Source: an optimization exercise on an open RTL-to-GDS flow (aim: small area). Production flows keep margins and buffers that such runs may drop.
Where RTL was checked, it was by simulation tests only, not by an equivalence proof against the original.
The series may have gaps, and a smaller design here may also do less where the tests do not look.
No functional check of the RTL was part of runs 2 to 8.

### The clock network, run 1

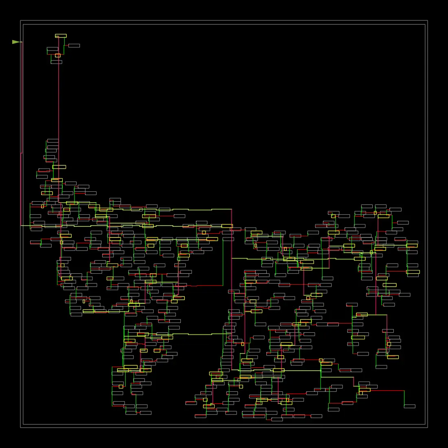
### Clock distribution, run 1

Scale bar: 100 µm.
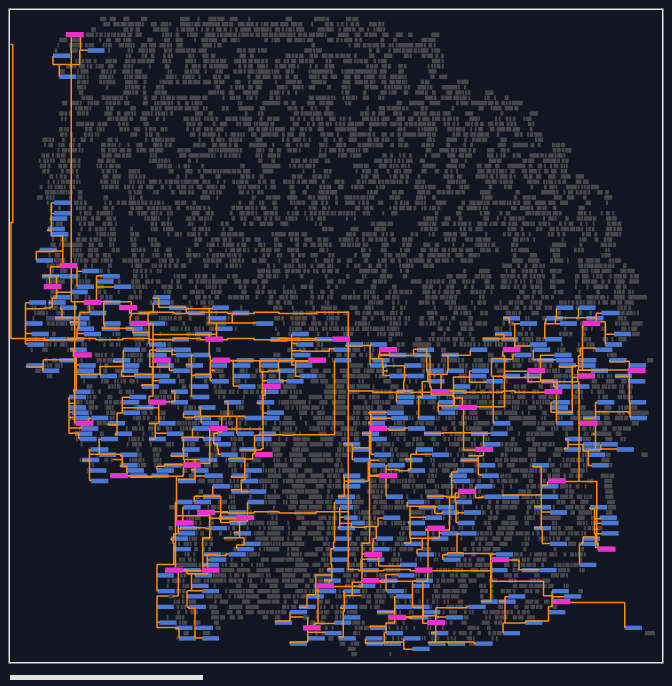
### Signal wires by layer, run 1

Scale bar: 100 µm. Only two layers are drawn.
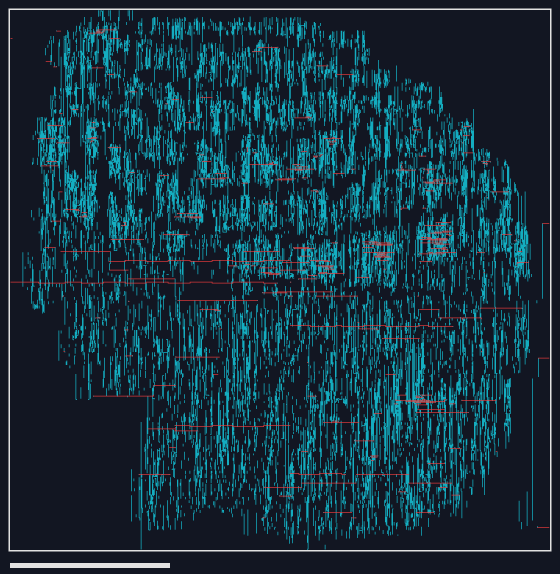
### design/flow/run.sh
#!/bin/bash
# synth_recipe.tcl (not shown) runs the flow's synth.tcl, then flattens the netlist and writes it again
# the make line also repeats each setting of config.mk as NAME=value (left out here)
make -C /OpenROAD-flow-scripts/flow DESIGN_CONFIG=/design/flow/config.mk WORK_HOME=/design/flow/orfs CLKGATE_MAP_FILE= SYNTH_SCRIPT=/design/flow/synth_recipe.tcl finish
### design/flow/config.mk
export PLATFORM = sky130hd
export DESIGN_NAME = top
export DESIGN_NICKNAME = top
export VERILOG_FILES = /design/flow/design.v
export SDC_FILE = /design/flow/constraint.sdc
export NUM_CORES = 4
export LEC_CHECK = 0
export CAP_MARGIN = 20
export CORE_MARGIN = 2
export CORE_UTILIZATION = 40
export SLEW_MARGIN = 20
### design/flow/constraint.sdc
create_clock -name core_clock -period 40.0 [get_ports {clk_2m}]
set_input_delay 8.0000 -clock core_clock [delete_from_list [all_inputs] [get_ports {clk_2m}]]
set_output_delay 8.0000 -clock core_clock [all_outputs]
set_load 0.01 [all_outputs]
### design/flow/design.v
`timescale 1ns / 1ps
module m_sequence_generator (
    input wire clk_2m,       
    input wire clk_10k,      
    input wire rst_n,       
    output reg m_seq_out    
);
reg [7:0] lfsr;
wire feedback = lfsr[7] ^ lfsr[3] ^ lfsr[2] ^ lfsr[1];
reg sync0, sync1;
always @(posedge clk_2m or negedge rst_n) begin
    if (!rst_n) begin
        sync0 <= 1'b0;
        sync1 <= 1'b0;
    end else begin
        sync0 <= clk_10k;
        sync1 <= sync0;
    end
end
wire step = sync0 & ~sync1;
always @(posedge clk_2m or negedge rst_n) begin
    if (!rst_n) begin
        lfsr <= 8'b10101010;  
        m_seq_out <= 1'b0;
    end else if (step) begin
        lfsr <= {lfsr[6:0], feedback};
        m_seq_out <= lfsr[7]; 
    end
end
endmodule
`timescale 1ns / 1ps
module dpll_clock_recovery (
    input wire clk_2m,         
    input wire rst_n,          
	input wire clk_in,           
    input wire m_seq_in,       
    output reg recovered_clk,  
    output reg locked          
);
parameter clk_2m_FREQ = 2000000;
parameter GATE_TIME    = 1;
localparam integer GATE_CNT = clk_2m_FREQ * GATE_TIME;
reg [31:0] gate_cnt;
reg        gate_en;
reg        gate_done;
always @(posedge clk_2m or negedge rst_n) begin
    if (!rst_n) begin
        gate_cnt  <= 0;
        gate_en   <= 1'b0;
        gate_done <= 1'b0;
    end else begin
        if (gate_cnt < GATE_CNT - 1) begin
            gate_cnt  <= gate_cnt + 1;
            gate_en   <= 1'b1;
            gate_done <= 1'b0;
        end else begin
            gate_cnt  <= 0;
            gate_en   <= 1'b0;
            gate_done <= 1'b1;
        end
    end
end
reg sync0, sync1;
wire pulse_edge;
always @(posedge clk_2m or negedge rst_n) begin
    if (!rst_n) begin
        sync0 <= 1'b0;
        sync1 <= 1'b0;
    end else begin
        sync0 <= clk_in;
        sync1 <= sync0;
    end
end
assign pulse_edge = sync0 & ~sync1;
reg [31:0] pulse_cnt;
reg [31:0] freq_value;
always @(posedge clk_2m or negedge rst_n) begin
    if (!rst_n) begin
        pulse_cnt  <= 32'd0;
        freq_value <= 32'd0;
    end else begin
        if (gate_en) begin
            if (pulse_edge)
                pulse_cnt <= pulse_cnt + 1;
        end
        if (gate_done) begin
            freq_value <= pulse_cnt;     
            pulse_cnt  <= 32'd0;
        end
    end
end
parameter KP = 8'h10;    
parameter KI = 8'h05;    
reg [31:0] INIT_INC;
always @(posedge clk_2m or negedge rst_n) begin 
    if (!rst_n) 
        INIT_INC <= 32'd0; 
    else begin 
        INIT_INC <= freq_value * 32'd2147;   
    end 
end
reg [2:0] m_seq_delay;   
always @(posedge clk_2m) m_seq_delay <= {m_seq_delay[1:0], m_seq_in};
wire edge_detected = (m_seq_delay[1] ^ m_seq_delay[0]) & ~(m_seq_delay[2] ^ m_seq_delay[1]);
reg signed [15:0] phase_error;   
reg signed [31:0] int_error;     
reg [31:0] dco_phase;            
reg [31:0] dco_increment;        
reg [7:0] lock_counter;          
reg signed [15:0] phase_now;     
reg signed [15:0] phase_diff;    
always @(posedge clk_2m or negedge rst_n) begin
    if (!rst_n) begin
        phase_error   <= 16'd0;
        int_error     <= 32'd0;
        dco_phase     <= 32'd0;
        dco_increment <= 32'd0;   
        recovered_clk <= 1'b0;
        locked        <= 1'b0;
        lock_counter  <= 8'd0;
        phase_now     <= 16'd0;
        phase_diff    <= 16'd0;
    end else begin
        if (edge_detected) begin
            phase_now <= dco_phase[31:16];
            phase_diff <= phase_now;
            if (phase_now > 16'sd32767)
                phase_diff <= phase_now - 16'sd65536;
            else if (phase_now < -16'sd32768)
                phase_diff <= phase_now + 16'sd65536;
            phase_error <= phase_diff;
            int_error <= int_error + (phase_error >>> 2);
            if (int_error > 32'sh000FFFFF)
                int_error <= 32'sh000FFFFF;
            else if (int_error < -32'sh000FFFFF)
                int_error <= -32'sh000FFFFF;
            dco_increment <= INIT_INC +
                             ((KP * phase_error) >>> 4) +
                             ((KI * int_error) >>> 8);
            if ((phase_error < 16'sd50) && (phase_error > -16'sd50)) begin
                if (lock_counter != 8'hFF)
                    lock_counter <= lock_counter + 1'b1;
            end else begin
                if (lock_counter != 8'h00)
                    lock_counter <= lock_counter - 1'b1;
            end
        end
        dco_phase     <= dco_phase + dco_increment;
        recovered_clk <= dco_phase[31];          
        locked        <= (lock_counter > 8'd32); 
    end
end
endmodule
`timescale 1ns / 1ps
module display (
    input  wire        sys_clk,        
    input  wire        sys_clk_out,    
    input  wire        rst_n,          
	 output wire	  dot,               
    output reg  [3:0]  DCBA,           
    output reg  [5:0]  w_out         
);
parameter SYS_CLK_FREQ = 2000000;  
parameter GATE_TIME    = 1;         
localparam integer GATE_CNT = SYS_CLK_FREQ * GATE_TIME;  
reg [31:0] gate_cnt;     
reg        gate_en;      
reg        gate_done;    
always @(posedge sys_clk or negedge rst_n) begin
    if (!rst_n) begin
        gate_cnt  <= 0;
        gate_en   <= 1'b0;
        gate_done <= 1'b0;
    end else begin
        if (gate_cnt < GATE_CNT - 1) begin
            gate_cnt  <= gate_cnt + 1;
            gate_en   <= 1'b1;
            gate_done <= 1'b0;
        end else begin
            gate_cnt  <= 0;
            gate_en   <= 1'b0;
            gate_done <= 1'b1;  
        end
    end
end
reg sync0, sync1;   
wire pulse_edge;     
always @(posedge sys_clk or negedge rst_n) begin
    if (!rst_n) begin
        sync0 <= 1'b0;
        sync1 <= 1'b0;
    end else begin
        sync0 <= sys_clk_out;   
        sync1 <= sync0;
    end
end
assign pulse_edge = sync0 & ~sync1;  
reg [31:0] pulse_cnt;    
reg [31:0] freq_value;   
always @(posedge sys_clk or negedge rst_n) begin
    if (!rst_n) begin
        pulse_cnt  <= 32'd0;
        freq_value <= 32'd0;
    end else begin
        if (gate_en) begin
            if (pulse_edge)
                pulse_cnt <= pulse_cnt + 1;
        end
        if (gate_done) begin
            freq_value <= pulse_cnt;  
            pulse_cnt  <= 32'd0;      
        end
    end
end
reg [3:0] bcd0, bcd1, bcd2, bcd3, bcd4, bcd5;
reg [31:0] value;    
integer i;   
always @(*) begin
    bcd0 = 4'd0; bcd1 = 4'd0; bcd2 = 4'd0;
    bcd3 = 4'd0; bcd4 = 4'd0; bcd5 = 4'd0;
    value = freq_value;
    for (i = 31; i >= 0; i = i - 1) begin
        if (bcd0 >= 4'd5) bcd0 = bcd0 + 4'd3;
        if (bcd1 >= 4'd5) bcd1 = bcd1 + 4'd3;
        if (bcd2 >= 4'd5) bcd2 = bcd2 + 4'd3;
        if (bcd3 >= 4'd5) bcd3 = bcd3 + 4'd3;
        if (bcd4 >= 4'd5) bcd4 = bcd4 + 4'd3;
        if (bcd5 >= 4'd5) bcd5 = bcd5 + 4'd3;
        {bcd5, bcd4, bcd3, bcd2, bcd1, bcd0} =
            {bcd5, bcd4, bcd3, bcd2, bcd1, bcd0} << 1;
        bcd0[0] = value[i];
    end
end
reg [2:0]  scan_sel;
reg [15:0] scan_cnt;
always @(posedge sys_clk or negedge rst_n) begin
    if (!rst_n) begin
        scan_cnt <= 16'd0;
        scan_sel <= 3'd0;
    end else begin
        if (scan_cnt >= 2000) begin
            scan_cnt <= 16'd0;
            scan_sel <= scan_sel + 1;
        end else begin
            scan_cnt <= scan_cnt + 1;
        end
    end
end
assign dot = 1'b1;
always @(*) begin
    case (scan_sel)
        3'd0: begin w_out = 6'b111110; DCBA = bcd5; end
        3'd1: begin w_out = 6'b111101; DCBA = bcd4; end
        3'd2: begin w_out = 6'b111011; DCBA = bcd3; end
        3'd3: begin w_out = 6'b110111; DCBA = bcd2; end
        3'd4: begin w_out = 6'b101111; DCBA = bcd1; end
        3'd5: begin w_out = 6'b011111; DCBA = bcd0; end
        default: begin w_out = 6'b111111; DCBA = 4'd0; end
    endcase
end
endmodule
`timescale 1ns / 1ps
module top (
    input wire clk_2m,        
    input wire clk_10k,       
    input wire rst_n,         
    output wire m_seq_out,     
    output wire sys_clk_out,  
    output wire locked,        
    output wire [3:0] DCBA,  
    output wire [5:0] w_out,     
	 output wire dot     
);
m_sequence_generator m_seq_gen (
    .clk_2m(clk_2m),
    .clk_10k(clk_10k),
    .rst_n(rst_n),
    .m_seq_out(m_seq_out)
);
dpll_clock_recovery dpll_clock_recovery (
   .clk_2m(clk_2m),
   .rst_n(rst_n),
    .clk_in(clk_10k),
   .m_seq_in(m_seq_out),
   .recovered_clk(sys_clk_out),
   .locked(locked)
);
display display (
		.sys_clk(clk_2m),
		.sys_clk_out(clk_10k),
		.rst_n(rst_n),
		.dot(dot),
		.DCBA(DCBA),
		.w_out(w_out)
);
endmodule
==> key figures, run 1 <==
Hold path
  – WHS Path Cells: 0
  – Worst Hold End: dpll_clock_recovery.sync1$_DFF_PN0_
  – Hold Crit Class: reg2reg
  – Worst hold start: dpll_clock_recovery.sync0$_DFF_PN0_

Place
  – Place WS: 2050 ps
  – Post-DP HPWL: between 70,000 and 80,000 µm
  – I/O Buffers: 15
  – Area after DPL: 0.0462 mm²
  – Cells after DPL: 6,805
  – Final Wtd Congestion: approximately 0.84

Cells and area
  – Most frequent cells in the layout: nand2_1 (485), nor2_1 (464), inv_1 (445)
  – Final std cells w/o fill: 6,904
  – Area growth from synthesis to layout: 8.35%
  – # nets final: a little under 6k
  – ANT cells: 0
  – Most common cell after layout, fill and taps aside: nand2_1
  – Final Cell Area: about 0.048 mm²
  – Final core occ: 0.437
  – Share of layout cells above drive strength 1: 0.0914

Worst setup path
  – R2R cell count: between 40 and 50
  – CP endpoint kind: primary output
  – Worst Path Required: about 32,000 ps
  – Crit path largest cell delay: about 560 ps
  – Crit path DAT: 29,530 ps
  – Reg2reg setup slack: between 30,000 and 40,000 ps
  – Slowest cell on crit path: or4_4
  – Crit Path Category: reg2out
  – R2R Path End: dpll_clock_recovery.dco_increment[31]$_DFFE_PN0P_
  – Crit start category: flop
  – CP Max Fanout: 9
  – Top cell by count, worst path: ha_1
  – Reg-to-Reg Start: dpll_clock_recovery.int_error[2]$_DFFE_PN0P_

Global route
  – Met2 GRT Util: 0.284
  – Initial antenna violation count: 0
  – Vias in the first global route: around 36k
  – Grt met3 use: 0.0186
  – Largest net degree at the start of global routing: approximately 100
  – Total global routing overflow: 0
  – GRT met1 Usage: 0.239
  – Global-route wire length before repair: about 170,000 µm
  – Grt peak-use layer: met2

Synth
  – Post-synth top cells: nand2_1 (485), nor2_1 (467), inv_1 (445)
  – Ys flop type: dfrtp_1
  – Post-synthesis async set-or-reset flop share: 0.993
  – Mux cell area share after synthesis: 0.0417
  – Largest family of logic cells by synthesized area: compound AO/OA/AOI/OAI gates
  – Number of synthesized flops with an enable pin: 0
  – Syn_area_per_cell: 8.23 µm²
  – Synth Register Bits: between 400 and 500
  – Synth area leaders: dfrtp_1 (23%), ha_1 (11%), nand2_1 (4.1%)
  – Synth Warn #: 5
  – Most numerous cell in the Yosys netlist: nand2_1
  – Syn Inst Count: approximately 5.4k
  – Simple-gate share of the synthesized area: 0.185
  – Compound-Gate Fraction of Synth Area: 0.266
  – Cell variety after synth: roughly 150
  – XOR/XNOR Fraction of Synth Area: 0.0652
  – Synthesized area: 0.0446 mm²
  – Post-Synth Adder-Cell Area: 0.152
  – Seq/Total Area, Yosys: 0.233
  – Synth area leader: dfrtp_1
  – Share of the synthesized area in the top cell type: 0.229

Clock tree
  – Clk buf depth: 3
  – Reg clk slew, reported paths: 60 ps
  – Clock Root Buffer: clkbuf_16
  – Htree depth: 2
  – Hold buffers post-CTS: 0
  – Clock sinks: around 420
  – TritonCTS clock tree: done

Drt
  – Vias/cell: approximately 5.6
  – Initial DRC Count: 2,370
  – Met1 WL: 49,100 µm
  – Antenna-violating nets left: 0
  – DR WL met3: ~2600 µm
  – Met2 Wirelength: approximately 45,000 µm
  – Post-Route WL: 98,100 µm
  – DR vias: ~38k
  – DRT Pass-1 Iters: 8
  – DR top layer: met4
  – DRC viols: 0

Floorplanning
  – Die X: roughly 340 µm
  – Core area: ~0.11 mm²
  – Full die area: 0.114 mm²
  – Initial Utilization: 0.403
  – I/O pin total: 17
  – Die height: between 300 and 400 µm
  – # rows: around 120

Run
  – Max-cap viol count: 0

Timing
  – Hold Violations, Final: 0
  – Hold_ws: between 300 and 400 ps
  – Final setup violation count: 0
  – Worst setup margin: approximately 2500 ps
  – Fin. max-slew vios: 0
  – Period utilisation layout: 0.938
  – Rel. slew slack: 0.264
  – F_max: approximately 27 MHz
  – Worst slew pin tran: ~1100 ps
  – Fin crit period: around 38,000 ps
  – Setup_tns: 0 ps

Outcome
  – Status: finished clean
-- 'The clock network' (at the start) --
Num CTS Buffers: 50
final setup skew: 35.7 ps
Seq cells: 415
final-layout clock buffer total: 63

-- 'Clock distribution' (at the start) --
legend:
  clock drivers:
    colour: magenta
    count: 50
  flip-flops:
    colour: blue
    count: 415
  clock wires:
    colour: orange
    length: 6,240 µm
routed clock nets: 51
worst skew pair latency: 620 ps

-- 'Signal wires by layer' (at the start) --
legend:
  metal 2:
    colour: cyan
    wire_length: 45.2 mm
  metal 3:
    colour: red
    wire_length: 2,560 µm
GRT Util Overall: 0.171
Avg WL per Cell: 14.2 µm

run 1: worst max-delay path by stage:
stage | start | to | slack, ps | cells after the start
after floorplan | display.freq_value[29]$_DFFE_PN0P_ | DCBA[1] | 6070 | 141
after detailed placement | display.freq_value[29]$_DFFE_PN0P_ | DCBA[1] | 2050 | 141
final | display.freq_value[29]$_DFFE_PN0P_ | DCBA[1] | 2470 | 141
after global routing | display.freq_value[29]$_DFFE_PN0P_ | DCBA[1] | -170 | 141
after global placement | display.freq_value[29]$_DFFE_PN0P_ | DCBA[1] | 3050 | 142
after CTS | display.freq_value[29]$_DFFE_PN0P_ | DCBA[1] | 1150 | 141
run 1: cells by family after synthesis:
kind of cell	Yosys count
flops	415
other cells	2
fa+ha+maj	490
mux	167
compound gates	1641
simple gates	1730
buf+inv	660
xor+xnor	313
run 1: critical path: cells and delay by family (launching register included):
kind	cells	cell delay, ps
simple gates	35	6640
flops	1	490
xor+xnor	16	4150
compound gates	45	9470
buf+inv	16	1810
fa+ha+maj	29	6290
run 1: layout make-up:
class | count | area, µm²
fill | 10977 | 62400
multi-input combinational | 4369 | 32000
sequential | 415 | 10400
tap | 1488 | 1860
inverter | 486 | 1830
clock buffer | 63 | 1400
timing repair buffer | 54 | 448
clock inverter | 29 | 442
run 1: sequential cells by signal, indices dropped and copies added, names as in the netlist, 3 cells and up:
signal                             flops
m_seq_gen.lfsr                         8
display.gate_cnt                      32
dpll_clock_recovery.pulse_cnt         32
dpll_clock_recovery.dco_phase         32
dpll_clock_recovery.freq_value        32
dpll_clock_recovery.dco_increment     32
dpll_clock_recovery.lock_counter       8
display.scan_cnt                      16
dpll_clock_recovery.phase_diff        16
dpll_clock_recovery.INIT_INC          32
display.scan_sel                       3
dpll_clock_recovery.phase_now         16
dpll_clock_recovery.gate_cnt          32
display.pulse_cnt                     32
dpll_clock_recovery.phase_error       16
display.freq_value                    32
dpll_clock_recovery.m_seq_delay        3
dpll_clock_recovery.int_error         32
run 1: repair_timing:
action / 4_1_cts / 5_1_grt
endpoints found under the setup margin: 0 / 3
gates resized for setup: 0 / 26
setup buffers: 0 / 6
## Run 2: files that changed since run 1, shown whole
==> design/flow/design.v <==
module m_sequence_generator (
    input  wire clk_2m,
    input  wire rst_n,
    input  wire step,
    output reg  m_seq_out
);
reg [7:0] lfsr;
wire feedback = lfsr[7] ^ lfsr[3] ^ lfsr[2] ^ lfsr[1];
always @(posedge clk_2m or negedge rst_n) begin
    if (!rst_n) begin
        lfsr      <= 8'b10101010;
        m_seq_out <= 1'b0;
    end else if (step) begin
        lfsr      <= {lfsr[6:0], feedback};
        m_seq_out <= lfsr[7];
    end
end
endmodule
module dpll_clock_recovery (
    input  wire clk_2m,
    input  wire rst_n,
    input  wire pulse_edge,      
    input  wire gate_done,       
    input  wire m_seq_in,
    output reg  recovered_clk,
    output reg  locked
);
reg [30:0] acc;
reg [30:0] INIT_INC;
reg        gate_done_d;
wire [30:0] acc_next = (gate_done_d ? 31'd0 : acc) + (pulse_edge ? 31'd2147 : 31'd0);
always @(posedge clk_2m or negedge rst_n) begin
    if (!rst_n) begin
        acc         <= 31'd0;
        INIT_INC    <= 31'd0;
        gate_done_d <= 1'b0;
    end else begin
        gate_done_d <= gate_done;
        if (!gate_done)
            acc <= acc_next;
        if (gate_done_d)
            INIT_INC <= acc;
    end
end
reg [1:0] m_seq_delay;
always @(posedge clk_2m) m_seq_delay <= {m_seq_delay[0], m_seq_in};
wire edge_detected = m_seq_delay[1] ^ m_seq_delay[0];
reg [15:0] phase_now, phase_diff, phase_error;
reg signed [21:0] int_error;      
reg [31:0] dco_phase;
reg [31:0] dco_increment;
reg [7:0]  lock_counter;
wire signed [15:0] pe_s = phase_error;
wire signed [21:0] int_sum = int_error + (pe_s >>> 2);
wire int_hi = int_error > 22'sd1048575;
wire int_lo = int_error < -22'sd1048575;
wire signed [23:0] int5 = int_error * 24'sd5;
wire [23:0] i_term = {{8{int5[23]}}, int5[23:8]};
wire [31:0] inc_next = {1'b0, INIT_INC} + {16'b0, phase_error} + {8'b0, i_term};
wire pe_small = (pe_s < 16'sd50) && (pe_s > -16'sd50);
always @(posedge clk_2m or negedge rst_n) begin
    if (!rst_n) begin
        phase_now     <= 16'd0;
        phase_diff    <= 16'd0;
        phase_error   <= 16'd0;
        int_error     <= 22'sd0;
        dco_phase     <= 32'd0;
        dco_increment <= 32'd0;
        lock_counter  <= 8'd0;
        recovered_clk <= 1'b0;
        locked        <= 1'b0;
    end else begin
        if (edge_detected) begin
            phase_now   <= dco_phase[31:16];
            phase_diff  <= phase_now;
            phase_error <= phase_diff;
            if (int_hi)
                int_error <= 22'sd1048575;
            else if (int_lo)
                int_error <= -22'sd1048575;
            else
                int_error <= int_sum;
            dco_increment <= inc_next;
            if (pe_small) begin
                if (lock_counter != 8'hFF)
                    lock_counter <= lock_counter + 1'b1;
            end else begin
                if (lock_counter != 8'h00)
                    lock_counter <= lock_counter - 1'b1;
            end
        end
        dco_phase     <= dco_phase + dco_increment;
        recovered_clk <= dco_phase[31];
        locked        <= (lock_counter > 8'd32);
    end
end
endmodule
module display (
    input  wire       sys_clk,
    input  wire       rst_n,
    input  wire       pulse_edge,
    input  wire       gate_done,
    output wire       dot,
    output reg  [3:0] DCBA,
    output reg  [5:0] w_out
);
reg [23:0] pulse_bcd;    
reg [23:0] freq_bcd;     
reg [23:0] bcd_inc;
reg        carry;
integer k;
always @(*) begin
    carry = 1'b1;
    for (k = 0; k < 6; k = k + 1) begin
        if (carry && pulse_bcd[4*k +: 4] == 4'd9) begin
            bcd_inc[4*k +: 4] = 4'd0;
        end else begin
            bcd_inc[4*k +: 4] = pulse_bcd[4*k +: 4] + {3'b0, carry};
            carry = 1'b0;
        end
    end
end
always @(posedge sys_clk or negedge rst_n) begin
    if (!rst_n) begin
        pulse_bcd <= 24'd0;
        freq_bcd  <= 24'd0;
    end else begin
        if (gate_done) begin
            freq_bcd  <= pulse_bcd;
            pulse_bcd <= 24'd0;
        end else if (pulse_edge) begin
            pulse_bcd <= bcd_inc;
        end
    end
end
localparam [10:0] SCAN_FIRST = 11'h066;
localparam [10:0] SCAN_LAST  = 11'h533;
reg [10:0] scan_cnt;
reg [2:0]  scan_sel;
wire       scan_hit = (scan_cnt == SCAN_LAST);
always @(posedge sys_clk or negedge rst_n) begin
    if (!rst_n) begin
        scan_cnt <= SCAN_FIRST;
        scan_sel <= 3'd0;
    end else begin
        scan_cnt <= {scan_cnt[9:0], scan_cnt[10] ^ scan_cnt[8]} ^ {1'b0, scan_hit, 9'b0};
        if (scan_hit)
            scan_sel <= scan_sel + 1'b1;
    end
end
assign dot = 1'b1;
always @(*) begin
    case (scan_sel)
        3'd0: begin w_out = 6'b111110; DCBA = freq_bcd[23:20]; end
        3'd1: begin w_out = 6'b111101; DCBA = freq_bcd[19:16]; end
        3'd2: begin w_out = 6'b111011; DCBA = freq_bcd[15:12]; end
        3'd3: begin w_out = 6'b110111; DCBA = freq_bcd[11:8];  end
        3'd4: begin w_out = 6'b101111; DCBA = freq_bcd[7:4];   end
        3'd5: begin w_out = 6'b011111; DCBA = freq_bcd[3:0];   end
        default: begin w_out = 6'b111111; DCBA = 4'd0; end
    endcase
end
endmodule
module top (
    input  wire       clk_2m,
    input  wire       clk_10k,
    input  wire       rst_n,
    output wire       m_seq_out,
    output wire       sys_clk_out,
    output wire       locked,
    output wire [3:0] DCBA,
    output wire [5:0] w_out,
    output wire       dot
);
reg sync0, sync1;
always @(posedge clk_2m or negedge rst_n) begin
    if (!rst_n) begin
        sync0 <= 1'b0;
        sync1 <= 1'b0;
    end else begin
        sync0 <= clk_10k;
        sync1 <= sync0;
    end
end
wire rise = sync0 & ~sync1;
localparam [20:0] GATE_FIRST = 21'h0bf6b1;
localparam [20:0] GATE_LAST  = 21'h11fb58;
reg [20:0] gate_cnt;
reg        gate_done;
wire       gate_hit = (gate_cnt == GATE_LAST);
always @(posedge clk_2m or negedge rst_n) begin
    if (!rst_n) begin
        gate_cnt  <= GATE_FIRST;
        gate_done <= 1'b0;
    end else begin
        gate_cnt  <= {gate_cnt[19:0], gate_cnt[20] ^ gate_cnt[18]} ^ {1'b0, gate_hit, 19'b0};
        gate_done <= gate_hit;
    end
end
m_sequence_generator m_seq_gen (
    .clk_2m(clk_2m),
    .rst_n(rst_n),
    .step(rise),
    .m_seq_out(m_seq_out)
);
dpll_clock_recovery dpll_clock_recovery (
    .clk_2m(clk_2m),
    .rst_n(rst_n),
    .pulse_edge(rise),
    .gate_done(gate_done),
    .m_seq_in(m_seq_out),
    .recovered_clk(sys_clk_out),
    .locked(locked)
);
display display (
    .sys_clk(clk_2m),
    .rst_n(rst_n),
    .pulse_edge(rise),
    .gate_done(gate_done),
    .dot(dot),
    .DCBA(DCBA),
    .w_out(w_out)
);
endmodule
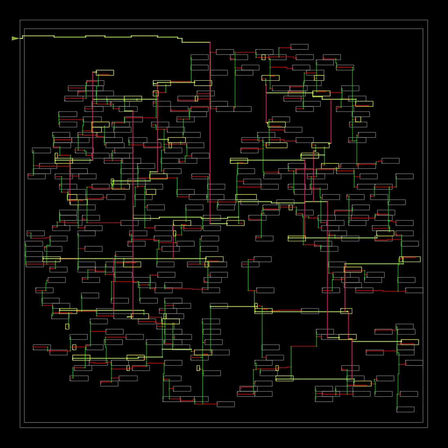
*The clock network, run 2*
final setup skew: 19.7 ps
Num CTS Buffers: 37
clock sinks: 304
worst skew pair latency: 550 ps

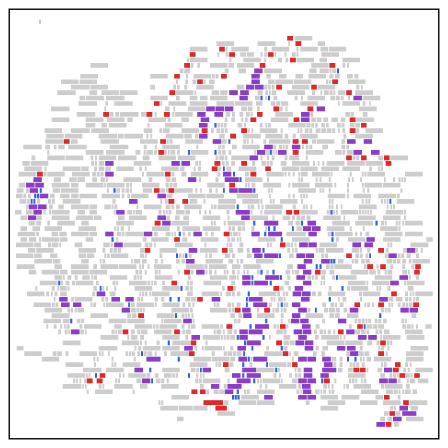
*Logic cells by family, run 2*
legend:
  inverters:
    colour: blue
    cells: 96
    most_used: inv_1
  adder and majority cells:
    colour: purple
    cells: 177
    most_used: ha_1
  XOR/XNOR gates:
    colour: red
    cells: 114
    most_used: xnor2_1

==> run 2 against run 1 <==
Compared with the run above:
- setup slack improved by 27000 ps
- final cell count decreased by 64%
- count of clock-buffer cells in the layout decreased by 11
- critical endpoint is now w_out[2]
- largest cell class unchanged
==> key figures, run 2 <==
Global route
  – Total global routing overflow: 0 (unchanged)
  – Global-route wire length before repair: 65,200 µm (-62%)
  – Vias in the first global route: 13.0k (-64%)
  – Initial antenna violation count: 0 (unchanged)

Clock tree
  – TritonCTS clock tree: done
  – Clk buf depth: 3 (unchanged)
  – Clock Root Buffer: clkbuf_16
  – Reg clk slew, reported paths: 60 ps (about the same)
  – CTS resizes: 0 (unchanged)

Worst setup path
  – Crit Path Category: reg2out
  – Crit path DAT: 2840 ps (-26,690 ps)
  – Crit start category: flop
  – CP endpoint kind: primary output
  – Worst Path Buf+Inv: 2 (-14)
  – CP top delay family: flip-flops
  – Crit path largest cell delay: 710 ps (+150 ps)
  – CP Max Fanout: 16 (+7)

Floorplanning
  – Core area: 0.0433 mm² (-61%)
  – Die X: 214 µm (-37%)
  – Die height: 214 µm (-37%)
  – # rows: 76 (-38%)
  – Full die area: 0.0458 mm² (-60%)
  – I/O pin total: 17 (unchanged)

Synth
  – Seq/Total Area, Yosys: 0.432 (+0.199)
  – Syn_area_per_cell: 9.57 µm² (+16%)
  – Share of the synthesized area in the top cell type: 0.399 (+0.170)
  – Syn Inst Count: 1,843 (-66%)
  – Synth area leader: dfrtp_1
  – Post-synth top cells: nand2_1 (299), dfrtp_1 (281), ha_1 (156)
  – Synth Warn #: 4 (-1)
  – Most numerous cell in the Yosys netlist: nand2_1

Cells and area
  – # nets final: 2,032 (-65%)
  – ANT cells: 0 (unchanged)
  – Register Area: 0.00763 mm² (-27%)
  – Layout filler cell count: 4,123 (-62%)
  – Area growth from synthesis to layout: 11.1%
  – Final std cells w/o fill: 2,461 (-64%)
  – Final Cell Area: 0.0196 mm² (-59%)
  – Final core occ: 0.453 (+0.0165)

Outcome
  – Status: finished clean

Timing
  – Rel. slew slack: 0.358 (+0.0941)
  – Final setup violation count: 0 (unchanged)
  – Fin crit period: 10,840 ps (-26,690 ps)
  – F_max: 92.3 MHz (+250%)

Run
  – Max-cap viol count: 0 (unchanged)

Drt
  – DRC viols: 0 (unchanged)
  – DRT Pass-1 Iters: 5 (-3)
  – Antenna-violating nets left: 0 (unchanged)
  – Avg WL per Cell: 15.5 µm (+9.3%)
  – Vias/cell: 5.27 (-5.3%)

Place
  – Post-DP HPWL: 26,500 µm (-64%)
  – Cells after DPL: 2,398 (-65%)

Hold path
  – Hold Crit Class: reg2reg
==> run 2: cell count changes after synthesis, moves of 129 or more <==
| cell | before | now |
|---|---|---|
| nor2_1 | 467 | 119 |
| ha_1 | 399 | 156 |
| nand3_1 | 173 | 44 |
| a21oi_1 | 349 | 141 |
| o21ai_0 | 276 | 117 |
| inv_1 | 445 | 95 |
| nor3_1 | 154 | 20 |
| nand2_1 | 485 | 299 |
==> run 2: area by class of cell <==
cell class	instances	share of cell area
Sequential cell	304	0.389
Multi-Input combinational cell	1385	0.483
Clock buffer	52	0.0532
Tap cell	585	0.0373
Inverter	96	0.0184
Clock inverter	11	0.00619
Timing Repair Buffer	28	0.0129
==> run 2: layer usage <==
layer / wire, µm / global-route usage / vias up / part of all wire
li1: - / - / 6461 / -
met1: 18300 / 0.232 / 6296 / 0.48
met2: 17800 / 0.279 / 162 / 0.46
met3: 1330 / 0.0281 / 47 / 0.035
met4: 867 / 0.0559 / 0 / 0.023
met5: 0 / 0 / - / 0
==> run 2: per-stage QoR <==
stage | setup slack (ps) | hold slack [ps]
floorplan | 30310 | 347
global placement | 29760 | 355
detailed placement | 29680 | 358
CTS | 29070 | 363
global route | 28930 | 363
finish | 29160 | 359
==> run 2: final timing paths <==
kind                                                               from                                                 to  slack, ps  cells past startpoint
min in group asynchronous                                         rst_n    dpll_clock_recovery.lock_counter[7]$_DFFE_PN0P_       7470                      1
max in group asynchronous                                         rst_n                                gate_done$_DFF_PN0_      31040                      2
min reg2reg                                      gate_cnt[13]$_DFF_PN1_                             gate_cnt[14]$_DFF_PN1_        360                      0
max                                     display.scan_sel[2]$_DFFE_PN0P_                                           w_out[2]      29160                      4
max reg2reg                dpll_clock_recovery.int_error[7]$_DFFE_PN0P_  dpll_clock_recovery.dco_increment[30]$_DFFE_PN0P_      33920                     21
min                                              gate_cnt[13]$_DFF_PN1_                             gate_cnt[14]$_DFF_PN1_        360                      0
==> run 2: cell families after synthesis <==
group                    share of synthesized area
XOR/XNOR                                    0.0566
multiplexers                                0.0421
flip-flops                                   0.432
other                                     0.000213
AO/OA/AOI/OAI                                0.143
buffers and inverters                       0.0331
adder cells (fa/ha/maj)                      0.134
AND/OR/NAND/NOR                              0.158
==> run 2 -> run 3 <==
--- a/design/flow/design.v
+++ b/design/flow/design.v
@@ -25,73 +25,115 @@
     output reg  recovered_clk,
     output reg  locked
 );
+parameter KP = 8'h10;    
+parameter KI = 8'h05;    
 reg [30:0] acc;
 reg [30:0] INIT_INC;
 reg        gate_done_d;
-wire [30:0] acc_next = (gate_done_d ? 31'd0 : acc) + (pulse_edge ? 31'd2147 : 31'd0);
+wire       cnt = pulse_edge & ~gate_done;
+wire [30:0] acc_next;
+rca #(31) acc_add (
+    .a(acc & {31{~gate_done_d}}),
+    .b({19'd0, cnt, 4'd0, cnt, cnt, 3'd0, cnt, cnt}),    
+    .ci(1'b0),
+    .s(acc_next)
+);
 always @(posedge clk_2m or negedge rst_n) begin
     if (!rst_n) begin
         acc         <= 31'd0;
-        INIT_INC    <= 31'd0;
         gate_done_d <= 1'b0;
     end else begin
         gate_done_d <= gate_done;
-        if (!gate_done)
-            acc <= acc_next;
-        if (gate_done_d)
-            INIT_INC <= acc;
-    end
+        acc         <= acc_next;
+    end
+end
+wire load_all = ~rst_n;
+always @(posedge clk_2m) begin
+    if (gate_done_d | load_all)
+        INIT_INC <= acc;
 end
 reg [1:0] m_seq_delay;
 always @(posedge clk_2m) m_seq_delay <= {m_seq_delay[0], m_seq_in};
 wire edge_detected = m_seq_delay[1] ^ m_seq_delay[0];
 reg [15:0] phase_now, phase_diff, phase_error;
-reg signed [21:0] int_error;      
+reg [21:0] int_error;      
 reg [31:0] dco_phase;
 reg [31:0] dco_increment;
 reg [7:0]  lock_counter;
-wire signed [15:0] pe_s = phase_error;
-wire signed [21:0] int_sum = int_error + (pe_s >>> 2);
-wire int_hi = int_error > 22'sd1048575;
-wire int_lo = int_error < -22'sd1048575;
-wire signed [23:0] int5 = int_error * 24'sd5;
+wire [21:0] int_sum;
+rca #(22) int_add (
+    .a(int_error),
+    .b({{8{phase_error[15]}}, phase_error[15:2]}),
+    .ci(1'b0),
+    .s(int_sum)
+);
+wire int_hi = ~int_error[21] & int_error[20];
+wire int_lo = int_error[21] & (~int_error[20] | ~|int_error[19:0]);
+wire [21:0] int_next = int_hi ? 22'h0FFFFF :
+                       int_lo ? 22'h300001 : int_sum;
+wire [23:0] int_sx = {{2{int_error[21]}}, int_error};
+wire [23:0] int5;
+rca #(24) int5_add (
+    .a(int_sx),
+    .b({int_sx[21:0], 2'b00}),
+    .ci(1'b0),
+    .s(int5)
+);
 wire [23:0] i_term = {{8{int5[23]}}, int5[23:8]};
-wire [31:0] inc_next = {1'b0, INIT_INC} + {16'b0, phase_error} + {8'b0, i_term};
-wire pe_small = (pe_s < 16'sd50) && (pe_s > -16'sd50);
-always @(posedge clk_2m or negedge rst_n) begin
-    if (!rst_n) begin
-        phase_now     <= 16'd0;
-        phase_diff    <= 16'd0;
-        phase_error   <= 16'd0;
-        int_error     <= 22'sd0;
+wire [24:0] pi_sum;
+rca #(25) pi_add (
+    .a({1'b0, i_term}),
+    .b({9'd0, phase_error}),
+    .ci(1'b0),
+    .s(pi_sum)
+);
+wire [31:0] inc_next;
+rca #(32) inc_add (
+    .a({1'b0, INIT_INC}),
+    .b({7'd0, pi_sum}),
+    .ci(1'b0),
+    .s(inc_next)
+);
+wire pe_small = phase_error[15] ? (phase_error > 16'hFFCE) : (phase_error < 16'd50);
+wire lc_sat = pe_small ? (&lock_counter) : ~|lock_counter;
+wire [7:0] lc_next;
+rca #(8) lc_add (
+    .a(lock_counter),
+    .b({{7{~pe_small}}, 1'b1}),
+    .ci(1'b0),
+    .s(lc_next)
+);
+wire [31:0] phase_next;
+rca #(32) nco_add (
+    .a(dco_phase),
+    .b(dco_increment),
+    .ci(1'b0),
+    .s(phase_next)
+);
+always @(posedge clk_2m or negedge rst_n) begin
+    if (!rst_n) begin
+        int_error     <= 22'd0;
         dco_phase     <= 32'd0;
-        dco_increment <= 32'd0;
         lock_counter  <= 8'd0;
         recovered_clk <= 1'b0;
         locked        <= 1'b0;
     end else begin
         if (edge_detected) begin
-            phase_now   <= dco_phase[31:16];
-            phase_diff  <= phase_now;
-            phase_error <= phase_diff;
-            if (int_hi)
-                int_error <= 22'sd1048575;
-            else if (int_lo)
-                int_error <= -22'sd1048575;
-            else
-                int_error <= int_sum;
-            dco_increment <= inc_next;
-            if (pe_small) begin
-                if (lock_counter != 8'hFF)
-                    lock_counter <= lock_counter + 1'b1;
-            end else begin
-                if (lock_counter != 8'h00)
-                    lock_counter <= lock_counter - 1'b1;
-            end
+            int_error <= int_next;
+            if (!lc_sat)
+                lock_counter <= lc_next;
         end
-        dco_phase     <= dco_phase + dco_increment;
+        dco_phase     <= phase_next;
         recovered_clk <= dco_phase[31];
         locked        <= (lock_counter > 8'd32);
+    end
+end
+always @(posedge clk_2m) begin
+    if (edge_detected | load_all) begin
+        phase_now     <= dco_phase[31:16];
+        phase_diff    <= phase_now;
+        phase_error   <= phase_diff;
+        dco_increment <= inc_next;
     end
 end
 endmodule
@@ -222,3 +264,21 @@
     .w_out(w_out)
 );
 endmodule
+module rca #(
+    parameter W = 8
+) (
+    input  wire [W-1:0] a,
+    input  wire [W-1:0] b,
+    input  wire         ci,
+    output wire [W-1:0] s
+);
+wire [W:0] c;
+assign c[0] = ci;
+genvar i;
+generate
+    for (i = 0; i < W; i = i + 1) begin : bit_
+        assign s[i]   = a[i] ^ b[i] ^ c[i];
+        assign c[i+1] = (a[i] & b[i]) | (c[i] & (a[i] ^ b[i]));
+    end
+endgenerate
+endmodule
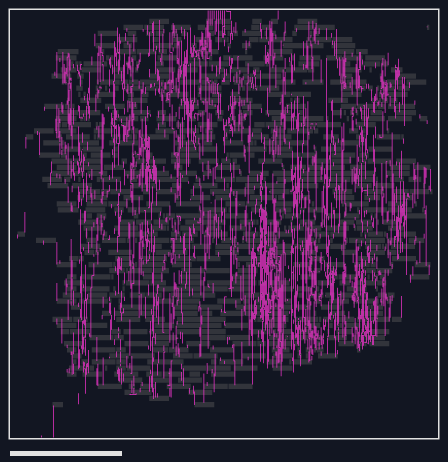
*Metal 2, run 3*
Scale bar: 50 µm.
longest straight run: 87.7 µm
share of all routed wire: 48%
main direction: vertical
Post-Route WL: 22,700 µm
met2 GRT Util: 0.218
DR vias: 7,138

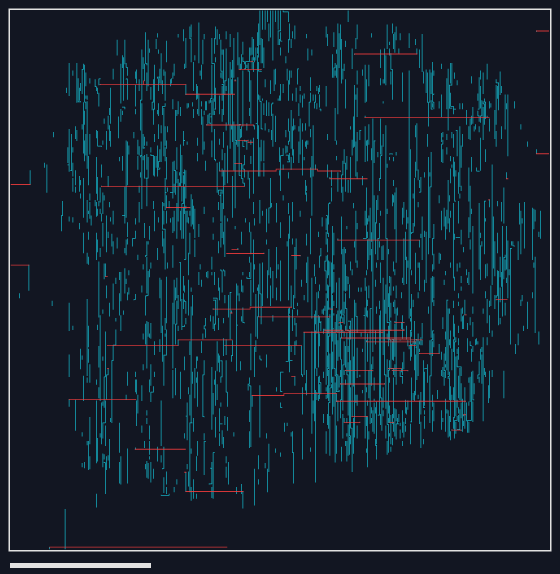
*Signal wires by layer, run 3*
Scale bar: 50 µm. Only two layers are drawn.
legend:
  metal 3:
    colour: red
    wire_length: 841 µm
  metal 2:
    colour: cyan
    wire_length: 10,800 µm
Avg WL per Cell: 15.3 µm
GRT Util Overall: 0.137

==> run 3 against run 2 <==
Compared with the run above:
- critical path depth increased by 38
- register-to-register slack lost 7200 ps
- critical path type is now reg2reg
- largest cell class is now flip-flops and latches
- worst hold slack better by 4.8 ps
==> key figures, run 3 <==
Cells and area
  – Final-layout clock buffer total: 42 (-19%)
  – Leading cell kind: flip-flops and latches
  – Area growth from synthesis to layout: 13.7%
  – Non-clk invs: 144 (+50%)
  – Register Area: 0.00818 mm² (+7.3%)
  – Layout filler cell count: 3,086 (-25%)
  – Comb_multi_in: 502 (-64%)
  – Non-clk bufs: 24 (-14%)
  – Buffering overhead: 0.0139 (+0.000978)
  – Final clock-cell share: 0.0756 (+0.0161)
  – Most frequent cells in the layout: dfrtp_1 (170), inv_1 (144), fa_1 (114)
  – Sequential share of cell area: 0.512 (+0.123)
  – Seq cells: 304 (unchanged)
  – Largest registers: dpll_clock_recovery.dco_increment: 32 flops, dpll_clock_recovery.dco_phase: 32 flops
  – Footprint of the multi-input gates: 0.00525 mm²
  – # nets final: 1,189 (-41%)
  – Fraction of area in multi-input gates: 0.329 (-0.154)
  – Final core occ: 0.462 (+0.00913)
  – ANT cells: 0 (unchanged)
  – Most common cell after layout, fill and taps aside: dfrtp_1
  – Share of layout cells above drive strength 1: 0.121
  – Final Cell Area: 0.0160 mm² (-19%)

Timing
  – Period utilisation layout: 0.333
  – Worst setup margin: 26,690 ps (-2470 ps)
  – Worst slew pin tran: just over 1000 ps
  – Fin. max-slew vios: 0
  – Rel. slew slack: 0.318 (-0.0392)
  – Fin crit period: 13,310 ps (+2470 ps)
  – Setup_tns: 0 ps
  – Final setup violation count: 0 (unchanged)
  – F_max: 75.1 MHz (-19%)
  – Final setup skew: 14.7 ps (-5.02 ps)
  – Hold Violations, Final: 0
  – Unrepaired setup endpoints after global routing: no

Synth
  – Share of the synthesized area in the top cell type: 0.303 (-0.0956)
  – Most numerous cell in the Yosys netlist: dfrtp_1
  – Synthesized area: 0.0140 mm²
  – Synth Register Bits: slightly above 300
  – Synth area leader: dfrtp_1
  – Synth area leaders: dfrtp_1 (30%), edfxtp_1 (24%), fa_1 (16%)
  – Synth Warn #: 4 (unchanged)
  – Syn_area_per_cell: 14.4 µm² (+51%)
  – Number of synthesized flops with an enable pin: 111
  – Cell variety after synth: 56
  – Post-synthesis async set-or-reset flop share: 0.628
  – Ys flop type: dfrtp_1
  – Syn Inst Count: 974 (-47%)
  – Seq/Total Area, Yosys: 0.582 (+0.150)
  – Post-synth top cells: dfrtp_1 (170), inv_1 (144), fa_1 (114)

Floorplanning
  – Full die area: 0.0366 mm² (-20%)
  – Tapcells: 455 (-22%)
  – Core area: 0.0345 mm² (-20%)
  – Die height: 191 µm (-11%)
  – I/O pin total: 17 (unchanged)
  – Die X: 191 µm (-11%)
  – Initial Utilization: 0.407
  – # rows: 68 (-11%)

Place
  – Final Wtd Congestion: 0.762
  – Area after DPL: between 0.01 and 0.015 mm²
  – Place WS: 26,550 ps (-3130 ps)
  – Post-DP HPWL: 15,500 µm (-41%)
  – I/O Buffers: 15

Clock tree
  – Post-CTS Setup Bufs: 0
  – Reg clk slew, reported paths: 60 ps (about the same)
  – Clock sinks: 304 (unchanged)
  – Clock Root Buffer: clkbuf_16
  – CTS resizes: 0 (unchanged)
  – Num CTS Buffers: 35 (-5.4%)
  – Worst skew pair latency: 500 ps (-50 ps)
  – Clk buf depth: 3 (unchanged)
  – Htree depth: 2
  – TritonCTS clock tree: done
  – Hold buffers post-CTS: 0

Hold path
  – Hold Crit Class: reg2reg

Global route
  – Vias in the first global route: 7,701 (-41%)
  – Global-route wire length before repair: 39,700 µm (-39%)
  – Total global routing overflow: 0 (unchanged)
  – Largest net degree at the start of global routing: 81
  – Initial antenna violation count: 0 (unchanged)

Worst setup path
  – Worst Path Required: a little over 40,000 ps
  – CP endpoint kind: flop
  – Slowest cell on crit path: fa_1
  – CP Max Fanout: 4 (-12)
  – Top cell by count, worst path: fa_1
  – CP top delay family: adder cells
  – Crit start category: flop
  – Worst Path Buf+Inv: 3 (+1)
  – Crit path DAT: 13,560 ps (+10,720 ps)
  – Crit path largest cell delay: 500 ps (-210 ps)
  – Crit Path Category: reg2reg

Drt
  – DRT Pass-1 Iters: 5 (unchanged)
  – Initial DRC Count: between 400 and 500
  – DRC viols: 0 (unchanged)
  – Antenna-violating nets left: 0 (unchanged)
  – Vias/cell: 4.79 (-9.1%)

Outcome
  – Status: finished clean

Run
  – Max-cap viol count: 0 (unchanged)
[run 3: cell count changes in the layout (fill, tap and decap cells not counted), moves of 93 or more]
cell	change
nand2_1	-253
ha_1	-95
a21oi_1	-108
edfxtp_1	+111
o21ai_0	-101
fa_1	+93
dfrtp_1	-109
[run 3: path summary, 6_finish.rpt]
check	from	endpoint	slack, ps	cells after the start
max in group asynchronous	rst_n	dpll_clock_recovery.acc[12]$_DFF_PN0_	31120	2
min in group asynchronous	rst_n	dpll_clock_recovery.dco_phase[29]$_DFF_PN0_	7480	1
worst max-delay path	dpll_clock_recovery.int_error[3]$_DFFE_PN0P_	dpll_clock_recovery.dco_increment[30]$_DFFE_PP_	26690	42
worst min-delay path	gate_cnt[2]$_DFF_PN0_	gate_cnt[3]$_DFF_PN0_	360	0
worst max register to register	dpll_clock_recovery.int_error[3]$_DFFE_PN0P_	dpll_clock_recovery.dco_increment[30]$_DFFE_PP_	26690	42
worst min register to register	gate_cnt[2]$_DFF_PN0_	gate_cnt[3]$_DFF_PN0_	360	0
[run 3: per-stage QoR]
stage                     cells  hold slack, ps
after global placement     1429             354
after global routing       1491             371
after CTS                  1491             365
final                      1491             363
after floorplan             974             347
after detailed placement   1429             357
[run 3: logic make-up (layout without fill, tap and decap cells)]
kind of cell / count (synthesis) / count (layout) / synth area share
buffers and inverters: 168 / 230 / 0.0452
and+or+nand+nor: 168 / 168 / 0.0631
AOI/OAI and AO/OA: 108 / 108 / 0.0535
DFF: 304 / 304 / 0.582
other: 1 / 1 / 0.000267
xor gates and xnor gates: 15 / 15 / 0.00936
muxes: 35 / 35 / 0.0293
adders and majority gates: 175 / 175 / 0.217
[run 3: metal layers]
| metal | up-vias | part of all wire | GRT usage |
|---|---|---|---|
| met2 | 106 | 0.48 | 0.218 |
| met1 | 3653 | 0.46 | 0.191 |
| li1 | 3345 | - | - |
| met5 | - | 0 | 0 |
| met4 | 0 | 0.022 | 0.0456 |
| met3 | 34 | 0.037 | 0.0233 |
==> run 3 -> run 4 <==
--- a/design/flow/config.mk
+++ b/design/flow/config.mk
@@ -8,4 +8,6 @@
 export CAP_MARGIN = 20
 export CORE_MARGIN = 2
 export CORE_UTILIZATION = 40
+export CTS_BUF_LIST = sky130_fd_sc_hd__clkbuf_4
+export CTS_CLUSTER_SIZE = 20
 export SLEW_MARGIN = 20
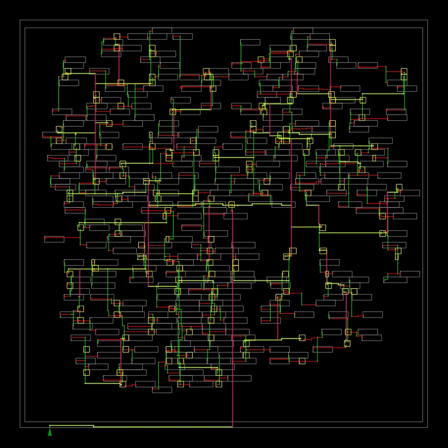
*The clock network, run 4*
final-layout clock buffer total: 140
final setup skew: 57.7 ps
Num CTS Buffers: 83
worst skew pair latency: 690 ps

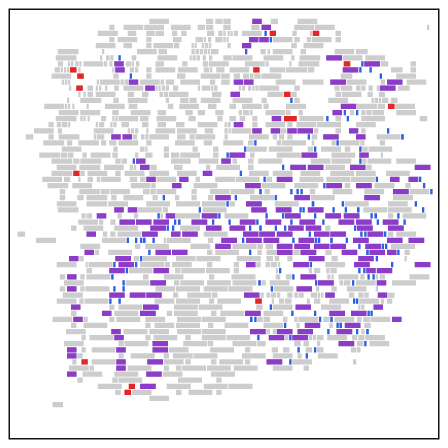
*Logic cells by family, run 4*
legend:
  adder and majority cells:
    colour: purple
    cells: 175
    most_used: fa_1
  XOR/XNOR gates:
    colour: red
    cells: 15
    most_used: xnor2_1
  inverters:
    colour: blue
    cells: 144
    most_used: inv_1

==> run 4 against run 3 <==
Compared with the run above:
- flip-flop and latch count unchanged
- first-iteration DRC count decreased by 19%
- synthesized area unchanged
- register-to-register slack improved by 20 ps
- final area decreased by 0.54%
- core utilization decreased by 0.25 points
- critical endpoint unchanged
==> key figures, run 4 <==
Worst setup path
  – Worst Path Required: 40,440 ps (+190 ps)
  – Slowest cell on crit path: fa_1
  – Crit path largest cell delay: 500 ps (about the same)
  – Crit Path Category: reg2reg
  – Crit path DAT: 13,730 ps (+170 ps)
  – CP Max Fanout: 4 (unchanged)
  – Crit start category: flop

Drt
  – Avg WL per Cell: 14.6 µm (-4.2%)
  – DR top layer: met4
  – Post-Route WL: 23,100 µm (+1.7%)
  – Met2 Wirelength: 11,000 µm (+1.7%)
  – Met1 WL: 10,400 µm (-1.2%)
  – DRC viols: 0 (unchanged)
  – Initial DRC Count: 349 (-19%)
  – Vias/cell: 4.72 (-1.5%)
  – DR WL met3: 1030 µm (+23%)
  – DRT Pass-1 Iters: 4 (-1)

Clock tree
  – Clock sinks: 304 (unchanged)
  – Clock Root Buffer: clkbuf_4
  – Hold buffers post-CTS: 0 (unchanged)
  – Htree depth: 3 (+1)
  – Reg clk slew, reported paths: 60 ps (about the same)
  – TritonCTS clock tree: done
  – Post-CTS Setup Bufs: 0 (unchanged)
  – CTS resizes: 0 (unchanged)
  – Clk buf depth: 3 (unchanged)

Cells and area
  – Register Area: 0.00818 mm² (unchanged)
  – Most frequent cells in the layout: dfrtp_1 (170), inv_1 (144), clkbuf_4 (140)
  – Largest registers: dpll_clock_recovery.dco_increment: 32 flops, dpll_clock_recovery.dco_phase: 32 flops
  – Final Cell Area: 0.0159 mm² (-0.54%)
  – Final core occ: 0.460 (-0.00250)
  – Area growth from synthesis to layout: 13.1%
  – Share of layout cells above drive strength 1: 0.192 (+0.0710)
  – Most common cell after layout, fill and taps aside: dfrtp_1
  – # nets final: 1,237 (+4.0%)
  – Layout filler cell count: 3,170 (+2.7%)

Synth
  – Share of the synthesized area in the top cell type: 0.303 (unchanged)
  – Post-synthesis async set-or-reset flop share: 0.628 (unchanged)
  – Synthesized area: 0.0140 mm² (unchanged)
  – Syn Inst Count: 974 (unchanged)
  – Synth Warn #: 4 (unchanged)
  – Number of synthesized flops with an enable pin: 111 (unchanged)
  – Synth area leaders: dfrtp_1 (30%), edfxtp_1 (24%), fa_1 (16%)
  – Synth area leader: dfrtp_1
  – Post-synth top cells: dfrtp_1 (170), inv_1 (144), fa_1 (114)
  – Most numerous cell in the Yosys netlist: dfrtp_1
  – Cell variety after synth: 56 (unchanged)
  – Syn_area_per_cell: 14.4 µm² (unchanged)
  – Synth Register Bits: 304 (unchanged)

Timing
  – Fin crit period: 13,290 ps (-15.9 ps)
  – Setup_tns: 0 ps (unchanged)
  – Worst setup margin: 26,710 ps (+15.9 ps)
  – Fin. max-slew vios: 0 (unchanged)
  – Unrepaired setup endpoints after global routing: no
  – Rel. slew slack: 0.295 (-0.0230)
  – Final setup violation count: 0 (unchanged)
  – Hold_ws: 355 ps (-7.99 ps)
  – Period utilisation layout: 0.332 (-0.000398)
  – F_max: 75.2 MHz (+0.12%)
  – Hold Violations, Final: 0 (unchanged)

Global route
  – Grt met3 use: 0.0323 (+0.00900)
  – Largest net degree at the start of global routing: 81 (unchanged)
  – GRT met1 Usage: 0.188 (-0.00319)
  – Initial antenna violation count: 1 (+1)
  – Grt peak-use layer: met2
  – Total global routing overflow: 0 (unchanged)
  – Global-route wire length before repair: 40,800 µm (+2.7%)
  – Vias in the first global route: 8,152 (+5.9%)
  – GRT Util Overall: 0.141 (+0.00439)

Floorplanning
  – I/O pin total: 17 (unchanged)
  – Die height: 191 µm (unchanged)
  – Full die area: 0.0366 mm² (unchanged)
  – Initial Utilization: 0.407 (unchanged)
  – Core area: 0.0345 mm² (unchanged)
  – # rows: 68 (unchanged)

Outcome
  – Status: finished clean

Hold path
  – Hold Crit Class: reg2reg

Place
  – Final Wtd Congestion: 0.762 (unchanged)
  – Area after DPL: 0.0148 mm² (unchanged)
  – Post-DP HPWL: 15,500 µm (unchanged)
  – I/O Buffers: 15 (unchanged)
  – Cells after DPL: 1,429 (unchanged)

Run
  – Max-cap viol count: 0 (unchanged)
run 4: cell counts after synthesis:
No cell type changed its count.
run 4: cell families (layout without fill, tap and decap cells):
group                    Yosys count  in the layout  synth area share
adder cells (fa/ha/maj)          175            175             0.217
AO/OA/AOI/OAI                    108            108            0.0535
flip-flops                       304            304             0.582
multiplexers                      35             35            0.0293
other                              1              2          0.000267
buffers and inverters            168            321            0.0452
AND/OR/NAND/NOR                  168            168            0.0631
XOR/XNOR                          15             15           0.00936
run 4: cell type report:
cell class                 count  area share
sequential                   304       0.515
multi-input combinational    502       0.330
clock buffer                 140      0.0662
tap                          455      0.0359
inverter                     144      0.0340
timing repair buffer          24      0.0139
clock inverter                13     0.00418
antenna                        1    0.000158
run 4: worst max-delay path: cells and delay by family, from the launching register on:
| kind | cells | cell delay, ps |
|---|---|---|
| compound gates | 4 | 370 |
| buf+inv | 3 | 160 |
| flops | 1 | 420 |
| fa+ha+maj | 34 | 12010 |
| simple gates | 1 | 110 |
run 4: path summary, 6_finish.rpt:
check / startpoint / end / slack (ps) / depth (start not counted)
worst max-delay path: dpll_clock_recovery.int_error[3]$_DFFE_PN0P_ / dpll_clock_recovery.dco_increment[30]$_DFFE_PP_ / 26710 / 42
worst min-delay path: display.scan_cnt[9]$_DFF_PN0_ / display.scan_cnt[10]$_DFF_PN0_ / 360 / 0
worst max register to register: dpll_clock_recovery.int_error[3]$_DFFE_PN0P_ / dpll_clock_recovery.dco_increment[30]$_DFFE_PP_ / 26710 / 42
worst min register to register: display.scan_cnt[9]$_DFF_PN0_ / display.scan_cnt[10]$_DFF_PN0_ / 360 / 0
max in group asynchronous: rst_n / dpll_clock_recovery.acc[8]$_DFF_PN0_ / 31280 / 2
min in group asynchronous: rst_n / dpll_clock_recovery.acc[30]$_DFF_PN0_ / 7300 / 1
==> run 4 -> run 5 <==
--- a/design/flow/config.mk
+++ b/design/flow/config.mk
@@ -8,6 +8,7 @@
 export CAP_MARGIN = 20
 export CORE_MARGIN = 2
 export CORE_UTILIZATION = 40
-export CTS_BUF_LIST = sky130_fd_sc_hd__clkbuf_4
+export CTS_BUF_LIST = sky130_fd_sc_hd__clkbuf_8
+export CTS_CLUSTER_DIAMETER = 50
 export CTS_CLUSTER_SIZE = 20
 export SLEW_MARGIN = 20
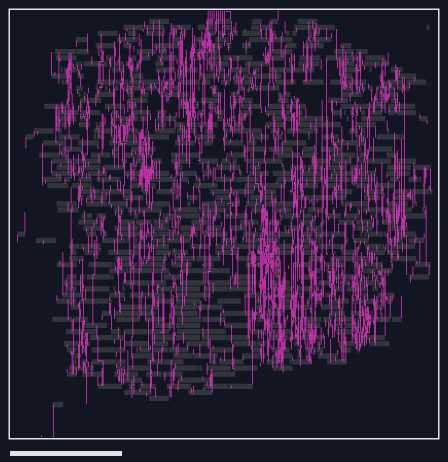
*Metal 2, run 5*
Scale bar: 50 µm.
wire length on this layer: 10,700 µm
main direction: vertical
share of all routed wire: 48%
nets with wire on the layer: 998
met2 GRT Util: 0.214
Post-Route WL: 22,500 µm
DR vias: 7,111

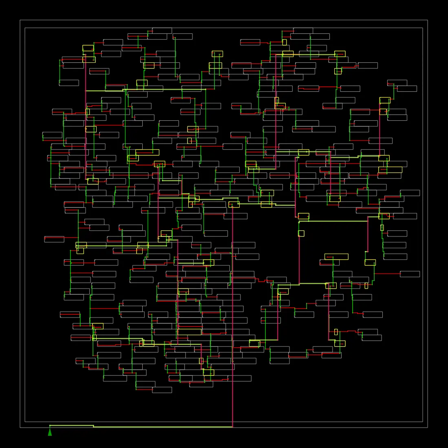
*The clock network, run 5*
Seq cells: 304

==> run 5 against run 4 <==
Compared with the run above:
- global-route usage down 0.57 points
- final area down 2.2%
- maximum frequency up 0.16%
- critical endpoint unchanged
==> key figures, run 5 <==
Hold path
  – Worst Hold End: gate_cnt[16]$_DFF_PN1_
  – Hold Crit Class: reg2reg

Cells and area
  – Largest registers: dpll_clock_recovery.dco_increment: 32 flops, dpll_clock_recovery.dco_phase: 32 flops
  – # nets final: 1,188 (-4.0%)
  – Area growth from synthesis to layout: 10.6%
  – Most frequent cells in the layout: dfrtp_1 (170), inv_1 (148), fa_1 (114)
  – ANT cells: 0 (-1)
  – Share of layout cells above drive strength 1: 0.123 (-0.0690)

Synth
  – Most numerous cell in the Yosys netlist: dfrtp_1
  – Synth Warn #: 4 (unchanged)
  – Synth area leaders: dfrtp_1 (30%), edfxtp_1 (24%), fa_1 (16%)
  – Synthesized area: 0.0140 mm² (unchanged)

Clock tree
  – Post-CTS Setup Bufs: 0 (unchanged)
  – Clock Root Buffer: clkbuf_8
  – Clk buf depth: 3 (unchanged)
  – Htree depth: 2 (-1)
  – CTS resizes: 0 (unchanged)

Worst setup path
  – Crit path largest cell delay: 500 ps (about the same)
  – R2R cell count: 42 (unchanged)
  – R2R Path End: dpll_clock_recovery.dco_increment[30]$_DFFE_PP_
  – Reg2reg setup slack: 26,730 ps (+20 ps)
  – Worst Path Required: 40,290 ps (-150 ps)

Drt
  – Vias/cell: 4.77 (+1.2%)
  – Avg WL per Cell: 15.1 µm (+3.3%)

Timing
  – Final setup skew: 49.7 ps (-7.96 ps)
  – Final setup violation count: 0 (unchanged)
  – Fin crit period: 13,270 ps (-20.9 ps)
  – F_max: 75.3 MHz (+0.16%)
  – Unrepaired setup endpoints after global routing: no

Place
  – Post-DP HPWL: 15,500 µm (unchanged)
  – Final Wtd Congestion: 0.762 (unchanged)

Global route
  – Grt met3 use: 0.0222 (-0.0101)
  – GRT Util Overall: 0.136 (-0.00571)
  – Largest net degree at the start of global routing: 81 (unchanged)
  – Vias in the first global route: 7,648 (-6.2%)

Floorplanning
  – Full die area: 0.0366 mm² (unchanged)
  – # rows: 68 (unchanged)

Outcome
  – Status: finished clean

Run
  – Max-cap viol count: 0 (unchanged)
==> run 5: cell families after synthesis <==
logic type / share of synthesized area
other: 0.000267
AOI/OAI and AO/OA: 0.0535
buffers and inverters: 0.0452
xor gates and xnor gates: 0.00936
and+or+nand+nor: 0.0631
DFF: 0.582
muxes: 0.0293
adders and majority gates: 0.217
==> run 5: cell type report <==
| class | instances | area (µm²) | share of cell area |
|---|---|---|---|
| clock inverter | 24 | 264 | 0.0170 |
| timing repair buffer | 24 | 221 | 0.0143 |
| clock buffer | 37 | 509 | 0.0328 |
| inverter | 144 | 541 | 0.0348 |
| sequential | 304 | 8180 | 0.527 |
| multi-input combinational | 502 | 5250 | 0.338 |
| tap | 455 | 569 | 0.0367 |
==> run 5: through the flow <==
| step | std cells | hold WS [ps] | instance area (µm²) |
|---|---|---|---|
| after floorplan | 974 | 347 | 14000 |
| after global placement | 1429 | 354 | 14800 |
| after detailed placement | 1429 | 357 | 14800 |
| after CTS | 1490 | 369 | 15500 |
| after global routing | 1490 | 375 | 15500 |
| final | 1490 | 368 | 15500 |
==> run 5: worst max-delay path by stage <==
stage | slack [ps] | end | start
6_report | 26730 | dpll_clock_recovery.dco_increment[30]$_DFFE_PP_ | dpll_clock_recovery.int_error[3]$_DFFE_PN0P_
5_1_grt | 26190 | dpll_clock_recovery.dco_increment[30]$_DFFE_PP_ | dpll_clock_recovery.int_error[3]$_DFFE_PN0P_
4_1_cts | 26600 | dpll_clock_recovery.dco_increment[30]$_DFFE_PP_ | dpll_clock_recovery.int_error[3]$_DFFE_PN0P_
3_5_place_dp | 26550 | dpll_clock_recovery.dco_increment[30]$_DFFE_PP_ | dpll_clock_recovery.int_error[3]$_DFFE_PN0P_
3_3_place_gp | 26850 | dpll_clock_recovery.dco_increment[30]$_DFFE_PP_ | dpll_clock_recovery.int_error[3]$_DFFE_PN0P_
2_1_floorplan | 27180 | dpll_clock_recovery.dco_increment[30]$_DFFE_PP_ | dpll_clock_recovery.int_error[3]$_DFFE_PN0P_
==> run 5 -> run 6 <==
--- a/design/flow/config.mk
+++ b/design/flow/config.mk
@@ -8,7 +8,7 @@
 export CAP_MARGIN = 20
 export CORE_MARGIN = 2
 export CORE_UTILIZATION = 40
-export CTS_BUF_LIST = sky130_fd_sc_hd__clkbuf_8
-export CTS_CLUSTER_DIAMETER = 50
-export CTS_CLUSTER_SIZE = 20
+export CTS_BUF_LIST = sky130_fd_sc_hd__clkbuf_16
+export CTS_CLUSTER_DIAMETER = 60
+export CTS_CLUSTER_SIZE = 30
 export SLEW_MARGIN = 20
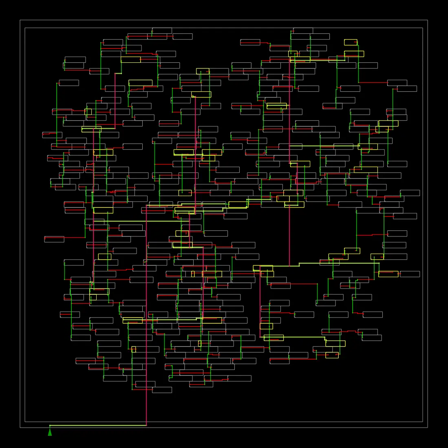
*The clock network, run 6*
final-layout clock buffer total: 27
final setup skew: 18.3 ps
worst skew pair latency: 540 ps
Num CTS Buffers: 26

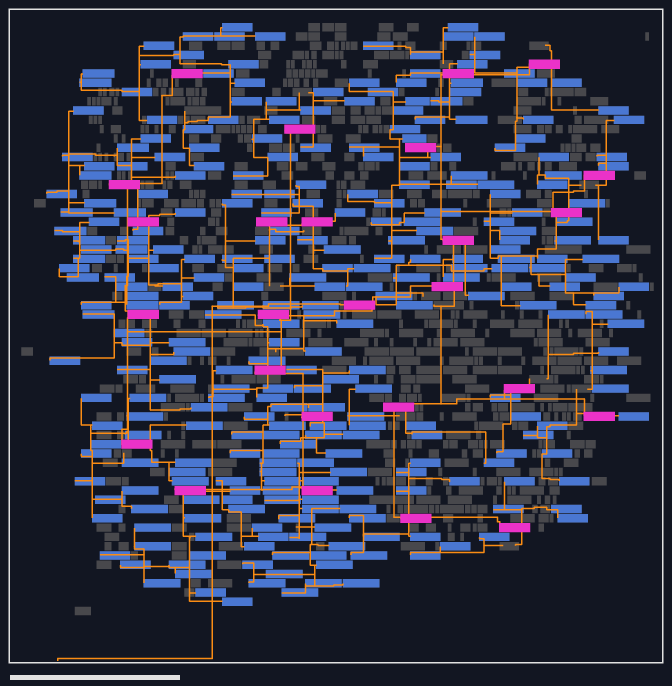
*Clock distribution, run 6*
Scale bar: 50 µm.
legend:
  clock wires:
    colour: orange
    length: 3,700 µm
  clock drivers:
    colour: magenta
    count: 26
  flip-flops:
    colour: blue
    count: 304
flops lie: spread over the die

==> run 6 against run 5 <==
Compared with the run above:
- still clean on timing, DRC and antenna
- final cell count is 0.87% lower
- maximum frequency is 0.20% lower
- sequential share of layout area is 0.73 points lower
- final area is 1.4% higher
- synthesized area stayed put
- wire length hardly changed
- count of clock-buffer cells in the layout is 10 lower
- first-iteration DRC count is 10% lower
- setup slack worse by 26 ps
- synthesized cell count stayed put
- via count is 0.59% lower
- critical endpoint unchanged
- largest cell class unchanged
- highest routed layer unchanged
==> key figures, run 6 <==
Place
  – I/O Buffers: 15
  – Post-DP HPWL: 15,500 µm (unchanged)
  – Area after DPL: 0.0148 mm² (unchanged)
  – Final Wtd Congestion: 0.762 (unchanged)

Synth
  – XOR/XNOR Fraction of Synth Area: 0.00936 (unchanged)
  – Synth Register Bits: 304
  – Synth area leaders: dfrtp_1 (30%), edfxtp_1 (24%), fa_1 (16%)
  – Most numerous cell in the Yosys netlist: dfrtp_1
  – Simple-gate share of the synthesized area: 0.0631 (unchanged)
  – Post-Synth Adder-Cell Area: 0.217 (unchanged)
  – Synthesized area: 0.0140 mm² (unchanged)
  – Synth Warn #: 4 (unchanged)
  – Compound-Gate Fraction of Synth Area: 0.0535 (unchanged)
  – Mux cell area share after synthesis: 0.0293 (unchanged)
  – Largest family of logic cells by synthesized area: adder cells

Cells and area
  – ANT cells: 0 (unchanged)
  – Footprint of the multi-input gates: 0.00525 mm² (unchanged)
  – Final Cell Area: 0.0157 mm² (+1.4%)
  – Largest registers: dpll_clock_recovery.dco_increment: 32 flops, dpll_clock_recovery.dco_phase: 32 flops
  – # nets final: 1,180 (-0.67%)
  – Most frequent cells in the layout: dfrtp_1 (170), inv_1 (144), fa_1 (114)
  – Register Area: 0.00818 mm² (unchanged)
  – Final std cells w/o fill: 1,477 (-0.87%)

Global route
  – GRT Util Overall: 0.134 (-0.00163)
  – Largest net degree at the start of global routing: 81 (unchanged)
  – Initial antenna violation count: 0
  – Vias in the first global route: 7,539 (-1.4%)

Clock tree
  – Htree depth: 1 (-1)
  – Clock Root Buffer: clkbuf_16
  – CTS resizes: 0 (unchanged)
  – Clk buf depth: 3 (unchanged)
  – Post-CTS Setup Bufs: 0 (unchanged)
  – TritonCTS clock tree: done

Floorplanning
  – Full die area: 0.0366 mm² (unchanged)
  – # rows: 68 (unchanged)

Timing
  – Hold_ws: 367 ps (-1.04 ps)
  – Final setup violation count: 0 (unchanged)
  – Worst slew pin tran: between 1000 and 1500 ps
  – Unrepaired setup endpoints after global routing: no
  – Fin crit period: 13,300 ps (+26.2 ps)
  – F_max: 75.2 MHz (-0.20%)

Worst setup path
  – Crit path largest cell delay: 500 ps (about the same)
  – Worst Path Required: 40,300 ps (about the same)

Drt
  – DR vias: 7,069 (-0.59%)
  – Avg WL per Cell: 15.2 µm (+0.79%)
  – Vias/cell: 4.79 (+0.28%)
  – Post-Route WL: 22,500 µm (about the same)

Outcome
  – Status: finished clean

Run
  – Max-cap viol count: 0 (unchanged)
-- run 6: cell types whose count changed in the layout (fill, tap and decap cells not counted), sizes merged --
cell	delta
clkinv	-4
inv	+5
clkinvlp	-2
clkbuf	-10
bufinv	-2
-- run 6: critical path: cells and delay by family (launching register included) --
| family | cells | cell delay (ps) |
|---|---|---|
| simple gates | 1 | 110 |
| compound gates | 4 | 380 |
| fa+ha+maj | 34 | 12000 |
| buf+inv | 3 | 160 |
| flops | 1 | 420 |
-- run 6: layout make-up --
type	count	share of cell area
Sequential cell	304	0.519
Multi-Input combinational cell	502	0.333
Clock buffer	27	0.0429
Tap cell	455	0.0361
Inverter	144	0.0343
Clock inverter	21	0.0201
Timing Repair Buffer	24	0.0141
-- run 6: final timing paths --
kind,from,end,slack (ps),cells after the start
setup reg to reg,dpll_clock_recovery.int_error[3]$_DFFE_PN0P_,dpll_clock_recovery.dco_increment[30]$_DFFE_PP_,26700,42
hold reg to reg,display.scan_cnt[5]$_DFF_PN1_,display.scan_cnt[6]$_DFF_PN1_,370,0
min in group asynchronous,rst_n,dpll_clock_recovery.dco_phase[29]$_DFF_PN0_,7430,1
hold / removal,display.scan_cnt[5]$_DFF_PN1_,display.scan_cnt[6]$_DFF_PN1_,370,0
setup / recovery,dpll_clock_recovery.int_error[3]$_DFFE_PN0P_,dpll_clock_recovery.dco_increment[30]$_DFFE_PP_,26700,42
max in group asynchronous,rst_n,dpll_clock_recovery.acc[1]$_DFF_PN0_,31170,2
-- run 6: per-layer routing --
layer	part of all wire	routed length (µm)	vias up	global-route usage
met5	0	0	-	0
met4	0.022	499	0	0.0346
met3	0.038	855	36	0.0196
met2	0.48	10700	104	0.216
met1	0.46	10400	3612	0.191
li1	-	-	3317	-
-- run 6: cell families (layout without fill, tap and decap cells) --
logic type / after synthesis / in the layout
AOI/OAI and AO/OA: 108 / 108
xor gates and xnor gates: 15 / 15
adders and majority gates: 175 / 175
buffers and inverters: 168 / 216
DFF: 304 / 304
muxes: 35 / 35
other: 1 / 1
and+or+nand+nor: 168 / 168
==> run 6 -> run 7 <==
--- a/design/flow/design.v
+++ b/design/flow/design.v
@@ -31,25 +31,24 @@
 reg [30:0] INIT_INC;
 reg        gate_done_d;
 wire       cnt = pulse_edge & ~gate_done;
+wire load_all = ~rst_n;
+wire acc_clr  = gate_done_d | load_all;
 wire [30:0] acc_next;
 rca #(31) acc_add (
-    .a(acc & {31{~gate_done_d}}),
+    .a(acc & {31{~acc_clr}}),
     .b({19'd0, cnt, 4'd0, cnt, cnt, 3'd0, cnt, cnt}),    
     .ci(1'b0),
     .s(acc_next)
 );
 always @(posedge clk_2m or negedge rst_n) begin
-    if (!rst_n) begin
-        acc         <= 31'd0;
+    if (!rst_n)
         gate_done_d <= 1'b0;
-    end else begin
+    else
         gate_done_d <= gate_done;
-        acc         <= acc_next;
-    end
-end
-wire load_all = ~rst_n;
+end
 always @(posedge clk_2m) begin
-    if (gate_done_d | load_all)
+    acc <= acc_next;
+    if (acc_clr)
         INIT_INC <= acc;
 end
 reg [1:0] m_seq_delay;
@@ -148,32 +147,30 @@
 );
 reg [23:0] pulse_bcd;    
 reg [23:0] freq_bcd;     
-reg [23:0] bcd_inc;
-reg        carry;
-integer k;
-always @(*) begin
-    carry = 1'b1;
-    for (k = 0; k < 6; k = k + 1) begin
-        if (carry && pulse_bcd[4*k +: 4] == 4'd9) begin
-            bcd_inc[4*k +: 4] = 4'd0;
-        end else begin
-            bcd_inc[4*k +: 4] = pulse_bcd[4*k +: 4] + {3'b0, carry};
-            carry = 1'b0;
-        end
-    end
-end
+wire        clr = gate_done | ~rst_n;
+wire [6:0]  carry;
+wire [23:0] bcd_next;
+assign carry[0] = pulse_edge;
+genvar k;
+generate
+    for (k = 0; k < 6; k = k + 1) begin : digit
+        wire [3:0] d = pulse_bcd[4*k +: 4];
+        wire [3:0] n;
+        assign n[0] = ~d[0];
+        assign n[1] = ~d[3] & (d[1] ^ d[0]);
+        assign n[2] = d[2] ^ (d[1] & d[0]);
+        assign n[3] = (d[2] & d[1] & d[0]) | (d[3] & ~d[0]);
+        assign carry[k+1] = carry[k] & d[3] & d[0];
+        assign bcd_next[4*k +: 4] = clr ? 4'd0 : carry[k] ? n : d;
+    end
+endgenerate
+always @(posedge sys_clk)
+    pulse_bcd <= bcd_next;
 always @(posedge sys_clk or negedge rst_n) begin
-    if (!rst_n) begin
-        pulse_bcd <= 24'd0;
-        freq_bcd  <= 24'd0;
-    end else begin
-        if (gate_done) begin
-            freq_bcd  <= pulse_bcd;
-            pulse_bcd <= 24'd0;
-        end else if (pulse_edge) begin
-            pulse_bcd <= bcd_inc;
-        end
-    end
+    if (!rst_n)
+        freq_bcd <= 24'd0;
+    else if (gate_done)
+        freq_bcd <= pulse_bcd;
 end
 localparam [10:0] SCAN_FIRST = 11'h066;
 localparam [10:0] SCAN_LAST  = 11'h533;
--- a/design/flow/config.mk
+++ b/design/flow/config.mk
@@ -8,7 +8,7 @@
 export CAP_MARGIN = 20
 export CORE_MARGIN = 2
 export CORE_UTILIZATION = 40
-export CTS_BUF_LIST = sky130_fd_sc_hd__clkbuf_16
-export CTS_CLUSTER_DIAMETER = 60
-export CTS_CLUSTER_SIZE = 30
+export CTS_BUF_LIST = sky130_fd_sc_hd__clkbuf_8
+export CTS_CLUSTER_DIAMETER = 50
+export CTS_CLUSTER_SIZE = 20
 export SLEW_MARGIN = 20
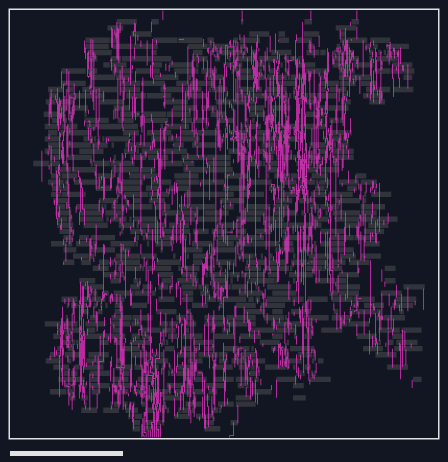
*Metal 2, run 7*
Scale bar: 50 µm.
main direction: vertical
nets with wire on the layer: 966
share of all routed wire: 48%
wire length on this layer: 10,100 µm
longest straight run: 56.1 µm
Post-Route WL: 21,000 µm
DR vias: 6,828
met2 GRT Util: 0.209

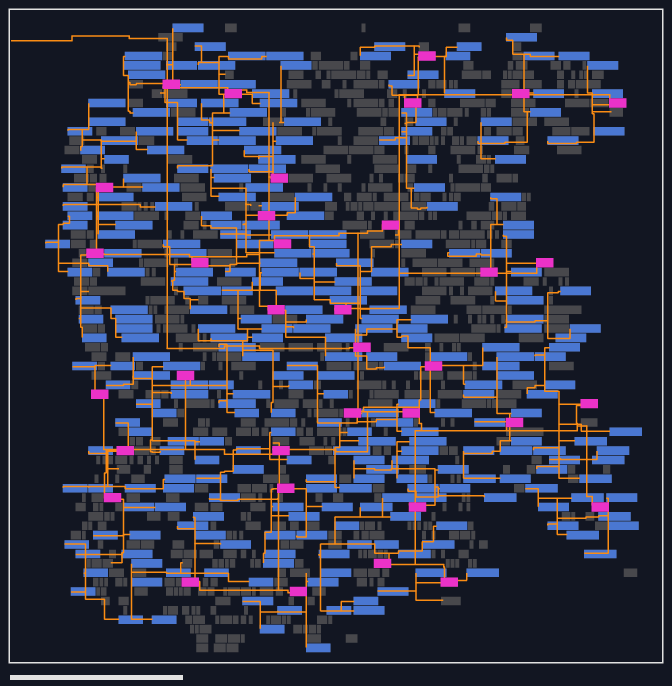
*Clock distribution, run 7*
Scale bar: 50 µm.
legend:
  flip-flops:
    colour: blue
    count: 304
  clock drivers:
    colour: magenta
    count: 35
  clock wires:
    colour: orange
    length: 3,750 µm
routed clock nets: 36

==> run 7 against run 6 <==
Compared with the run above:
- maximum frequency fell by 6.9%
- synthesized cell count fell by 0.62%
- synthesized area fell by 2.8%
- final area fell by 3.8%
- first-iteration DRC count rose by 3.3%
- critical endpoint is now dpll_clock_recovery.acc[30]$_DFF_P_
- worst hold slack barely moved
==> key figures, run 7 <==
Clock tree
  – Clk buf depth: 3 (unchanged)
  – CTS resizes: 0 (unchanged)
  – Post-CTS Setup Bufs: 0 (unchanged)
  – TritonCTS clock tree: done
  – Num CTS Buffers: 35 (+35%)
  – Worst skew pair latency: 540 ps (about the same)
  – Htree depth: 2 (+1)
  – Reg clk slew, reported paths: between 100 and 150 ps
  – Clock Root Buffer: clkbuf_8

Timing
  – F_max: 70.0 MHz (-6.9%)
  – Final setup skew: 29.1 ps (+10.8 ps)
  – Final setup violation count: 0 (unchanged)
  – Worst setup margin: 25,720 ps
  – Hold_ws: 367 ps (+0.168 ps)
  – Fin crit period: 14,280 ps (+986 ps)
  – Unrepaired setup endpoints after global routing: no
  – Worst slew pin tran: 1020 ps (-2.12 ps)

Cells and area
  – # nets final: 1,172 (-0.68%)
  – ANT cells: 0 (unchanged)
  – Largest registers: dpll_clock_recovery.dco_increment: 32 flops, dpll_clock_recovery.dco_phase: 32 flops
  – Final Cell Area: 0.0152 mm² (-3.8%)
  – Most frequent cells in the layout: inv_1 (143), dfrtp_1 (115), fa_1 (114)

Global route
  – Largest net degree at the start of global routing: 81 (unchanged)
  – Global-route wire length before repair: approximately 37,000 µm
  – GRT Util Overall: 0.130 (-0.00431)
  – Vias in the first global route: 7,335 (-2.7%)
  – Initial antenna violation count: 0 (unchanged)

Drt
  – Vias/cell: 4.63 (-3.2%)
  – DR top layer: met4
  – Met1 WL: 9860 µm (-5.1%)
  – Avg WL per Cell: 14.3 µm (-6.2%)
  – Met2 Wirelength: 10,100 µm (-5.8%)
  – DR WL met3: 682 µm (-20%)
  – Antenna-violating nets left: 0

Place
  – Post-DP HPWL: 14,700 µm (-5.7%)
  – Final Wtd Congestion: 0.758 (-0.46%)
  – Area after DPL: 0.0143 mm² (-2.9%)
  – I/O Buffers: 15 (unchanged)

Worst setup path
  – Crit path largest cell delay: 360 ps (-140 ps)
  – Slowest cell on crit path: fa_1
  – Worst Path Required: 40,440 ps (+140 ps)
  – Crit Path Category: in2reg

Synth
  – Synth area leaders: edfxtp_1 (24%), dfrtp_1 (21%), fa_1 (17%)
  – Synth Register Bits: 304 (unchanged)
  – Synthesized area: 0.0137 mm² (-2.8%)
  – Cell variety after synth: 52
  – Most numerous cell in the Yosys netlist: inv_1
  – Synth Warn #: 4 (unchanged)
  – Seq/Total Area, Yosys: 0.579

Floorplanning
  – Full die area: 0.0356 mm² (-2.7%)
  – # rows: 67 (-1.5%)

Run
  – Max-cap viol count: 0 (unchanged)

Outcome
  – Status: finished clean

Hold path
  – Hold Crit Class: reg2reg
-- run 7: cell count changes in the layout (fill, tap and decap cells not counted), sizes merged, moves of 6 or more --
cell    before  now
clkbuf      28   39
nor3        10    2
a22o        10    0
and2         2   30
ha          61   55
o21ai       17    8
nand2       47   62
nor2b       31    5
nand4        7   13
dfrtp      170  115
dfxtp        2   57
-- run 7: final cells by class --
type / instances / area (µm²)
fill: 3018 / 18500
sequential: 304 / 7900
multi-input combinational: 496 / 5130
tap: 448 / 561
clock buffer: 39 / 537
inverter: 142 / 533
clock inverter: 24 / 289
timing repair buffer: 21 / 196
-- run 7: cells by family after synthesis --
group | count (synthesis) | synth area share
xor gates and xnor gates | 24 | 0.0154
adders and majority gates | 169 | 0.218
other | 1 | 0.000275
DFF | 304 | 0.579
buffers and inverters | 168 | 0.0465
muxes | 35 | 0.0301
and+or+nand+nor | 179 | 0.0678
AOI/OAI and AO/OA | 88 | 0.0435
-- run 7: worst paths after layout --
check	startpoint	endpoint	slack, ps	cells after the start
max	rst_n	dpll_clock_recovery.acc[30]$_DFF_P_	25720	41
min	gate_cnt[4]$_DFF_PN1_	gate_cnt[5]$_DFF_PN1_	370	0
max reg2reg	dpll_clock_recovery.int_error[3]$_DFFE_PN0P_	dpll_clock_recovery.dco_increment[30]$_DFFE_PP_	26580	42
min reg2reg	gate_cnt[4]$_DFF_PN1_	gate_cnt[5]$_DFF_PN1_	370	0
max in group asynchronous	rst_n	dpll_clock_recovery.int_error[19]$_DFFE_PN0P_	31520	2
min in group asynchronous	rst_n	gate_cnt[1]$_DFF_PN0_	7320	1
-- run 7: stage by stage --
step / util / instances
final: 0.451 / 1474
after global routing: 0.451 / 1474
after CTS: 0.451 / 1474
after detailed placement: 0.426 / 1411
after global placement: 0.426 / 1411
after floorplan: - / 968
-- run 7: layer usage --
metal	GRT usage	vias to the layer above
met2	0.209	62
met3	0.0242	31
li1	-	3262
met5	0	-
met4	0.0364	0
met1	0.181	3473
-- run 7: critical path, delay by kind of cell --
family	cells	cell delay (ps)
xor+xnor	1	130
buf+inv	8	690
simple gates	2	350
fa+ha+maj	30	5540
==> run 7 -> run 8 <==
==> design/flow/flow/run.sh (new file) <==
#!/bin/bash
# Standard layout, with clock tree synthesis run without dummy loads.
set -euo pipefail
export CTS_ARGS="-sink_clustering_enable -repair_clock_nets -dont_use_dummy_load -buf_list sky130_fd_sc_hd__clkbuf_8 -sink_clustering_size 20 -sink_clustering_max_diameter 50"
bash standard.sh > standard.log 2>&1
==> design/flow/standard.sh (new file) <==
#!/bin/bash
# synth_recipe.tcl (not shown) runs the flow's synth.tcl, then flattens the netlist and writes it again
# the make line also repeats each setting of config.mk as NAME=value (left out here)
make -C /OpenROAD-flow-scripts/flow DESIGN_CONFIG=/design/flow/config.mk WORK_HOME=/design/flow/orfs CLKGATE_MAP_FILE= SYNTH_SCRIPT=/design/flow/synth_recipe.tcl "${@:-finish}"
--- a/design/flow/config.mk
+++ b/design/flow/config.mk
@@ -8,7 +8,4 @@
 export CAP_MARGIN = 20
 export CORE_MARGIN = 2
 export CORE_UTILIZATION = 40
-export CTS_BUF_LIST = sky130_fd_sc_hd__clkbuf_8
-export CTS_CLUSTER_DIAMETER = 50
-export CTS_CLUSTER_SIZE = 20
 export SLEW_MARGIN = 20
removed: design/flow/run.sh
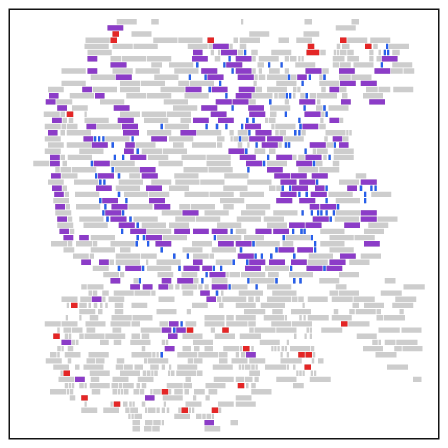
*Logic cells by family, run 8*
legend:
  XOR/XNOR gates:
    colour: red
    cells: 24
    most_used: xnor2_1
    where: spread over the die
  inverters:
    colour: blue
    cells: 142
    most_used: inv_1
  adder and majority cells:
    colour: purple
    cells: 169
    most_used: fa_1
most common cell after layout, fill and taps aside: inv_1
final std cells w/o fill: 1,446
fraction of area in multi-input gates: 0.347

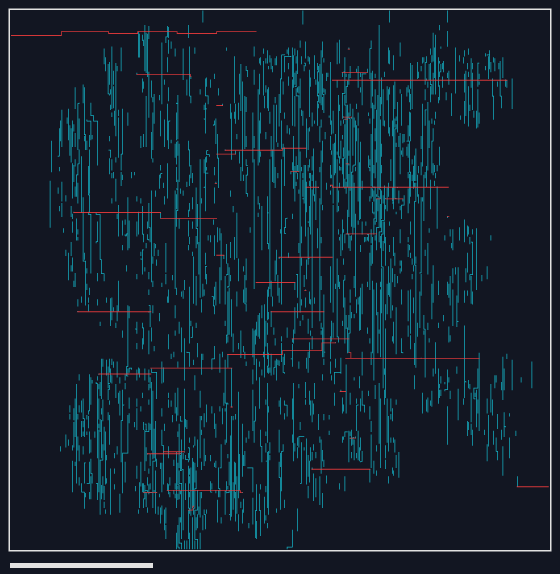
*Signal wires by layer, run 8*
Scale bar: 50 µm. Only two layers are drawn.
legend:
  metal 2:
    colour: cyan
    wire_length: 9,990 µm
  metal 3:
    colour: red
    wire_length: 664 µm
Avg WL per Cell: 14.4 µm
GRT Util Overall: 0.129
DR vias: 6,769

==> run 8 against run 7 <==
Compared with the run above:
- first-iteration DRC count shrank 19%
- worst hold slack worse by 24 ps
- core utilization shrank 1.0 points
- highest routed layer unchanged
==> key figures, run 8 <==
Outcome
  – Status: finished clean

Global route
  – Initial antenna violation count: 0 (unchanged)
  – Largest net degree at the start of global routing: 81 (unchanged)
  – Total global routing overflow: 0
  – Vias in the first global route: 7,237 (-1.3%)
  – Global-route wire length before repair: 37,100 µm (-1.0%)

Drt
  – DRC viols: 0
  – Post-Route WL: 20,800 µm (-1.2%)
  – Initial DRC Count: 300
  – Antenna-violating nets left: 0 (unchanged)
  – Vias/cell: 4.68 (+1.1%)
  – DRT Pass-1 Iters: 4

Synth
  – Synthesized area: 0.0137 mm² (unchanged)
  – Cell variety after synth: 52 (unchanged)
  – Simple-gate share of the synthesized area: 0.0678 (unchanged)
  – Compound-Gate Fraction of Synth Area: 0.0435 (unchanged)
  – Synth area leaders: edfxtp_1 (24%), dfrtp_1 (21%), fa_1 (17%)
  – Syn_area_per_cell: 14.1 µm²
  – Post-synthesis async set-or-reset flop share: 0.447
  – XOR/XNOR Fraction of Synth Area: 0.0154 (unchanged)
  – Post-Synth Adder-Cell Area: 0.218 (unchanged)
  – Synth Register Bits: 304 (unchanged)
  – Mux cell area share after synthesis: 0.0301 (unchanged)
  – Syn Inst Count: slightly below 1k
  – Seq/Total Area, Yosys: 0.579 (unchanged)
  – Synth Warn #: 4 (unchanged)
  – Number of synthesized flops with an enable pin: around 110
  – Synth area leader: edfxtp_1
  – Largest family of logic cells by synthesized area: adder cells
  – Share of the synthesized area in the top cell type: 0.244
  – Most numerous cell in the Yosys netlist: inv_1
  – Ys flop type: dfrtp_1
  – Post-synth top cells: inv_1 (142), dfrtp_1 (115), fa_1 (114)

Hold path
  – Hold Crit Class: reg2reg
  – WHS Path Cells: 0 (unchanged)

Clock tree
  – Num CTS Buffers: 35 (unchanged)
  – Htree depth: 2 (unchanged)
  – Worst skew pair latency: 540 ps (about the same)
  – Reg clk slew, reported paths: 100 ps (about the same)
  – CTS resizes: 0 (unchanged)
  – Hold buffers post-CTS: 0
  – TritonCTS clock tree: done
  – Post-CTS Setup Bufs: 0 (unchanged)
  – Clock sinks: 304
  – Clock Root Buffer: clkbuf_8
  – Clk buf depth: 3 (unchanged)

Timing
  – Final setup violation count: 0 (unchanged)
  – Period utilisation layout: 0.357
  – Fin crit period: 14,270 ps (-17.7 ps)
  – Hold_ws: 343 ps (-24.3 ps)
  – Hold Violations, Final: 0
  – Worst slew pin tran: 1020 ps (+0.0848 ps)
  – Fin. max-slew vios: 0
  – Rel. slew slack: 0.318
  – Worst setup margin: 25,730 ps (+17.7 ps)
  – Final setup skew: 66.2 ps (+37.0 ps)
  – Setup_tns: 0 ps
  – Unrepaired setup endpoints after global routing: no
  – F_max: 70.1 MHz (+0.12%)

Cells and area
  – Area growth from synthesis to layout: 8.43%
  – Share of layout cells above drive strength 1: 0.104
  – Final core occ: 0.440 (-0.0102)
  – Most frequent cells in the layout: inv_1 (141), dfrtp_1 (115), fa_1 (114)
  – # nets final: 1,172 (unchanged)
  – Layout filler cell count: 3,039 (+0.70%)
  – Largest registers: dpll_clock_recovery.dco_increment: 32 flops, dpll_clock_recovery.dco_phase: 32 flops
  – ANT cells: 0 (unchanged)

Floorplanning
  – Initial Utilization: 0.406
  – Die height: between 150 and 200 µm
  – # rows: 67 (unchanged)
  – Core area: ~0.034 mm²
  – I/O pin total: 17
  – Die X: 189 µm
  – Full die area: 0.0356 mm² (unchanged)

Place
  – Final Wtd Congestion: 0.758 (unchanged)
  – Cells after DPL: 1,411 (unchanged)
  – I/O Buffers: 15 (unchanged)
  – Place WS: 25,120 ps
  – Post-DP HPWL: 14,700 µm (unchanged)

Worst setup path
  – Crit start category: input port
  – Reg2reg setup slack: 26,590 ps (about the same)
  – CP endpoint kind: flop
  – Crit path DAT: roughly 15,000 ps
  – Slowest cell on crit path: fa_1
  – R2R cell count: 42 (unchanged)
  – CP top delay family: adder cells
  – CP Max Fanout: 32
  – Crit Path Category: in2reg
  – CP Depth: 41 (unchanged)
  – Worst Path Required: 40,440 ps (about the same)
  – Worst Path Buf+Inv: 8 (unchanged)
  – Crit path largest cell delay: 360 ps (about the same)
  – Top cell by count, worst path: ha_1

Run
  – Max-cap viol count: 0 (unchanged)
-- run 8: layout make-up --
class / instances / area (µm²) / share of cell area
clock buffers: 35 / 482 / 0.0325
inverters: 142 / 533 / 0.0360
multi-input cells: 496 / 5130 / 0.347
flip-flops and latches: 304 / 7900 / 0.534
well taps: 448 / 561 / 0.0379
repair buffers: 21 / 196 / 0.0133
-- run 8: through the flow --
stage                     area, µm²
after floorplan               13700
after global placement        14300
after detailed placement      14300
after CTS                     14800
after global routing          14800
final                         14800
-- run 8: per-layer routing --
| metal | GRT usage | vias to the layer above | routed length, µm |
|---|---|---|---|
| met5 | 0 | - | 0 |
| met4 | 0.0370 | 0 | 383 |
| met3 | 0.0246 | 27 | 663 |
| met2 | 0.207 | 68 | 9990 |
| met1 | 0.179 | 3442 | 9740 |
| li1 | - | 3232 | - |
-- run 8: cells by family (layout without fill, tap and decap cells) --
group,after synthesis,count (layout)
flip-flops,304,304
multiplexers,35,35
AO/OA/AOI/OAI,88,88
adder cells (fa/ha/maj),169,169
other,1,1
buffers and inverters,168,198
XOR/XNOR,24,24
AND/OR/NAND/NOR,179,179
-- run 8: worst paths after layout --
| kind | from | end |
|---|---|---|
| max in group asynchronous | rst_n | dpll_clock_recovery.int_error[21]$_DFFE_PN0P_ |
| min in group asynchronous | rst_n | m_seq_gen.lfsr[0]$_DFFE_PN0P_ |
| max | rst_n | dpll_clock_recovery.acc[30]$_DFF_P_ |
| min | dpll_clock_recovery.acc[15]$_DFF_P_ | dpll_clock_recovery.INIT_INC[15]$_DFFE_PP_ |
| min reg2reg | dpll_clock_recovery.acc[15]$_DFF_P_ | dpll_clock_recovery.INIT_INC[15]$_DFFE_PP_ |
| max reg2reg | dpll_clock_recovery.int_error[3]$_DFFE_PN0P_ | dpll_clock_recovery.dco_increment[30]$_DFFE_PP_ |
==> run 8 -> run 9 <==
--- a/design/flow/design.v
+++ b/design/flow/design.v
@@ -129,7 +129,7 @@
 end
 always @(posedge clk_2m) begin
     if (edge_detected | load_all) begin
-        phase_now     <= dco_phase[31:16];
+        phase_now     <= dco_phase[31:16] & {16{rst_n}};
         phase_diff    <= phase_now;
         phase_error   <= phase_diff;
         dco_increment <= inc_next;
@@ -274,8 +274,9 @@
 genvar i;
 generate
     for (i = 0; i < W; i = i + 1) begin : bit_
-        assign s[i]   = a[i] ^ b[i] ^ c[i];
-        assign c[i+1] = (a[i] & b[i]) | (c[i] & (a[i] ^ b[i]));
+        wire nc = ~c[i];
+        assign s[i]   = ~(a[i] ^ b[i] ^ nc);
+        assign c[i+1] = ~((~a[i] & ~b[i]) | (nc & ~(a[i] & b[i])));
     end
 endgenerate
 endmodule
==> design/flow/flow/run.sh (replaced) <==
#!/bin/bash
# Standard layout, with clock tree synthesis run without dummy loads and the
# port buffers built from the smallest buffer.
set -euo pipefail
export CTS_ARGS="-sink_clustering_enable -repair_clock_nets -dont_use_dummy_load -buf_list sky130_fd_sc_hd__clkbuf_8 -sink_clustering_size 20 -sink_clustering_max_diameter 50"
export BUFFER_PORTS_ARGS="-buffer_cell sky130_fd_sc_hd__buf_1"
bash standard.sh > standard.log 2>&1
--- a/design/flow/config.mk
+++ b/design/flow/config.mk
@@ -7,5 +7,5 @@
 export LEC_CHECK = 0
 export CAP_MARGIN = 20
 export CORE_MARGIN = 2
-export CORE_UTILIZATION = 40
+export CORE_UTILIZATION = 65
 export SLEW_MARGIN = 20
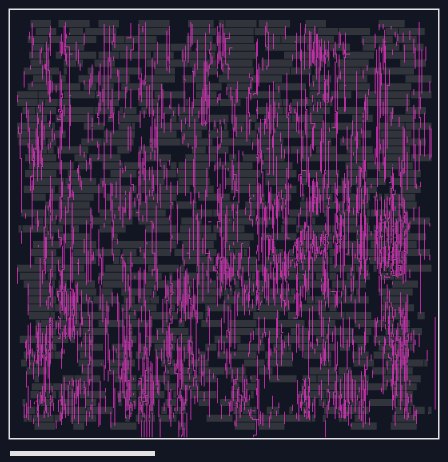
*Metal 2, run 9*
Scale bar: 50 µm.
wire length on this layer: 10,500 µm
nets with wire on the layer: 936
share of all routed wire: 50%

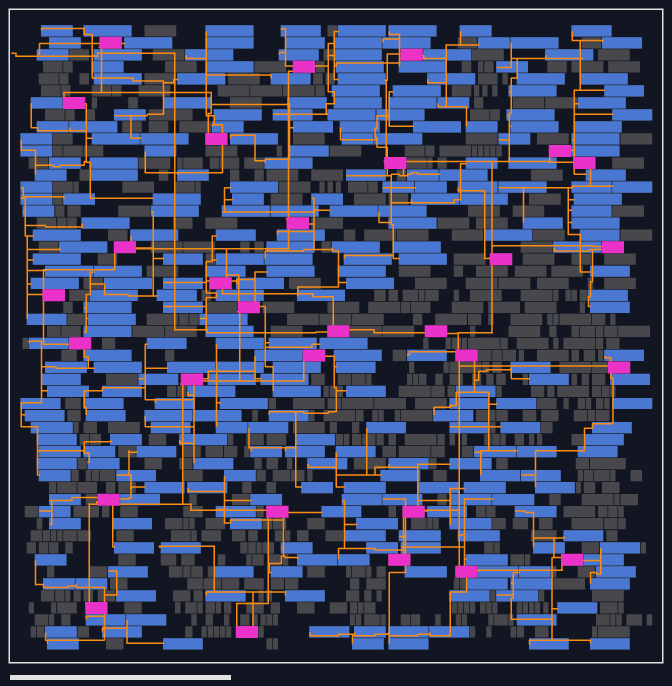
*Clock distribution, run 9*
Scale bar: 50 µm.
legend:
  clock wires:
    colour: orange
    length: 3,150 µm
  flip-flops:
    colour: blue
    count: 304
  clock drivers:
    colour: magenta
    count: 30
flops lie: spread over the die

==> run 9 against run 8 <==
Compared with the run above:
- critical endpoint unchanged
- setup slack got worse by 570 ps
- core utilization rose by 26 points
- critical path type unchanged
- global-route usage rose by 8.2 points
- register-to-register slack got worse by 30 ps
- maximum frequency fell by 3.8%
- largest cell class unchanged
- wire length rose by 0.42%
- synthesized area fell by 2.0%
==> key figures, run 9 <==
Outcome
  – Status: finished clean

Floorplanning
  – Die X: 148 µm (-22%)
  – Initial Utilization: 0.662 (+0.255)
  – Core area: 0.0202 mm² (-40%)
  – # rows: 52 (-22%)
  – Full die area: 0.0218 mm² (-39%)
  – Die height: 148 µm (-22%)
  – I/O pin total: 17 (unchanged)

Cells and area
  – Layout filler cell count: 1,377 (-55%)
  – Share of layout cells above drive strength 1: 0.109 (+0.00472)
  – ANT cells: 0 (unchanged)
  – # nets final: 1,087 (-7.3%)
  – Final core occ: 0.700 (+0.260)
  – Largest registers: dpll_clock_recovery.dco_increment: 32 flops, dpll_clock_recovery.dco_phase: 32 flops
  – Most frequent cells in the layout: fa_1 (114), dfrtp_1 (114), edfxtp_1 (111)
  – Final std cells w/o fill: 1,188 (-18%)
  – Area growth from synthesis to layout: 5.86%

Worst setup path
  – Worst Path Required: 40,470 ps (+30 ps)
  – Top cell by count, worst path: ha_1
  – Crit path DAT: 15,300 ps (+590 ps)
  – Critical path launch point: rst_n
  – Crit Path Category: in2reg
  – Reg-to-Reg Start: dpll_clock_recovery.int_error[3]$_DFFE_PN0P_
  – Crit start category: input port
  – CP Max Fanout: 45 (+41%)
  – Crit path largest cell delay: 390 ps (+30 ps)
  – Slowest cell on crit path: clkbuf_4
  – CP endpoint kind: flop

Hold path
  – Hold Crit Class: reg2reg
  – Worst hold start: gate_cnt[15]$_DFF_PN1_

Drt
  – DR vias: 6,696 (-1.1%)
  – Avg WL per Cell: 17.6 µm (+22%)
  – DRC viols: 0 (unchanged)
  – Vias/cell: 5.64 (+20%)
  – Initial DRC Count: 316 (+5.3%)
  – DRT Pass-1 Iters: 7 (+3)
  – Post-Route WL: 20,900 µm (+0.42%)
  – Antenna-violating nets left: 0 (unchanged)

Clock tree
  – Clk buf depth: 3 (unchanged)
  – Hold buffers post-CTS: 0 (unchanged)
  – Post-CTS Setup Bufs: 0 (unchanged)
  – Num CTS Buffers: 30 (-14%)
  – Clock Root Buffer: clkbuf_8
  – Reg clk slew, reported paths: 80 ps (-20 ps)
  – Worst skew pair latency: 610 ps (+70 ps)
  – TritonCTS clock tree: done
  – CTS resizes: 0 (unchanged)
  – Clock sinks: 304 (unchanged)
  – Htree depth: 1 (-1)

Timing
  – Hold Violations, Final: 0 (unchanged)
  – Fin crit period: 14,830 ps (+566 ps)
  – Fin. max-slew vios: 0 (unchanged)
  – Rel. slew slack: 0.317 (-0.00148)
  – Hold_ws: 348 ps (+4.94 ps)
  – Final setup skew: 105 ps (+39.3 ps)
  – Setup_tns: 0 ps (unchanged)
  – F_max: 67.4 MHz (-3.8%)
  – Worst slew pin tran: 1030 ps (+2.22 ps)
  – Period utilisation layout: 0.371 (+0.0142)
  – Unrepaired setup endpoints after global routing: no
  – Final setup violation count: 0 (unchanged)

Synth
  – Synth Register Bits: 304 (unchanged)
  – Synth Warn #: 4 (unchanged)
  – Most numerous cell in the Yosys netlist: dfrtp_1
  – Number of synthesized flops with an enable pin: 111 (unchanged)
  – Post-synthesis async set-or-reset flop share: 0.447 (unchanged)
  – Ys flop type: dfrtp_1
  – Share of the synthesized area in the top cell type: 0.249 (+0.00493)
  – Synthesized area: 0.0134 mm² (-2.0%)
  – Post-synth top cells: dfrtp_1 (115), fa_1 (114), edfxtp_1 (111)
  – Seq/Total Area, Yosys: 0.590 (+0.0117)
  – Syn_area_per_cell: 15.0 µm² (+6.0%)
  – Synth area leader: edfxtp_1
  – Syn Inst Count: 895 (-7.5%)
  – Cell variety after synth: 48 (-7.7%)
  – Synth area leaders: edfxtp_1 (25%), dfrtp_1 (21%), fa_1 (17%)

Global route
  – Vias in the first global route: 7,364 (+1.8%)
  – Initial antenna violation count: 0 (unchanged)
  – GRT Util Overall: 0.211 (+0.0825)
  – Global-route wire length before repair: 36,800 µm (-0.59%)
  – Largest net degree at the start of global routing: 81 (unchanged)
  – Total global routing overflow: 0 (unchanged)

Place
  – Post-DP HPWL: 15,000 µm (+2.6%)
  – Cells after DPL: 1,158 (-18%)
  – I/O Buffers: 15 (unchanged)
  – Final Wtd Congestion: 0.822 (+8.5%)

Run
  – Max-cap viol count: 0 (unchanged)
## run 9: metrics by stage
stage / worst slack, ps / instance area [µm²]
floorplan: 25580 / 13400
global placement: 24670 / 13700
detailed placement: 24500 / 13800
CTS: 25120 / 14200
global route: 24740 / 14200
finish: 25170 / 14200
## run 9: final timing paths
| check | cells after the start | slack [ps] | endpoint |
|---|---|---|---|
| min | 0 | 350 | gate_cnt[16]$_DFF_PN1_ |
| max | 41 | 25170 | dpll_clock_recovery.acc[30]$_DFF_P_ |
| max reg2reg | 39 | 26560 | dpll_clock_recovery.dco_increment[30]$_DFFE_PP_ |
| max in group asynchronous | 2 | 31170 | gate_done$_DFF_PN0_ |
| min reg2reg | 0 | 350 | gate_cnt[16]$_DFF_PN1_ |
| min in group asynchronous | 1 | 7470 | dpll_clock_recovery.dco_phase[15]$_DFF_PN0_ |
## run 9: logic make-up after synthesis
logic type               after synthesis  share of synthesized area
flip-flops                           304                      0.590
adder cells (fa/ha/maj)              164                      0.217
XOR/XNOR                              25                     0.0164
AND/OR/NAND/NOR                      191                     0.0766
AO/OA/AOI/OAI                         88                     0.0441
buffers and inverters                 87                     0.0249
multiplexers                          35                     0.0301
other                                  1                   0.000280
## run 9: worst max-delay path: cells and delay by family
kind          cells  cell delay [ps]
xor+xnor          1              120
fa+ha+maj        30             5750
buf+inv           8              930
simple gates      2              460
## run 9: layer usage
metal  global-route usage  up-vias  part of all wire  routed length [µm]
met4               0.0577        0             0.022                 467
met5                    0        -                 0                   0
met3               0.0340       36             0.040                 826
met1                0.299     3446              0.44                9090
li1                     -     3083                 -                   -
met2                0.348      131              0.50               10500
## run 9: layout make-up
cell class                 instances  area [µm²]  area share
sequential                       304        7910       0.558
clock buffer                      30         413      0.0291
multi-input combinational        504        5160       0.364
timing repair buffer              22         133     0.00936
inverter                          58         218      0.0154
tap                              270         338      0.0238
==> run 9 -> run 10 <==
--- a/design/flow/config.mk
+++ b/design/flow/config.mk
@@ -7,5 +7,5 @@
 export LEC_CHECK = 0
 export CAP_MARGIN = 20
 export CORE_MARGIN = 2
-export CORE_UTILIZATION = 65
+export CORE_UTILIZATION = 80
 export SLEW_MARGIN = 20
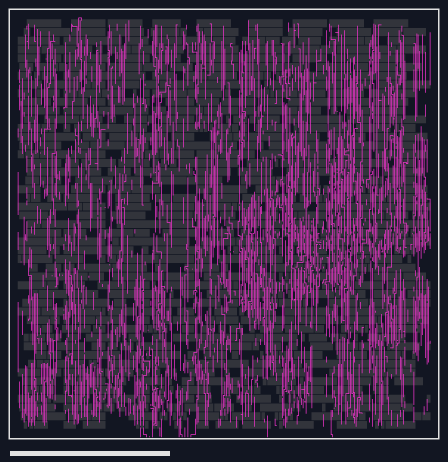
*Metal 2, run 10*
Scale bar: 50 µm.
wire length on this layer: 12,300 µm
share of all routed wire: 53%
main direction: vertical
longest straight run: 61.2 µm
DR vias: 6,869
Post-Route WL: 23,100 µm
met2 GRT Util: 0.492

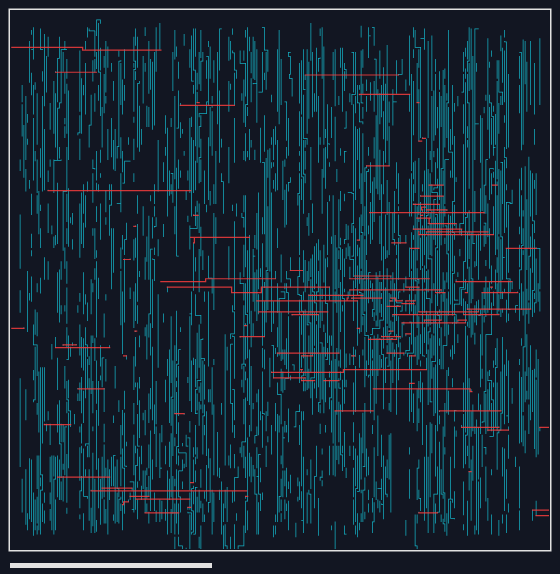
*Signal wires by layer, run 10*
Scale bar: 50 µm. Only two layers are drawn.
legend:
  metal 2:
    colour: cyan
    wire_length: 12,300 µm
  metal 3:
    colour: red
    wire_length: 893 µm
GRT Util Overall: 0.282
Avg WL per Cell: 20.3 µm

==> run 10 against run 9 <==
Compared with the run above:
- synthesized area unchanged
- core utilization is 15 points higher
- clock skew decreased by 9.8 ps
- first-iteration DRC count grew 54%
- die area shrank 18%
- global-route usage grew 7.1 points
- final cell count shrank 4.5%
- final area fell by 0.68%
- critical path depth rose by 1
- non-clock buffer count increased by 2
- critical path type unchanged
==> key figures, run 10 <==
Synth
  – Number of synthesized flops with an enable pin: 111 (unchanged)
  – Cell variety after synth: 48 (unchanged)
  – Post-synth top cells: dfrtp_1 (115), fa_1 (114), edfxtp_1 (111)
  – Synthesized area: 0.0134 mm² (unchanged)
  – Post-synthesis async set-or-reset flop share: 0.447 (unchanged)
  – Syn_area_per_cell: 15.0 µm² (unchanged)
  – Synth area leaders: edfxtp_1 (25%), dfrtp_1 (21%), fa_1 (17%)

Timing
  – Fin. max-slew vios: 0 (unchanged)
  – Setup_tns: 0 ps (unchanged)
  – Hold Violations, Final: 0 (unchanged)
  – Final setup violation count: 0 (unchanged)
  – Fin crit period: 15,110 ps (+279 ps)
  – Rel. slew slack: 0.318 (+0.00146)
  – Period utilisation layout: 0.378 (+0.00697)

Clock tree
  – Clock Root Buffer: clkbuf_8
  – Htree depth: 1 (unchanged)
  – Reg clk slew, reported paths: 90 ps (about the same)
  – Num CTS Buffers: 25 (-17%)
  – Clock sinks: 304 (unchanged)

Worst setup path
  – Crit path DAT: 15,560 ps (+260 ps)
  – Slowest cell on crit path: buf_4
  – CP endpoint kind: flop
  – CP top delay family: adder cells
  – Reg2reg setup slack: 26,170 ps (-390 ps)
  – Worst Path Required: 40,450 ps (-20 ps)

Cells and area
  – Share of layout cells above drive strength 1: 0.106 (-0.00292)
  – Final core occ: 0.855 (+0.154)
  – Final Cell Area: 0.0141 mm² (-0.68%)
  – Area growth from synthesis to layout: 5.14%
  – Largest registers: dpll_clock_recovery.dco_increment: 32 flops, dpll_clock_recovery.dco_phase: 32 flops
  – Final std cells w/o fill: 1,135 (-4.5%)
  – Register Area: 0.00791 mm² (unchanged)

Drt
  – Antenna-violating nets left: 0 (unchanged)
  – DRT Pass-1 Iters: 5 (-2)
  – Initial DRC Count: 487 (+54%)

Global route
  – Largest net degree at the start of global routing: 81 (unchanged)
  – Vias in the first global route: 7,737 (+5.1%)
  – Global-route wire length before repair: 39,100 µm (+6.2%)

Run
  – Max-cap viol count: 0 (unchanged)

Floorplanning
  – I/O pin total: 17 (unchanged)
  – Initial Utilization: 0.813 (+0.151)

Place
  – Place WS: 24,310 ps (-181 ps)
  – Cells after DPL: 1,109 (-4.2%)
  – Area after DPL: 0.0137 mm² (-0.40%)

Outcome
  – Status: finished clean

Hold path
  – Hold Crit Class: reg2reg
[run 10: changes by cell type in the layout (fill, tap and decap cells not counted), sizes merged]
cell / delta
buf: +2
clkbuf: -5
[run 10: final cells by class]
type	count	share of cell area
Sequential cell	304	0.562
Multi-Input combinational cell	504	0.367
Clock buffer	25	0.0244
Tap cell	220	0.0196
Inverter	58	0.0155
Timing Repair Buffer	24	0.0119
[run 10: layer usage]
layer / up-vias / track usage / share of wire
li1: 3070 / - / -
met1: 3567 / 0.385 / 0.40
met2: 181 / 0.492 / 0.53
met3: 51 / 0.0320 / 0.039
met4: 0 / 0.0827 / 0.027
met5: - / 0 / 0
[run 10: cells by family (layout without fill, tap and decap cells)]
kind of cell,after synthesis,after routing,synth area share
AO/OA/AOI/OAI,88,88,0.0441
XOR/XNOR,25,25,0.0164
adder cells (fa/ha/maj),164,164,0.217
buffers and inverters,87,107,0.0249
flip-flops,304,304,0.590
multiplexers,35,35,0.0301
other,1,1,0.000280
AND/OR/NAND/NOR,191,191,0.0766
[run 10: final timing paths]
kind                                                              startpoint                                         endpoint  depth (start not counted)
worst max-delay path                                                   rst_n              dpll_clock_recovery.acc[30]$_DFF_P_                         42
worst min-delay path                                  gate_cnt[12]$_DFF_PN1_                           gate_cnt[13]$_DFF_PN1_                          0
worst max register to register  dpll_clock_recovery.int_error[3]$_DFFE_PN0P_  dpll_clock_recovery.dco_increment[30]$_DFFE_PP_                         39
worst min register to register                        gate_cnt[12]$_DFF_PN1_                           gate_cnt[13]$_DFF_PN1_                          0
max in group asynchronous                                              rst_n                              gate_done$_DFF_PN0_                          3
min in group asynchronous                                              rst_n        dpll_clock_recovery.gate_done_d$_DFF_PN0_                          2
[run 10: worst register-to-register path: cells and delay by family (launching register included)]
| kind | cells | cell delay, ps |
|---|---|---|
| AOI/OAI and AO/OA | 4 | 820 |
| adders and majority gates | 33 | 12190 |
| DFF | 1 | 430 |
| buffers and inverters | 2 | 230 |
==> run 10 -> run 11 <==
==> design/flow/flow/run.sh (replaced) <==
#!/bin/bash
# Standard layout, with clock tree synthesis run without dummy loads and the
# port buffers built from the smallest buffer.
set -euo pipefail
export CTS_ARGS="-sink_clustering_enable -repair_clock_nets -dont_use_dummy_load -buf_list sky130_fd_sc_hd__clkbuf_16 -sink_clustering_size 40 -sink_clustering_max_diameter 60"
export BUFFER_PORTS_ARGS="-buffer_cell sky130_fd_sc_hd__buf_1"
bash standard.sh > standard.log 2>&1
--- a/design/flow/config.mk
+++ b/design/flow/config.mk
@@ -7,5 +7,5 @@
 export LEC_CHECK = 0
 export CAP_MARGIN = 20
 export CORE_MARGIN = 2
-export CORE_UTILIZATION = 80
+export CORE_UTILIZATION = 65
 export SLEW_MARGIN = 20
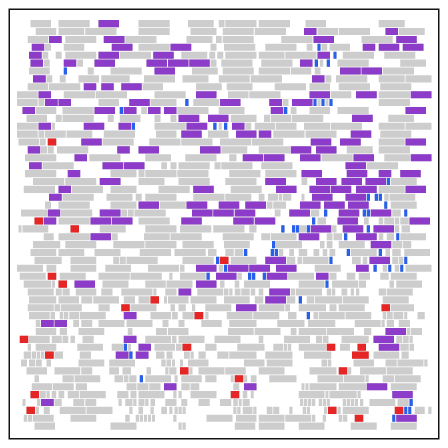
*Logic cells by family, run 11*
legend:
  adder and majority cells:
    colour: purple
    cells: 164
    most_used: fa_1
  XOR/XNOR gates:
    colour: red
    cells: 25
    most_used: xnor2_1
  inverters:
    colour: blue
    cells: 58
    most_used: inv_1

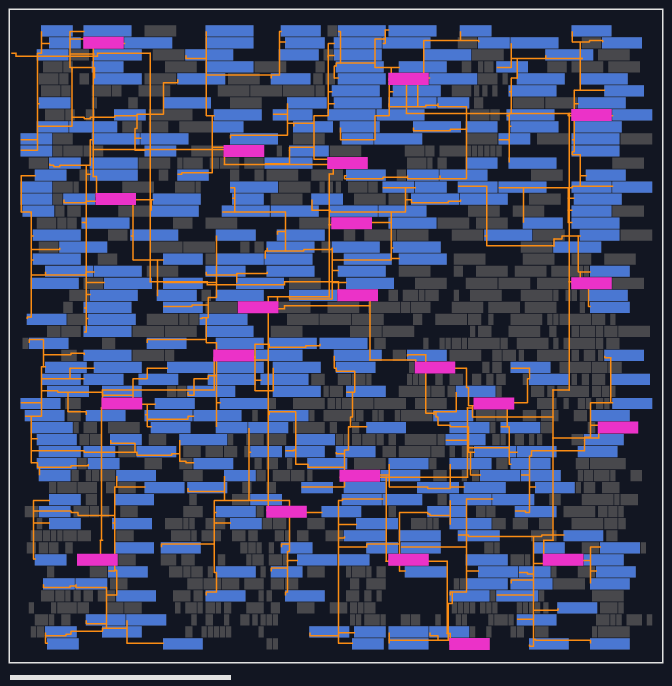
*Clock distribution, run 11*
Scale bar: 50 µm.
legend:
  flip-flops:
    colour: blue
    count: 304
  clock wires:
    colour: orange
    length: 3,080 µm
  clock drivers:
    colour: magenta
    count: 21
flops lie: spread over the die
routed clock nets: 22
worst skew pair latency: 520 ps
final setup skew: 39.5 ps

==> run 11 against run 10 <==
Compared with the run above:
- still clean on timing, DRC and antenna
- clock skew shrank 56 ps
- synthesized area is the same
- register-to-register slack gained 370 ps
- synthesized cell count is the same
- maximum frequency grew 1.5%
==> key figures, run 11 <==
Outcome
  – Status: finished clean

Global route
  – Initial antenna violation count: 0
  – GRT met1 Usage: 0.304 (-0.0810)
  – GRT Util Overall: 0.212 (-0.0703)
  – Vias in the first global route: 7,330 (-5.3%)
  – Total global routing overflow: 0
  – Global-route wire length before repair: 37,000 µm (-5.3%)
  – Grt met3 use: 0.0278 (-0.00419)
  – Grt peak-use layer: met2
  – Met2 GRT Util: 0.352 (-0.140)
  – Largest net degree at the start of global routing: 81 (unchanged)

Synth
  – Syn Inst Count: approximately 900
  – Number of synthesized flops with an enable pin: 111 (unchanged)
  – Share of the synthesized area in the top cell type: 0.249
  – Syn_area_per_cell: 15.0 µm² (unchanged)
  – Ys flop type: dfrtp_1
  – Most numerous cell in the Yosys netlist: dfrtp_1
  – Synth area leader: edfxtp_1
  – Post-synthesis async set-or-reset flop share: 0.447 (unchanged)
  – Synth area leaders: edfxtp_1 (25%), dfrtp_1 (21%), fa_1 (17%)
  – Synth Register Bits: between 300 and 400
  – Cell variety after synth: 48 (unchanged)
  – Synthesized area: 0.0134 mm² (unchanged)
  – Seq/Total Area, Yosys: 0.590
  – Synth Warn #: 4
  – Post-synth top cells: dfrtp_1 (115), fa_1 (114), edfxtp_1 (111)

Clock tree
  – CTS resizes: 0
  – Clk buf depth: 3
  – Post-CTS Setup Bufs: 0
  – Clock sinks: 304 (unchanged)
  – Htree depth: 1 (unchanged)
  – TritonCTS clock tree: done
  – Reg clk slew, reported paths: 90 ps (about the same)
  – Clock Root Buffer: clkbuf_16
  – Hold buffers post-CTS: 0
  – Num CTS Buffers: 21 (-16%)

Place
  – I/O Buffers: 15
  – Cells after DPL: 1,158 (+4.4%)
  – Final Wtd Congestion: a little over 0.8
  – Post-DP HPWL: about 15,000 µm
  – Area after DPL: 0.0138 mm² (+0.40%)

Cells and area
  – Area growth from synthesis to layout: 6.70%
  – Layout filler cell count: around 1.4k
  – Largest registers: dpll_clock_recovery.dco_increment: 32 flops, dpll_clock_recovery.dco_phase: 32 flops
  – Final Cell Area: 0.0143 mm² (+1.5%)
  – # nets final: 1,078
  – Final std cells w/o fill: 1,179 (+3.9%)
  – ANT cells: 0
  – Share of layout cells above drive strength 1: 0.100 (-0.00590)
  – Most frequent cells in the layout: fa_1 (114), dfrtp_1 (114), edfxtp_1 (111)

Timing
  – Hold Violations, Final: 0 (unchanged)
  – Fin. max-slew vios: 0 (unchanged)
  – Worst slew pin tran: 1040 ps
  – Unrepaired setup endpoints after global routing: no
  – F_max: between 60 and 70 MHz
  – Final setup violation count: 0 (unchanged)
  – Rel. slew slack: 0.306 (-0.0120)
  – Period utilisation layout: 0.372 (-0.00540)
  – Fin crit period: 14,900 ps (-216 ps)
  – Setup_tns: 0 ps (unchanged)

Floorplanning
  – # rows: 52
  – Die height: 148 µm
  – I/O pin total: 17 (unchanged)
  – Initial Utilization: 0.662 (-0.151)
  – Die X: approximately 150 µm
  – Full die area: 0.0218 mm²
  – Core area: slightly above 0.02 mm²

Worst setup path
  – Crit start category: input port
  – Worst Path Buf+Inv: 8
  – Slowest cell on crit path: clkbuf_4
  – CP Max Fanout: 45
  – Top cell by count, worst path: ha_1
  – CP endpoint kind: flop
  – CP top delay family: adder cells
  – Worst Path Required: 40,420 ps (-30 ps)
  – Crit path largest cell delay: between 300 and 400 ps
  – Crit path DAT: 15,310 ps (-250 ps)
  – Crit Path Category: in2reg

Drt
  – DR vias: 6,670 (-2.9%)
  – DRC viols: 0
  – DRT Pass-1 Iters: 4 (-1)
  – Initial DRC Count: 311 (-36%)
  – Antenna-violating nets left: 0 (unchanged)
  – Vias/cell: roughly 5.7
  – Post-Route WL: 21,000 µm (-8.9%)
  – Avg WL per Cell: 17.8 µm (-12%)

Hold path
  – Hold Crit Class: reg2reg

Run
  – Max-cap viol count: 0 (unchanged)
[run 11: cells by family after synthesis]
group,synth area share
fa+ha+maj,0.217
buf+inv,0.0249
other cells,0.000280
flops,0.590
xor+xnor,0.0164
simple gates,0.0766
mux,0.0301
compound gates,0.0441
[run 11: per-stage QoR]
stage	utilization	hold slack (ps)	setup slack (ps)
2_1_floorplan	-	347	25580
3_5_place_dp	0.680	357	24500
6_report	0.706	368	25100
4_1_cts	0.706	369	25030
5_1_grt	0.706	371	24660
3_3_place_gp	0.678	350	24670
[run 11: area by class of cell]
| class | count | area (µm²) | share of cell area |
|---|---|---|---|
| timing repair buffer | 22 | 133 | 0.00929 |
| tap | 270 | 338 | 0.0237 |
| multi-input combinational | 504 | 5160 | 0.362 |
| clock buffer | 21 | 526 | 0.0368 |
| sequential | 304 | 7910 | 0.553 |
| inverter | 58 | 218 | 0.0152 |
[run 11: path summary, 6_finish.rpt]
path / cells past startpoint / from / slack, ps / to
hold / removal: 0 / gate_cnt[13]$_DFF_PN1_ / 370 / gate_cnt[14]$_DFF_PN1_
hold reg to reg: 0 / gate_cnt[13]$_DFF_PN1_ / 370 / gate_cnt[14]$_DFF_PN1_
min in group asynchronous: 1 / rst_n / 7520 / dpll_clock_recovery.dco_phase[6]$_DFF_PN0_
max in group asynchronous: 2 / rst_n / 31140 / gate_done$_DFF_PN0_
setup / recovery: 41 / rst_n / 25100 / dpll_clock_recovery.acc[30]$_DFF_P_
setup reg to reg: 39 / dpll_clock_recovery.int_error[3]$_DFFE_PN0P_ / 26540 / dpll_clock_recovery.dco_increment[30]$_DFFE_PP_
[run 11: metal layers]
| layer | share of wire | vias up | routed length (µm) |
|---|---|---|---|
| met1 | 0.44 | 3442 | 9310 |
| li1 | - | 3072 | - |
| met2 | 0.50 | 115 | 10600 |
| met5 | 0 | - | 0 |
| met4 | 0.024 | 0 | 499 |
| met3 | 0.029 | 41 | 611 |

==> screenshots <==
Logic cells by family.
shot_01.png
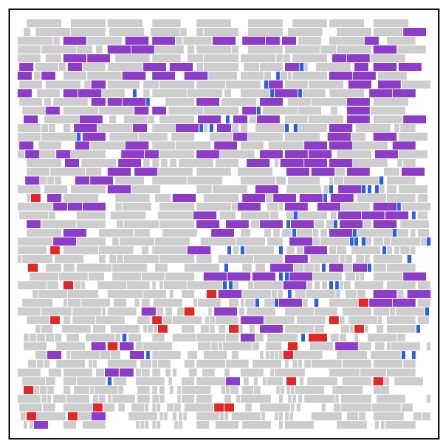
shot_02.png
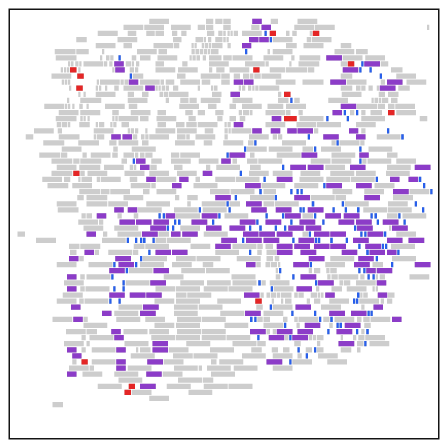
shot_03.png
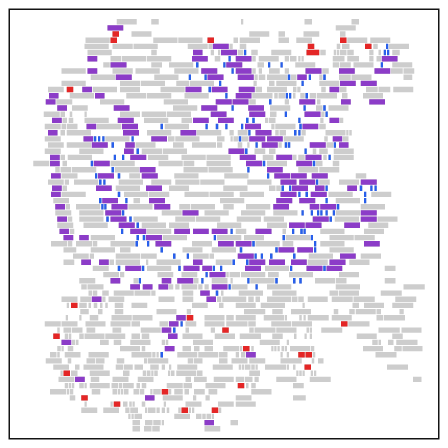
shot_04.png
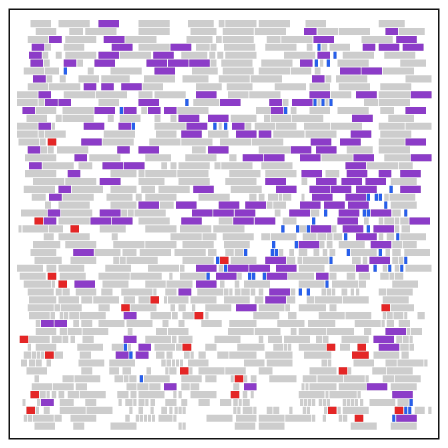
- run 7 = shot_03.png
- run 5 = shot_02.png
- run 10 = shot_01.png
- run 9 = shot_04.png

Key to shot_02.png:
legend:
  inverters:
    colour: blue
    cells: 144
    most_used: inv_1
  adder and majority cells:
    colour: purple
    cells: 175
    most_used: fa_1
  XOR/XNOR gates:
    colour: red
    cells: 15
    most_used: xnor2_1
    where: spread over the die


==> layout pictures side by side <==
Signal wires by layer.
Scale bar: 50 µm. Only two layers are drawn.
picture 1
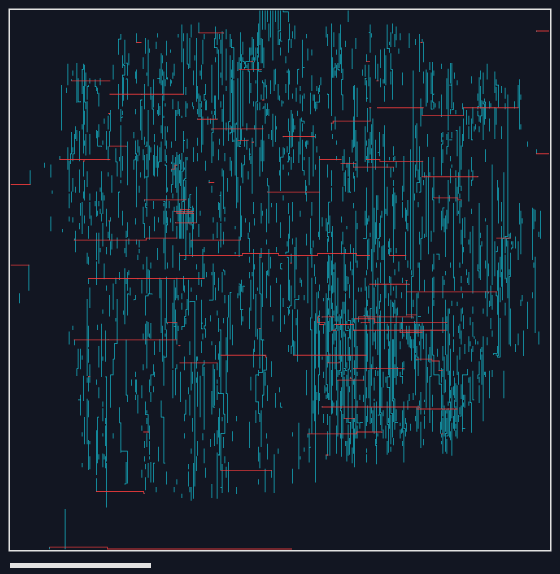
picture 2
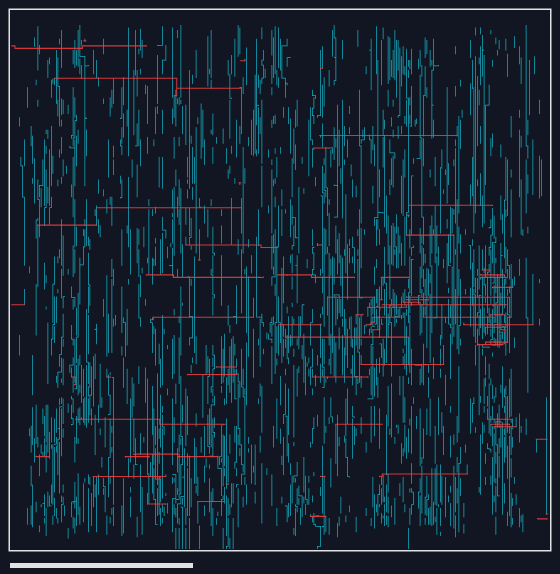
picture 3
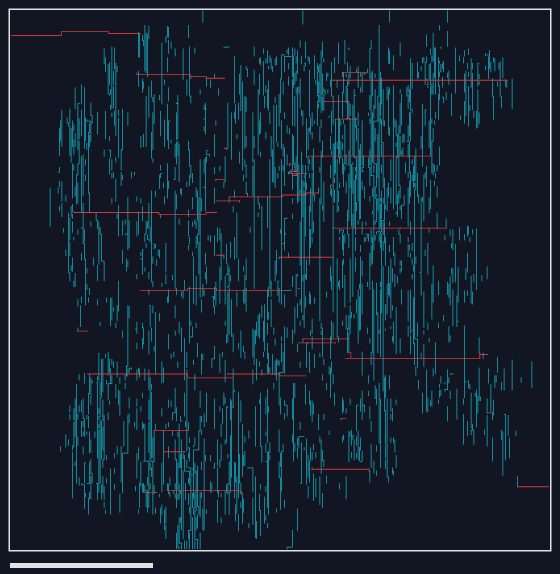
picture 4
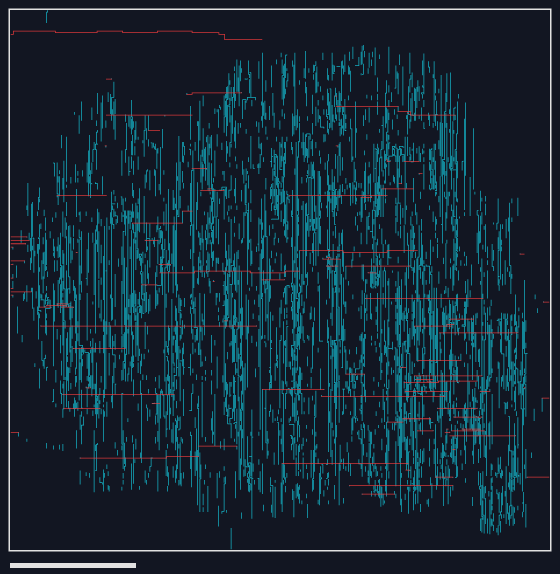
The one with the largest die is picture 4.
The one with the smallest die is picture 2.
run 9: picture 2
run 4: picture 1
run 2: picture 4
run 7: picture 3

==> static timing again, ports no longer ideal <==
The flow's constraints put no driver on any port. The routed layouts listed below were extracted and timed again, unchanged, in two steps.
Step 1 sets driving cells, clkbuf_16 on the clock port and buf_2 on the other inputs (assumed; they add their load-dependent delay and slew).
Step 2 times the ports against the registers' clock, not the clock port: input delays grow and output delays shrink by t, the midpoint of the rising clock arrivals with the driver on.
a / b / c = ideal ports / drivers / drivers and shift; a / b = the first two.
run | t, ns | setup WS [ns] | worst setup path at the end | latest minus earliest clock arrival (ns) | worst data-port slew with drivers (ns)
run 1 | 0.665 | 2.470 / 2.406 / 3.072 | register to output | 0.037 / 0.037 | 0.06
run 2 | 0.598 | 29.162 / 29.108 / 29.706 | register to output | 0.021 / 0.020 | 0.05
run 3 | 0.542 | 26.691 / 26.691 / 26.691 | register to register | 0.015 / 0.015 | 0.04
run 4 | 0.706 | 26.707 / 26.707 / 26.707 | register to register | 0.060 / 0.060 | 0.04
run 5 | 0.565 | 26.728 / 26.728 / 26.728 | register to register | 0.056 / 0.056 | 0.04
run 6 | 0.585 | 26.702 / 26.702 / 26.702 | register to register | 0.019 / 0.019 | 0.04
run 7 | 0.571 | 25.715 / 25.729 / 25.158 | input to register | 0.030 / 0.030 | 0.04
run 8 | 0.555 | 25.733 / 25.747 / 25.192 | input to register | 0.066 / 0.066 | 0.04
run 9 | 0.592 | 25.167 / 25.174 / 24.582 | input to register | 0.105 / 0.106 | 0.04
run 10 | 0.575 | 24.888 / 24.906 / 24.331 | input to register | 0.100 / 0.100 | 0.03
run 11 | 0.546 | 25.105 / 25.117 / 24.571 | input to register | 0.040 / 0.041 | 0.04
After both steps setup and hold are still met in every run listed. For run 9, which loses most, drivers alone change the setup slack by +0.007 ns; drivers and shift together by -0.585 ns.
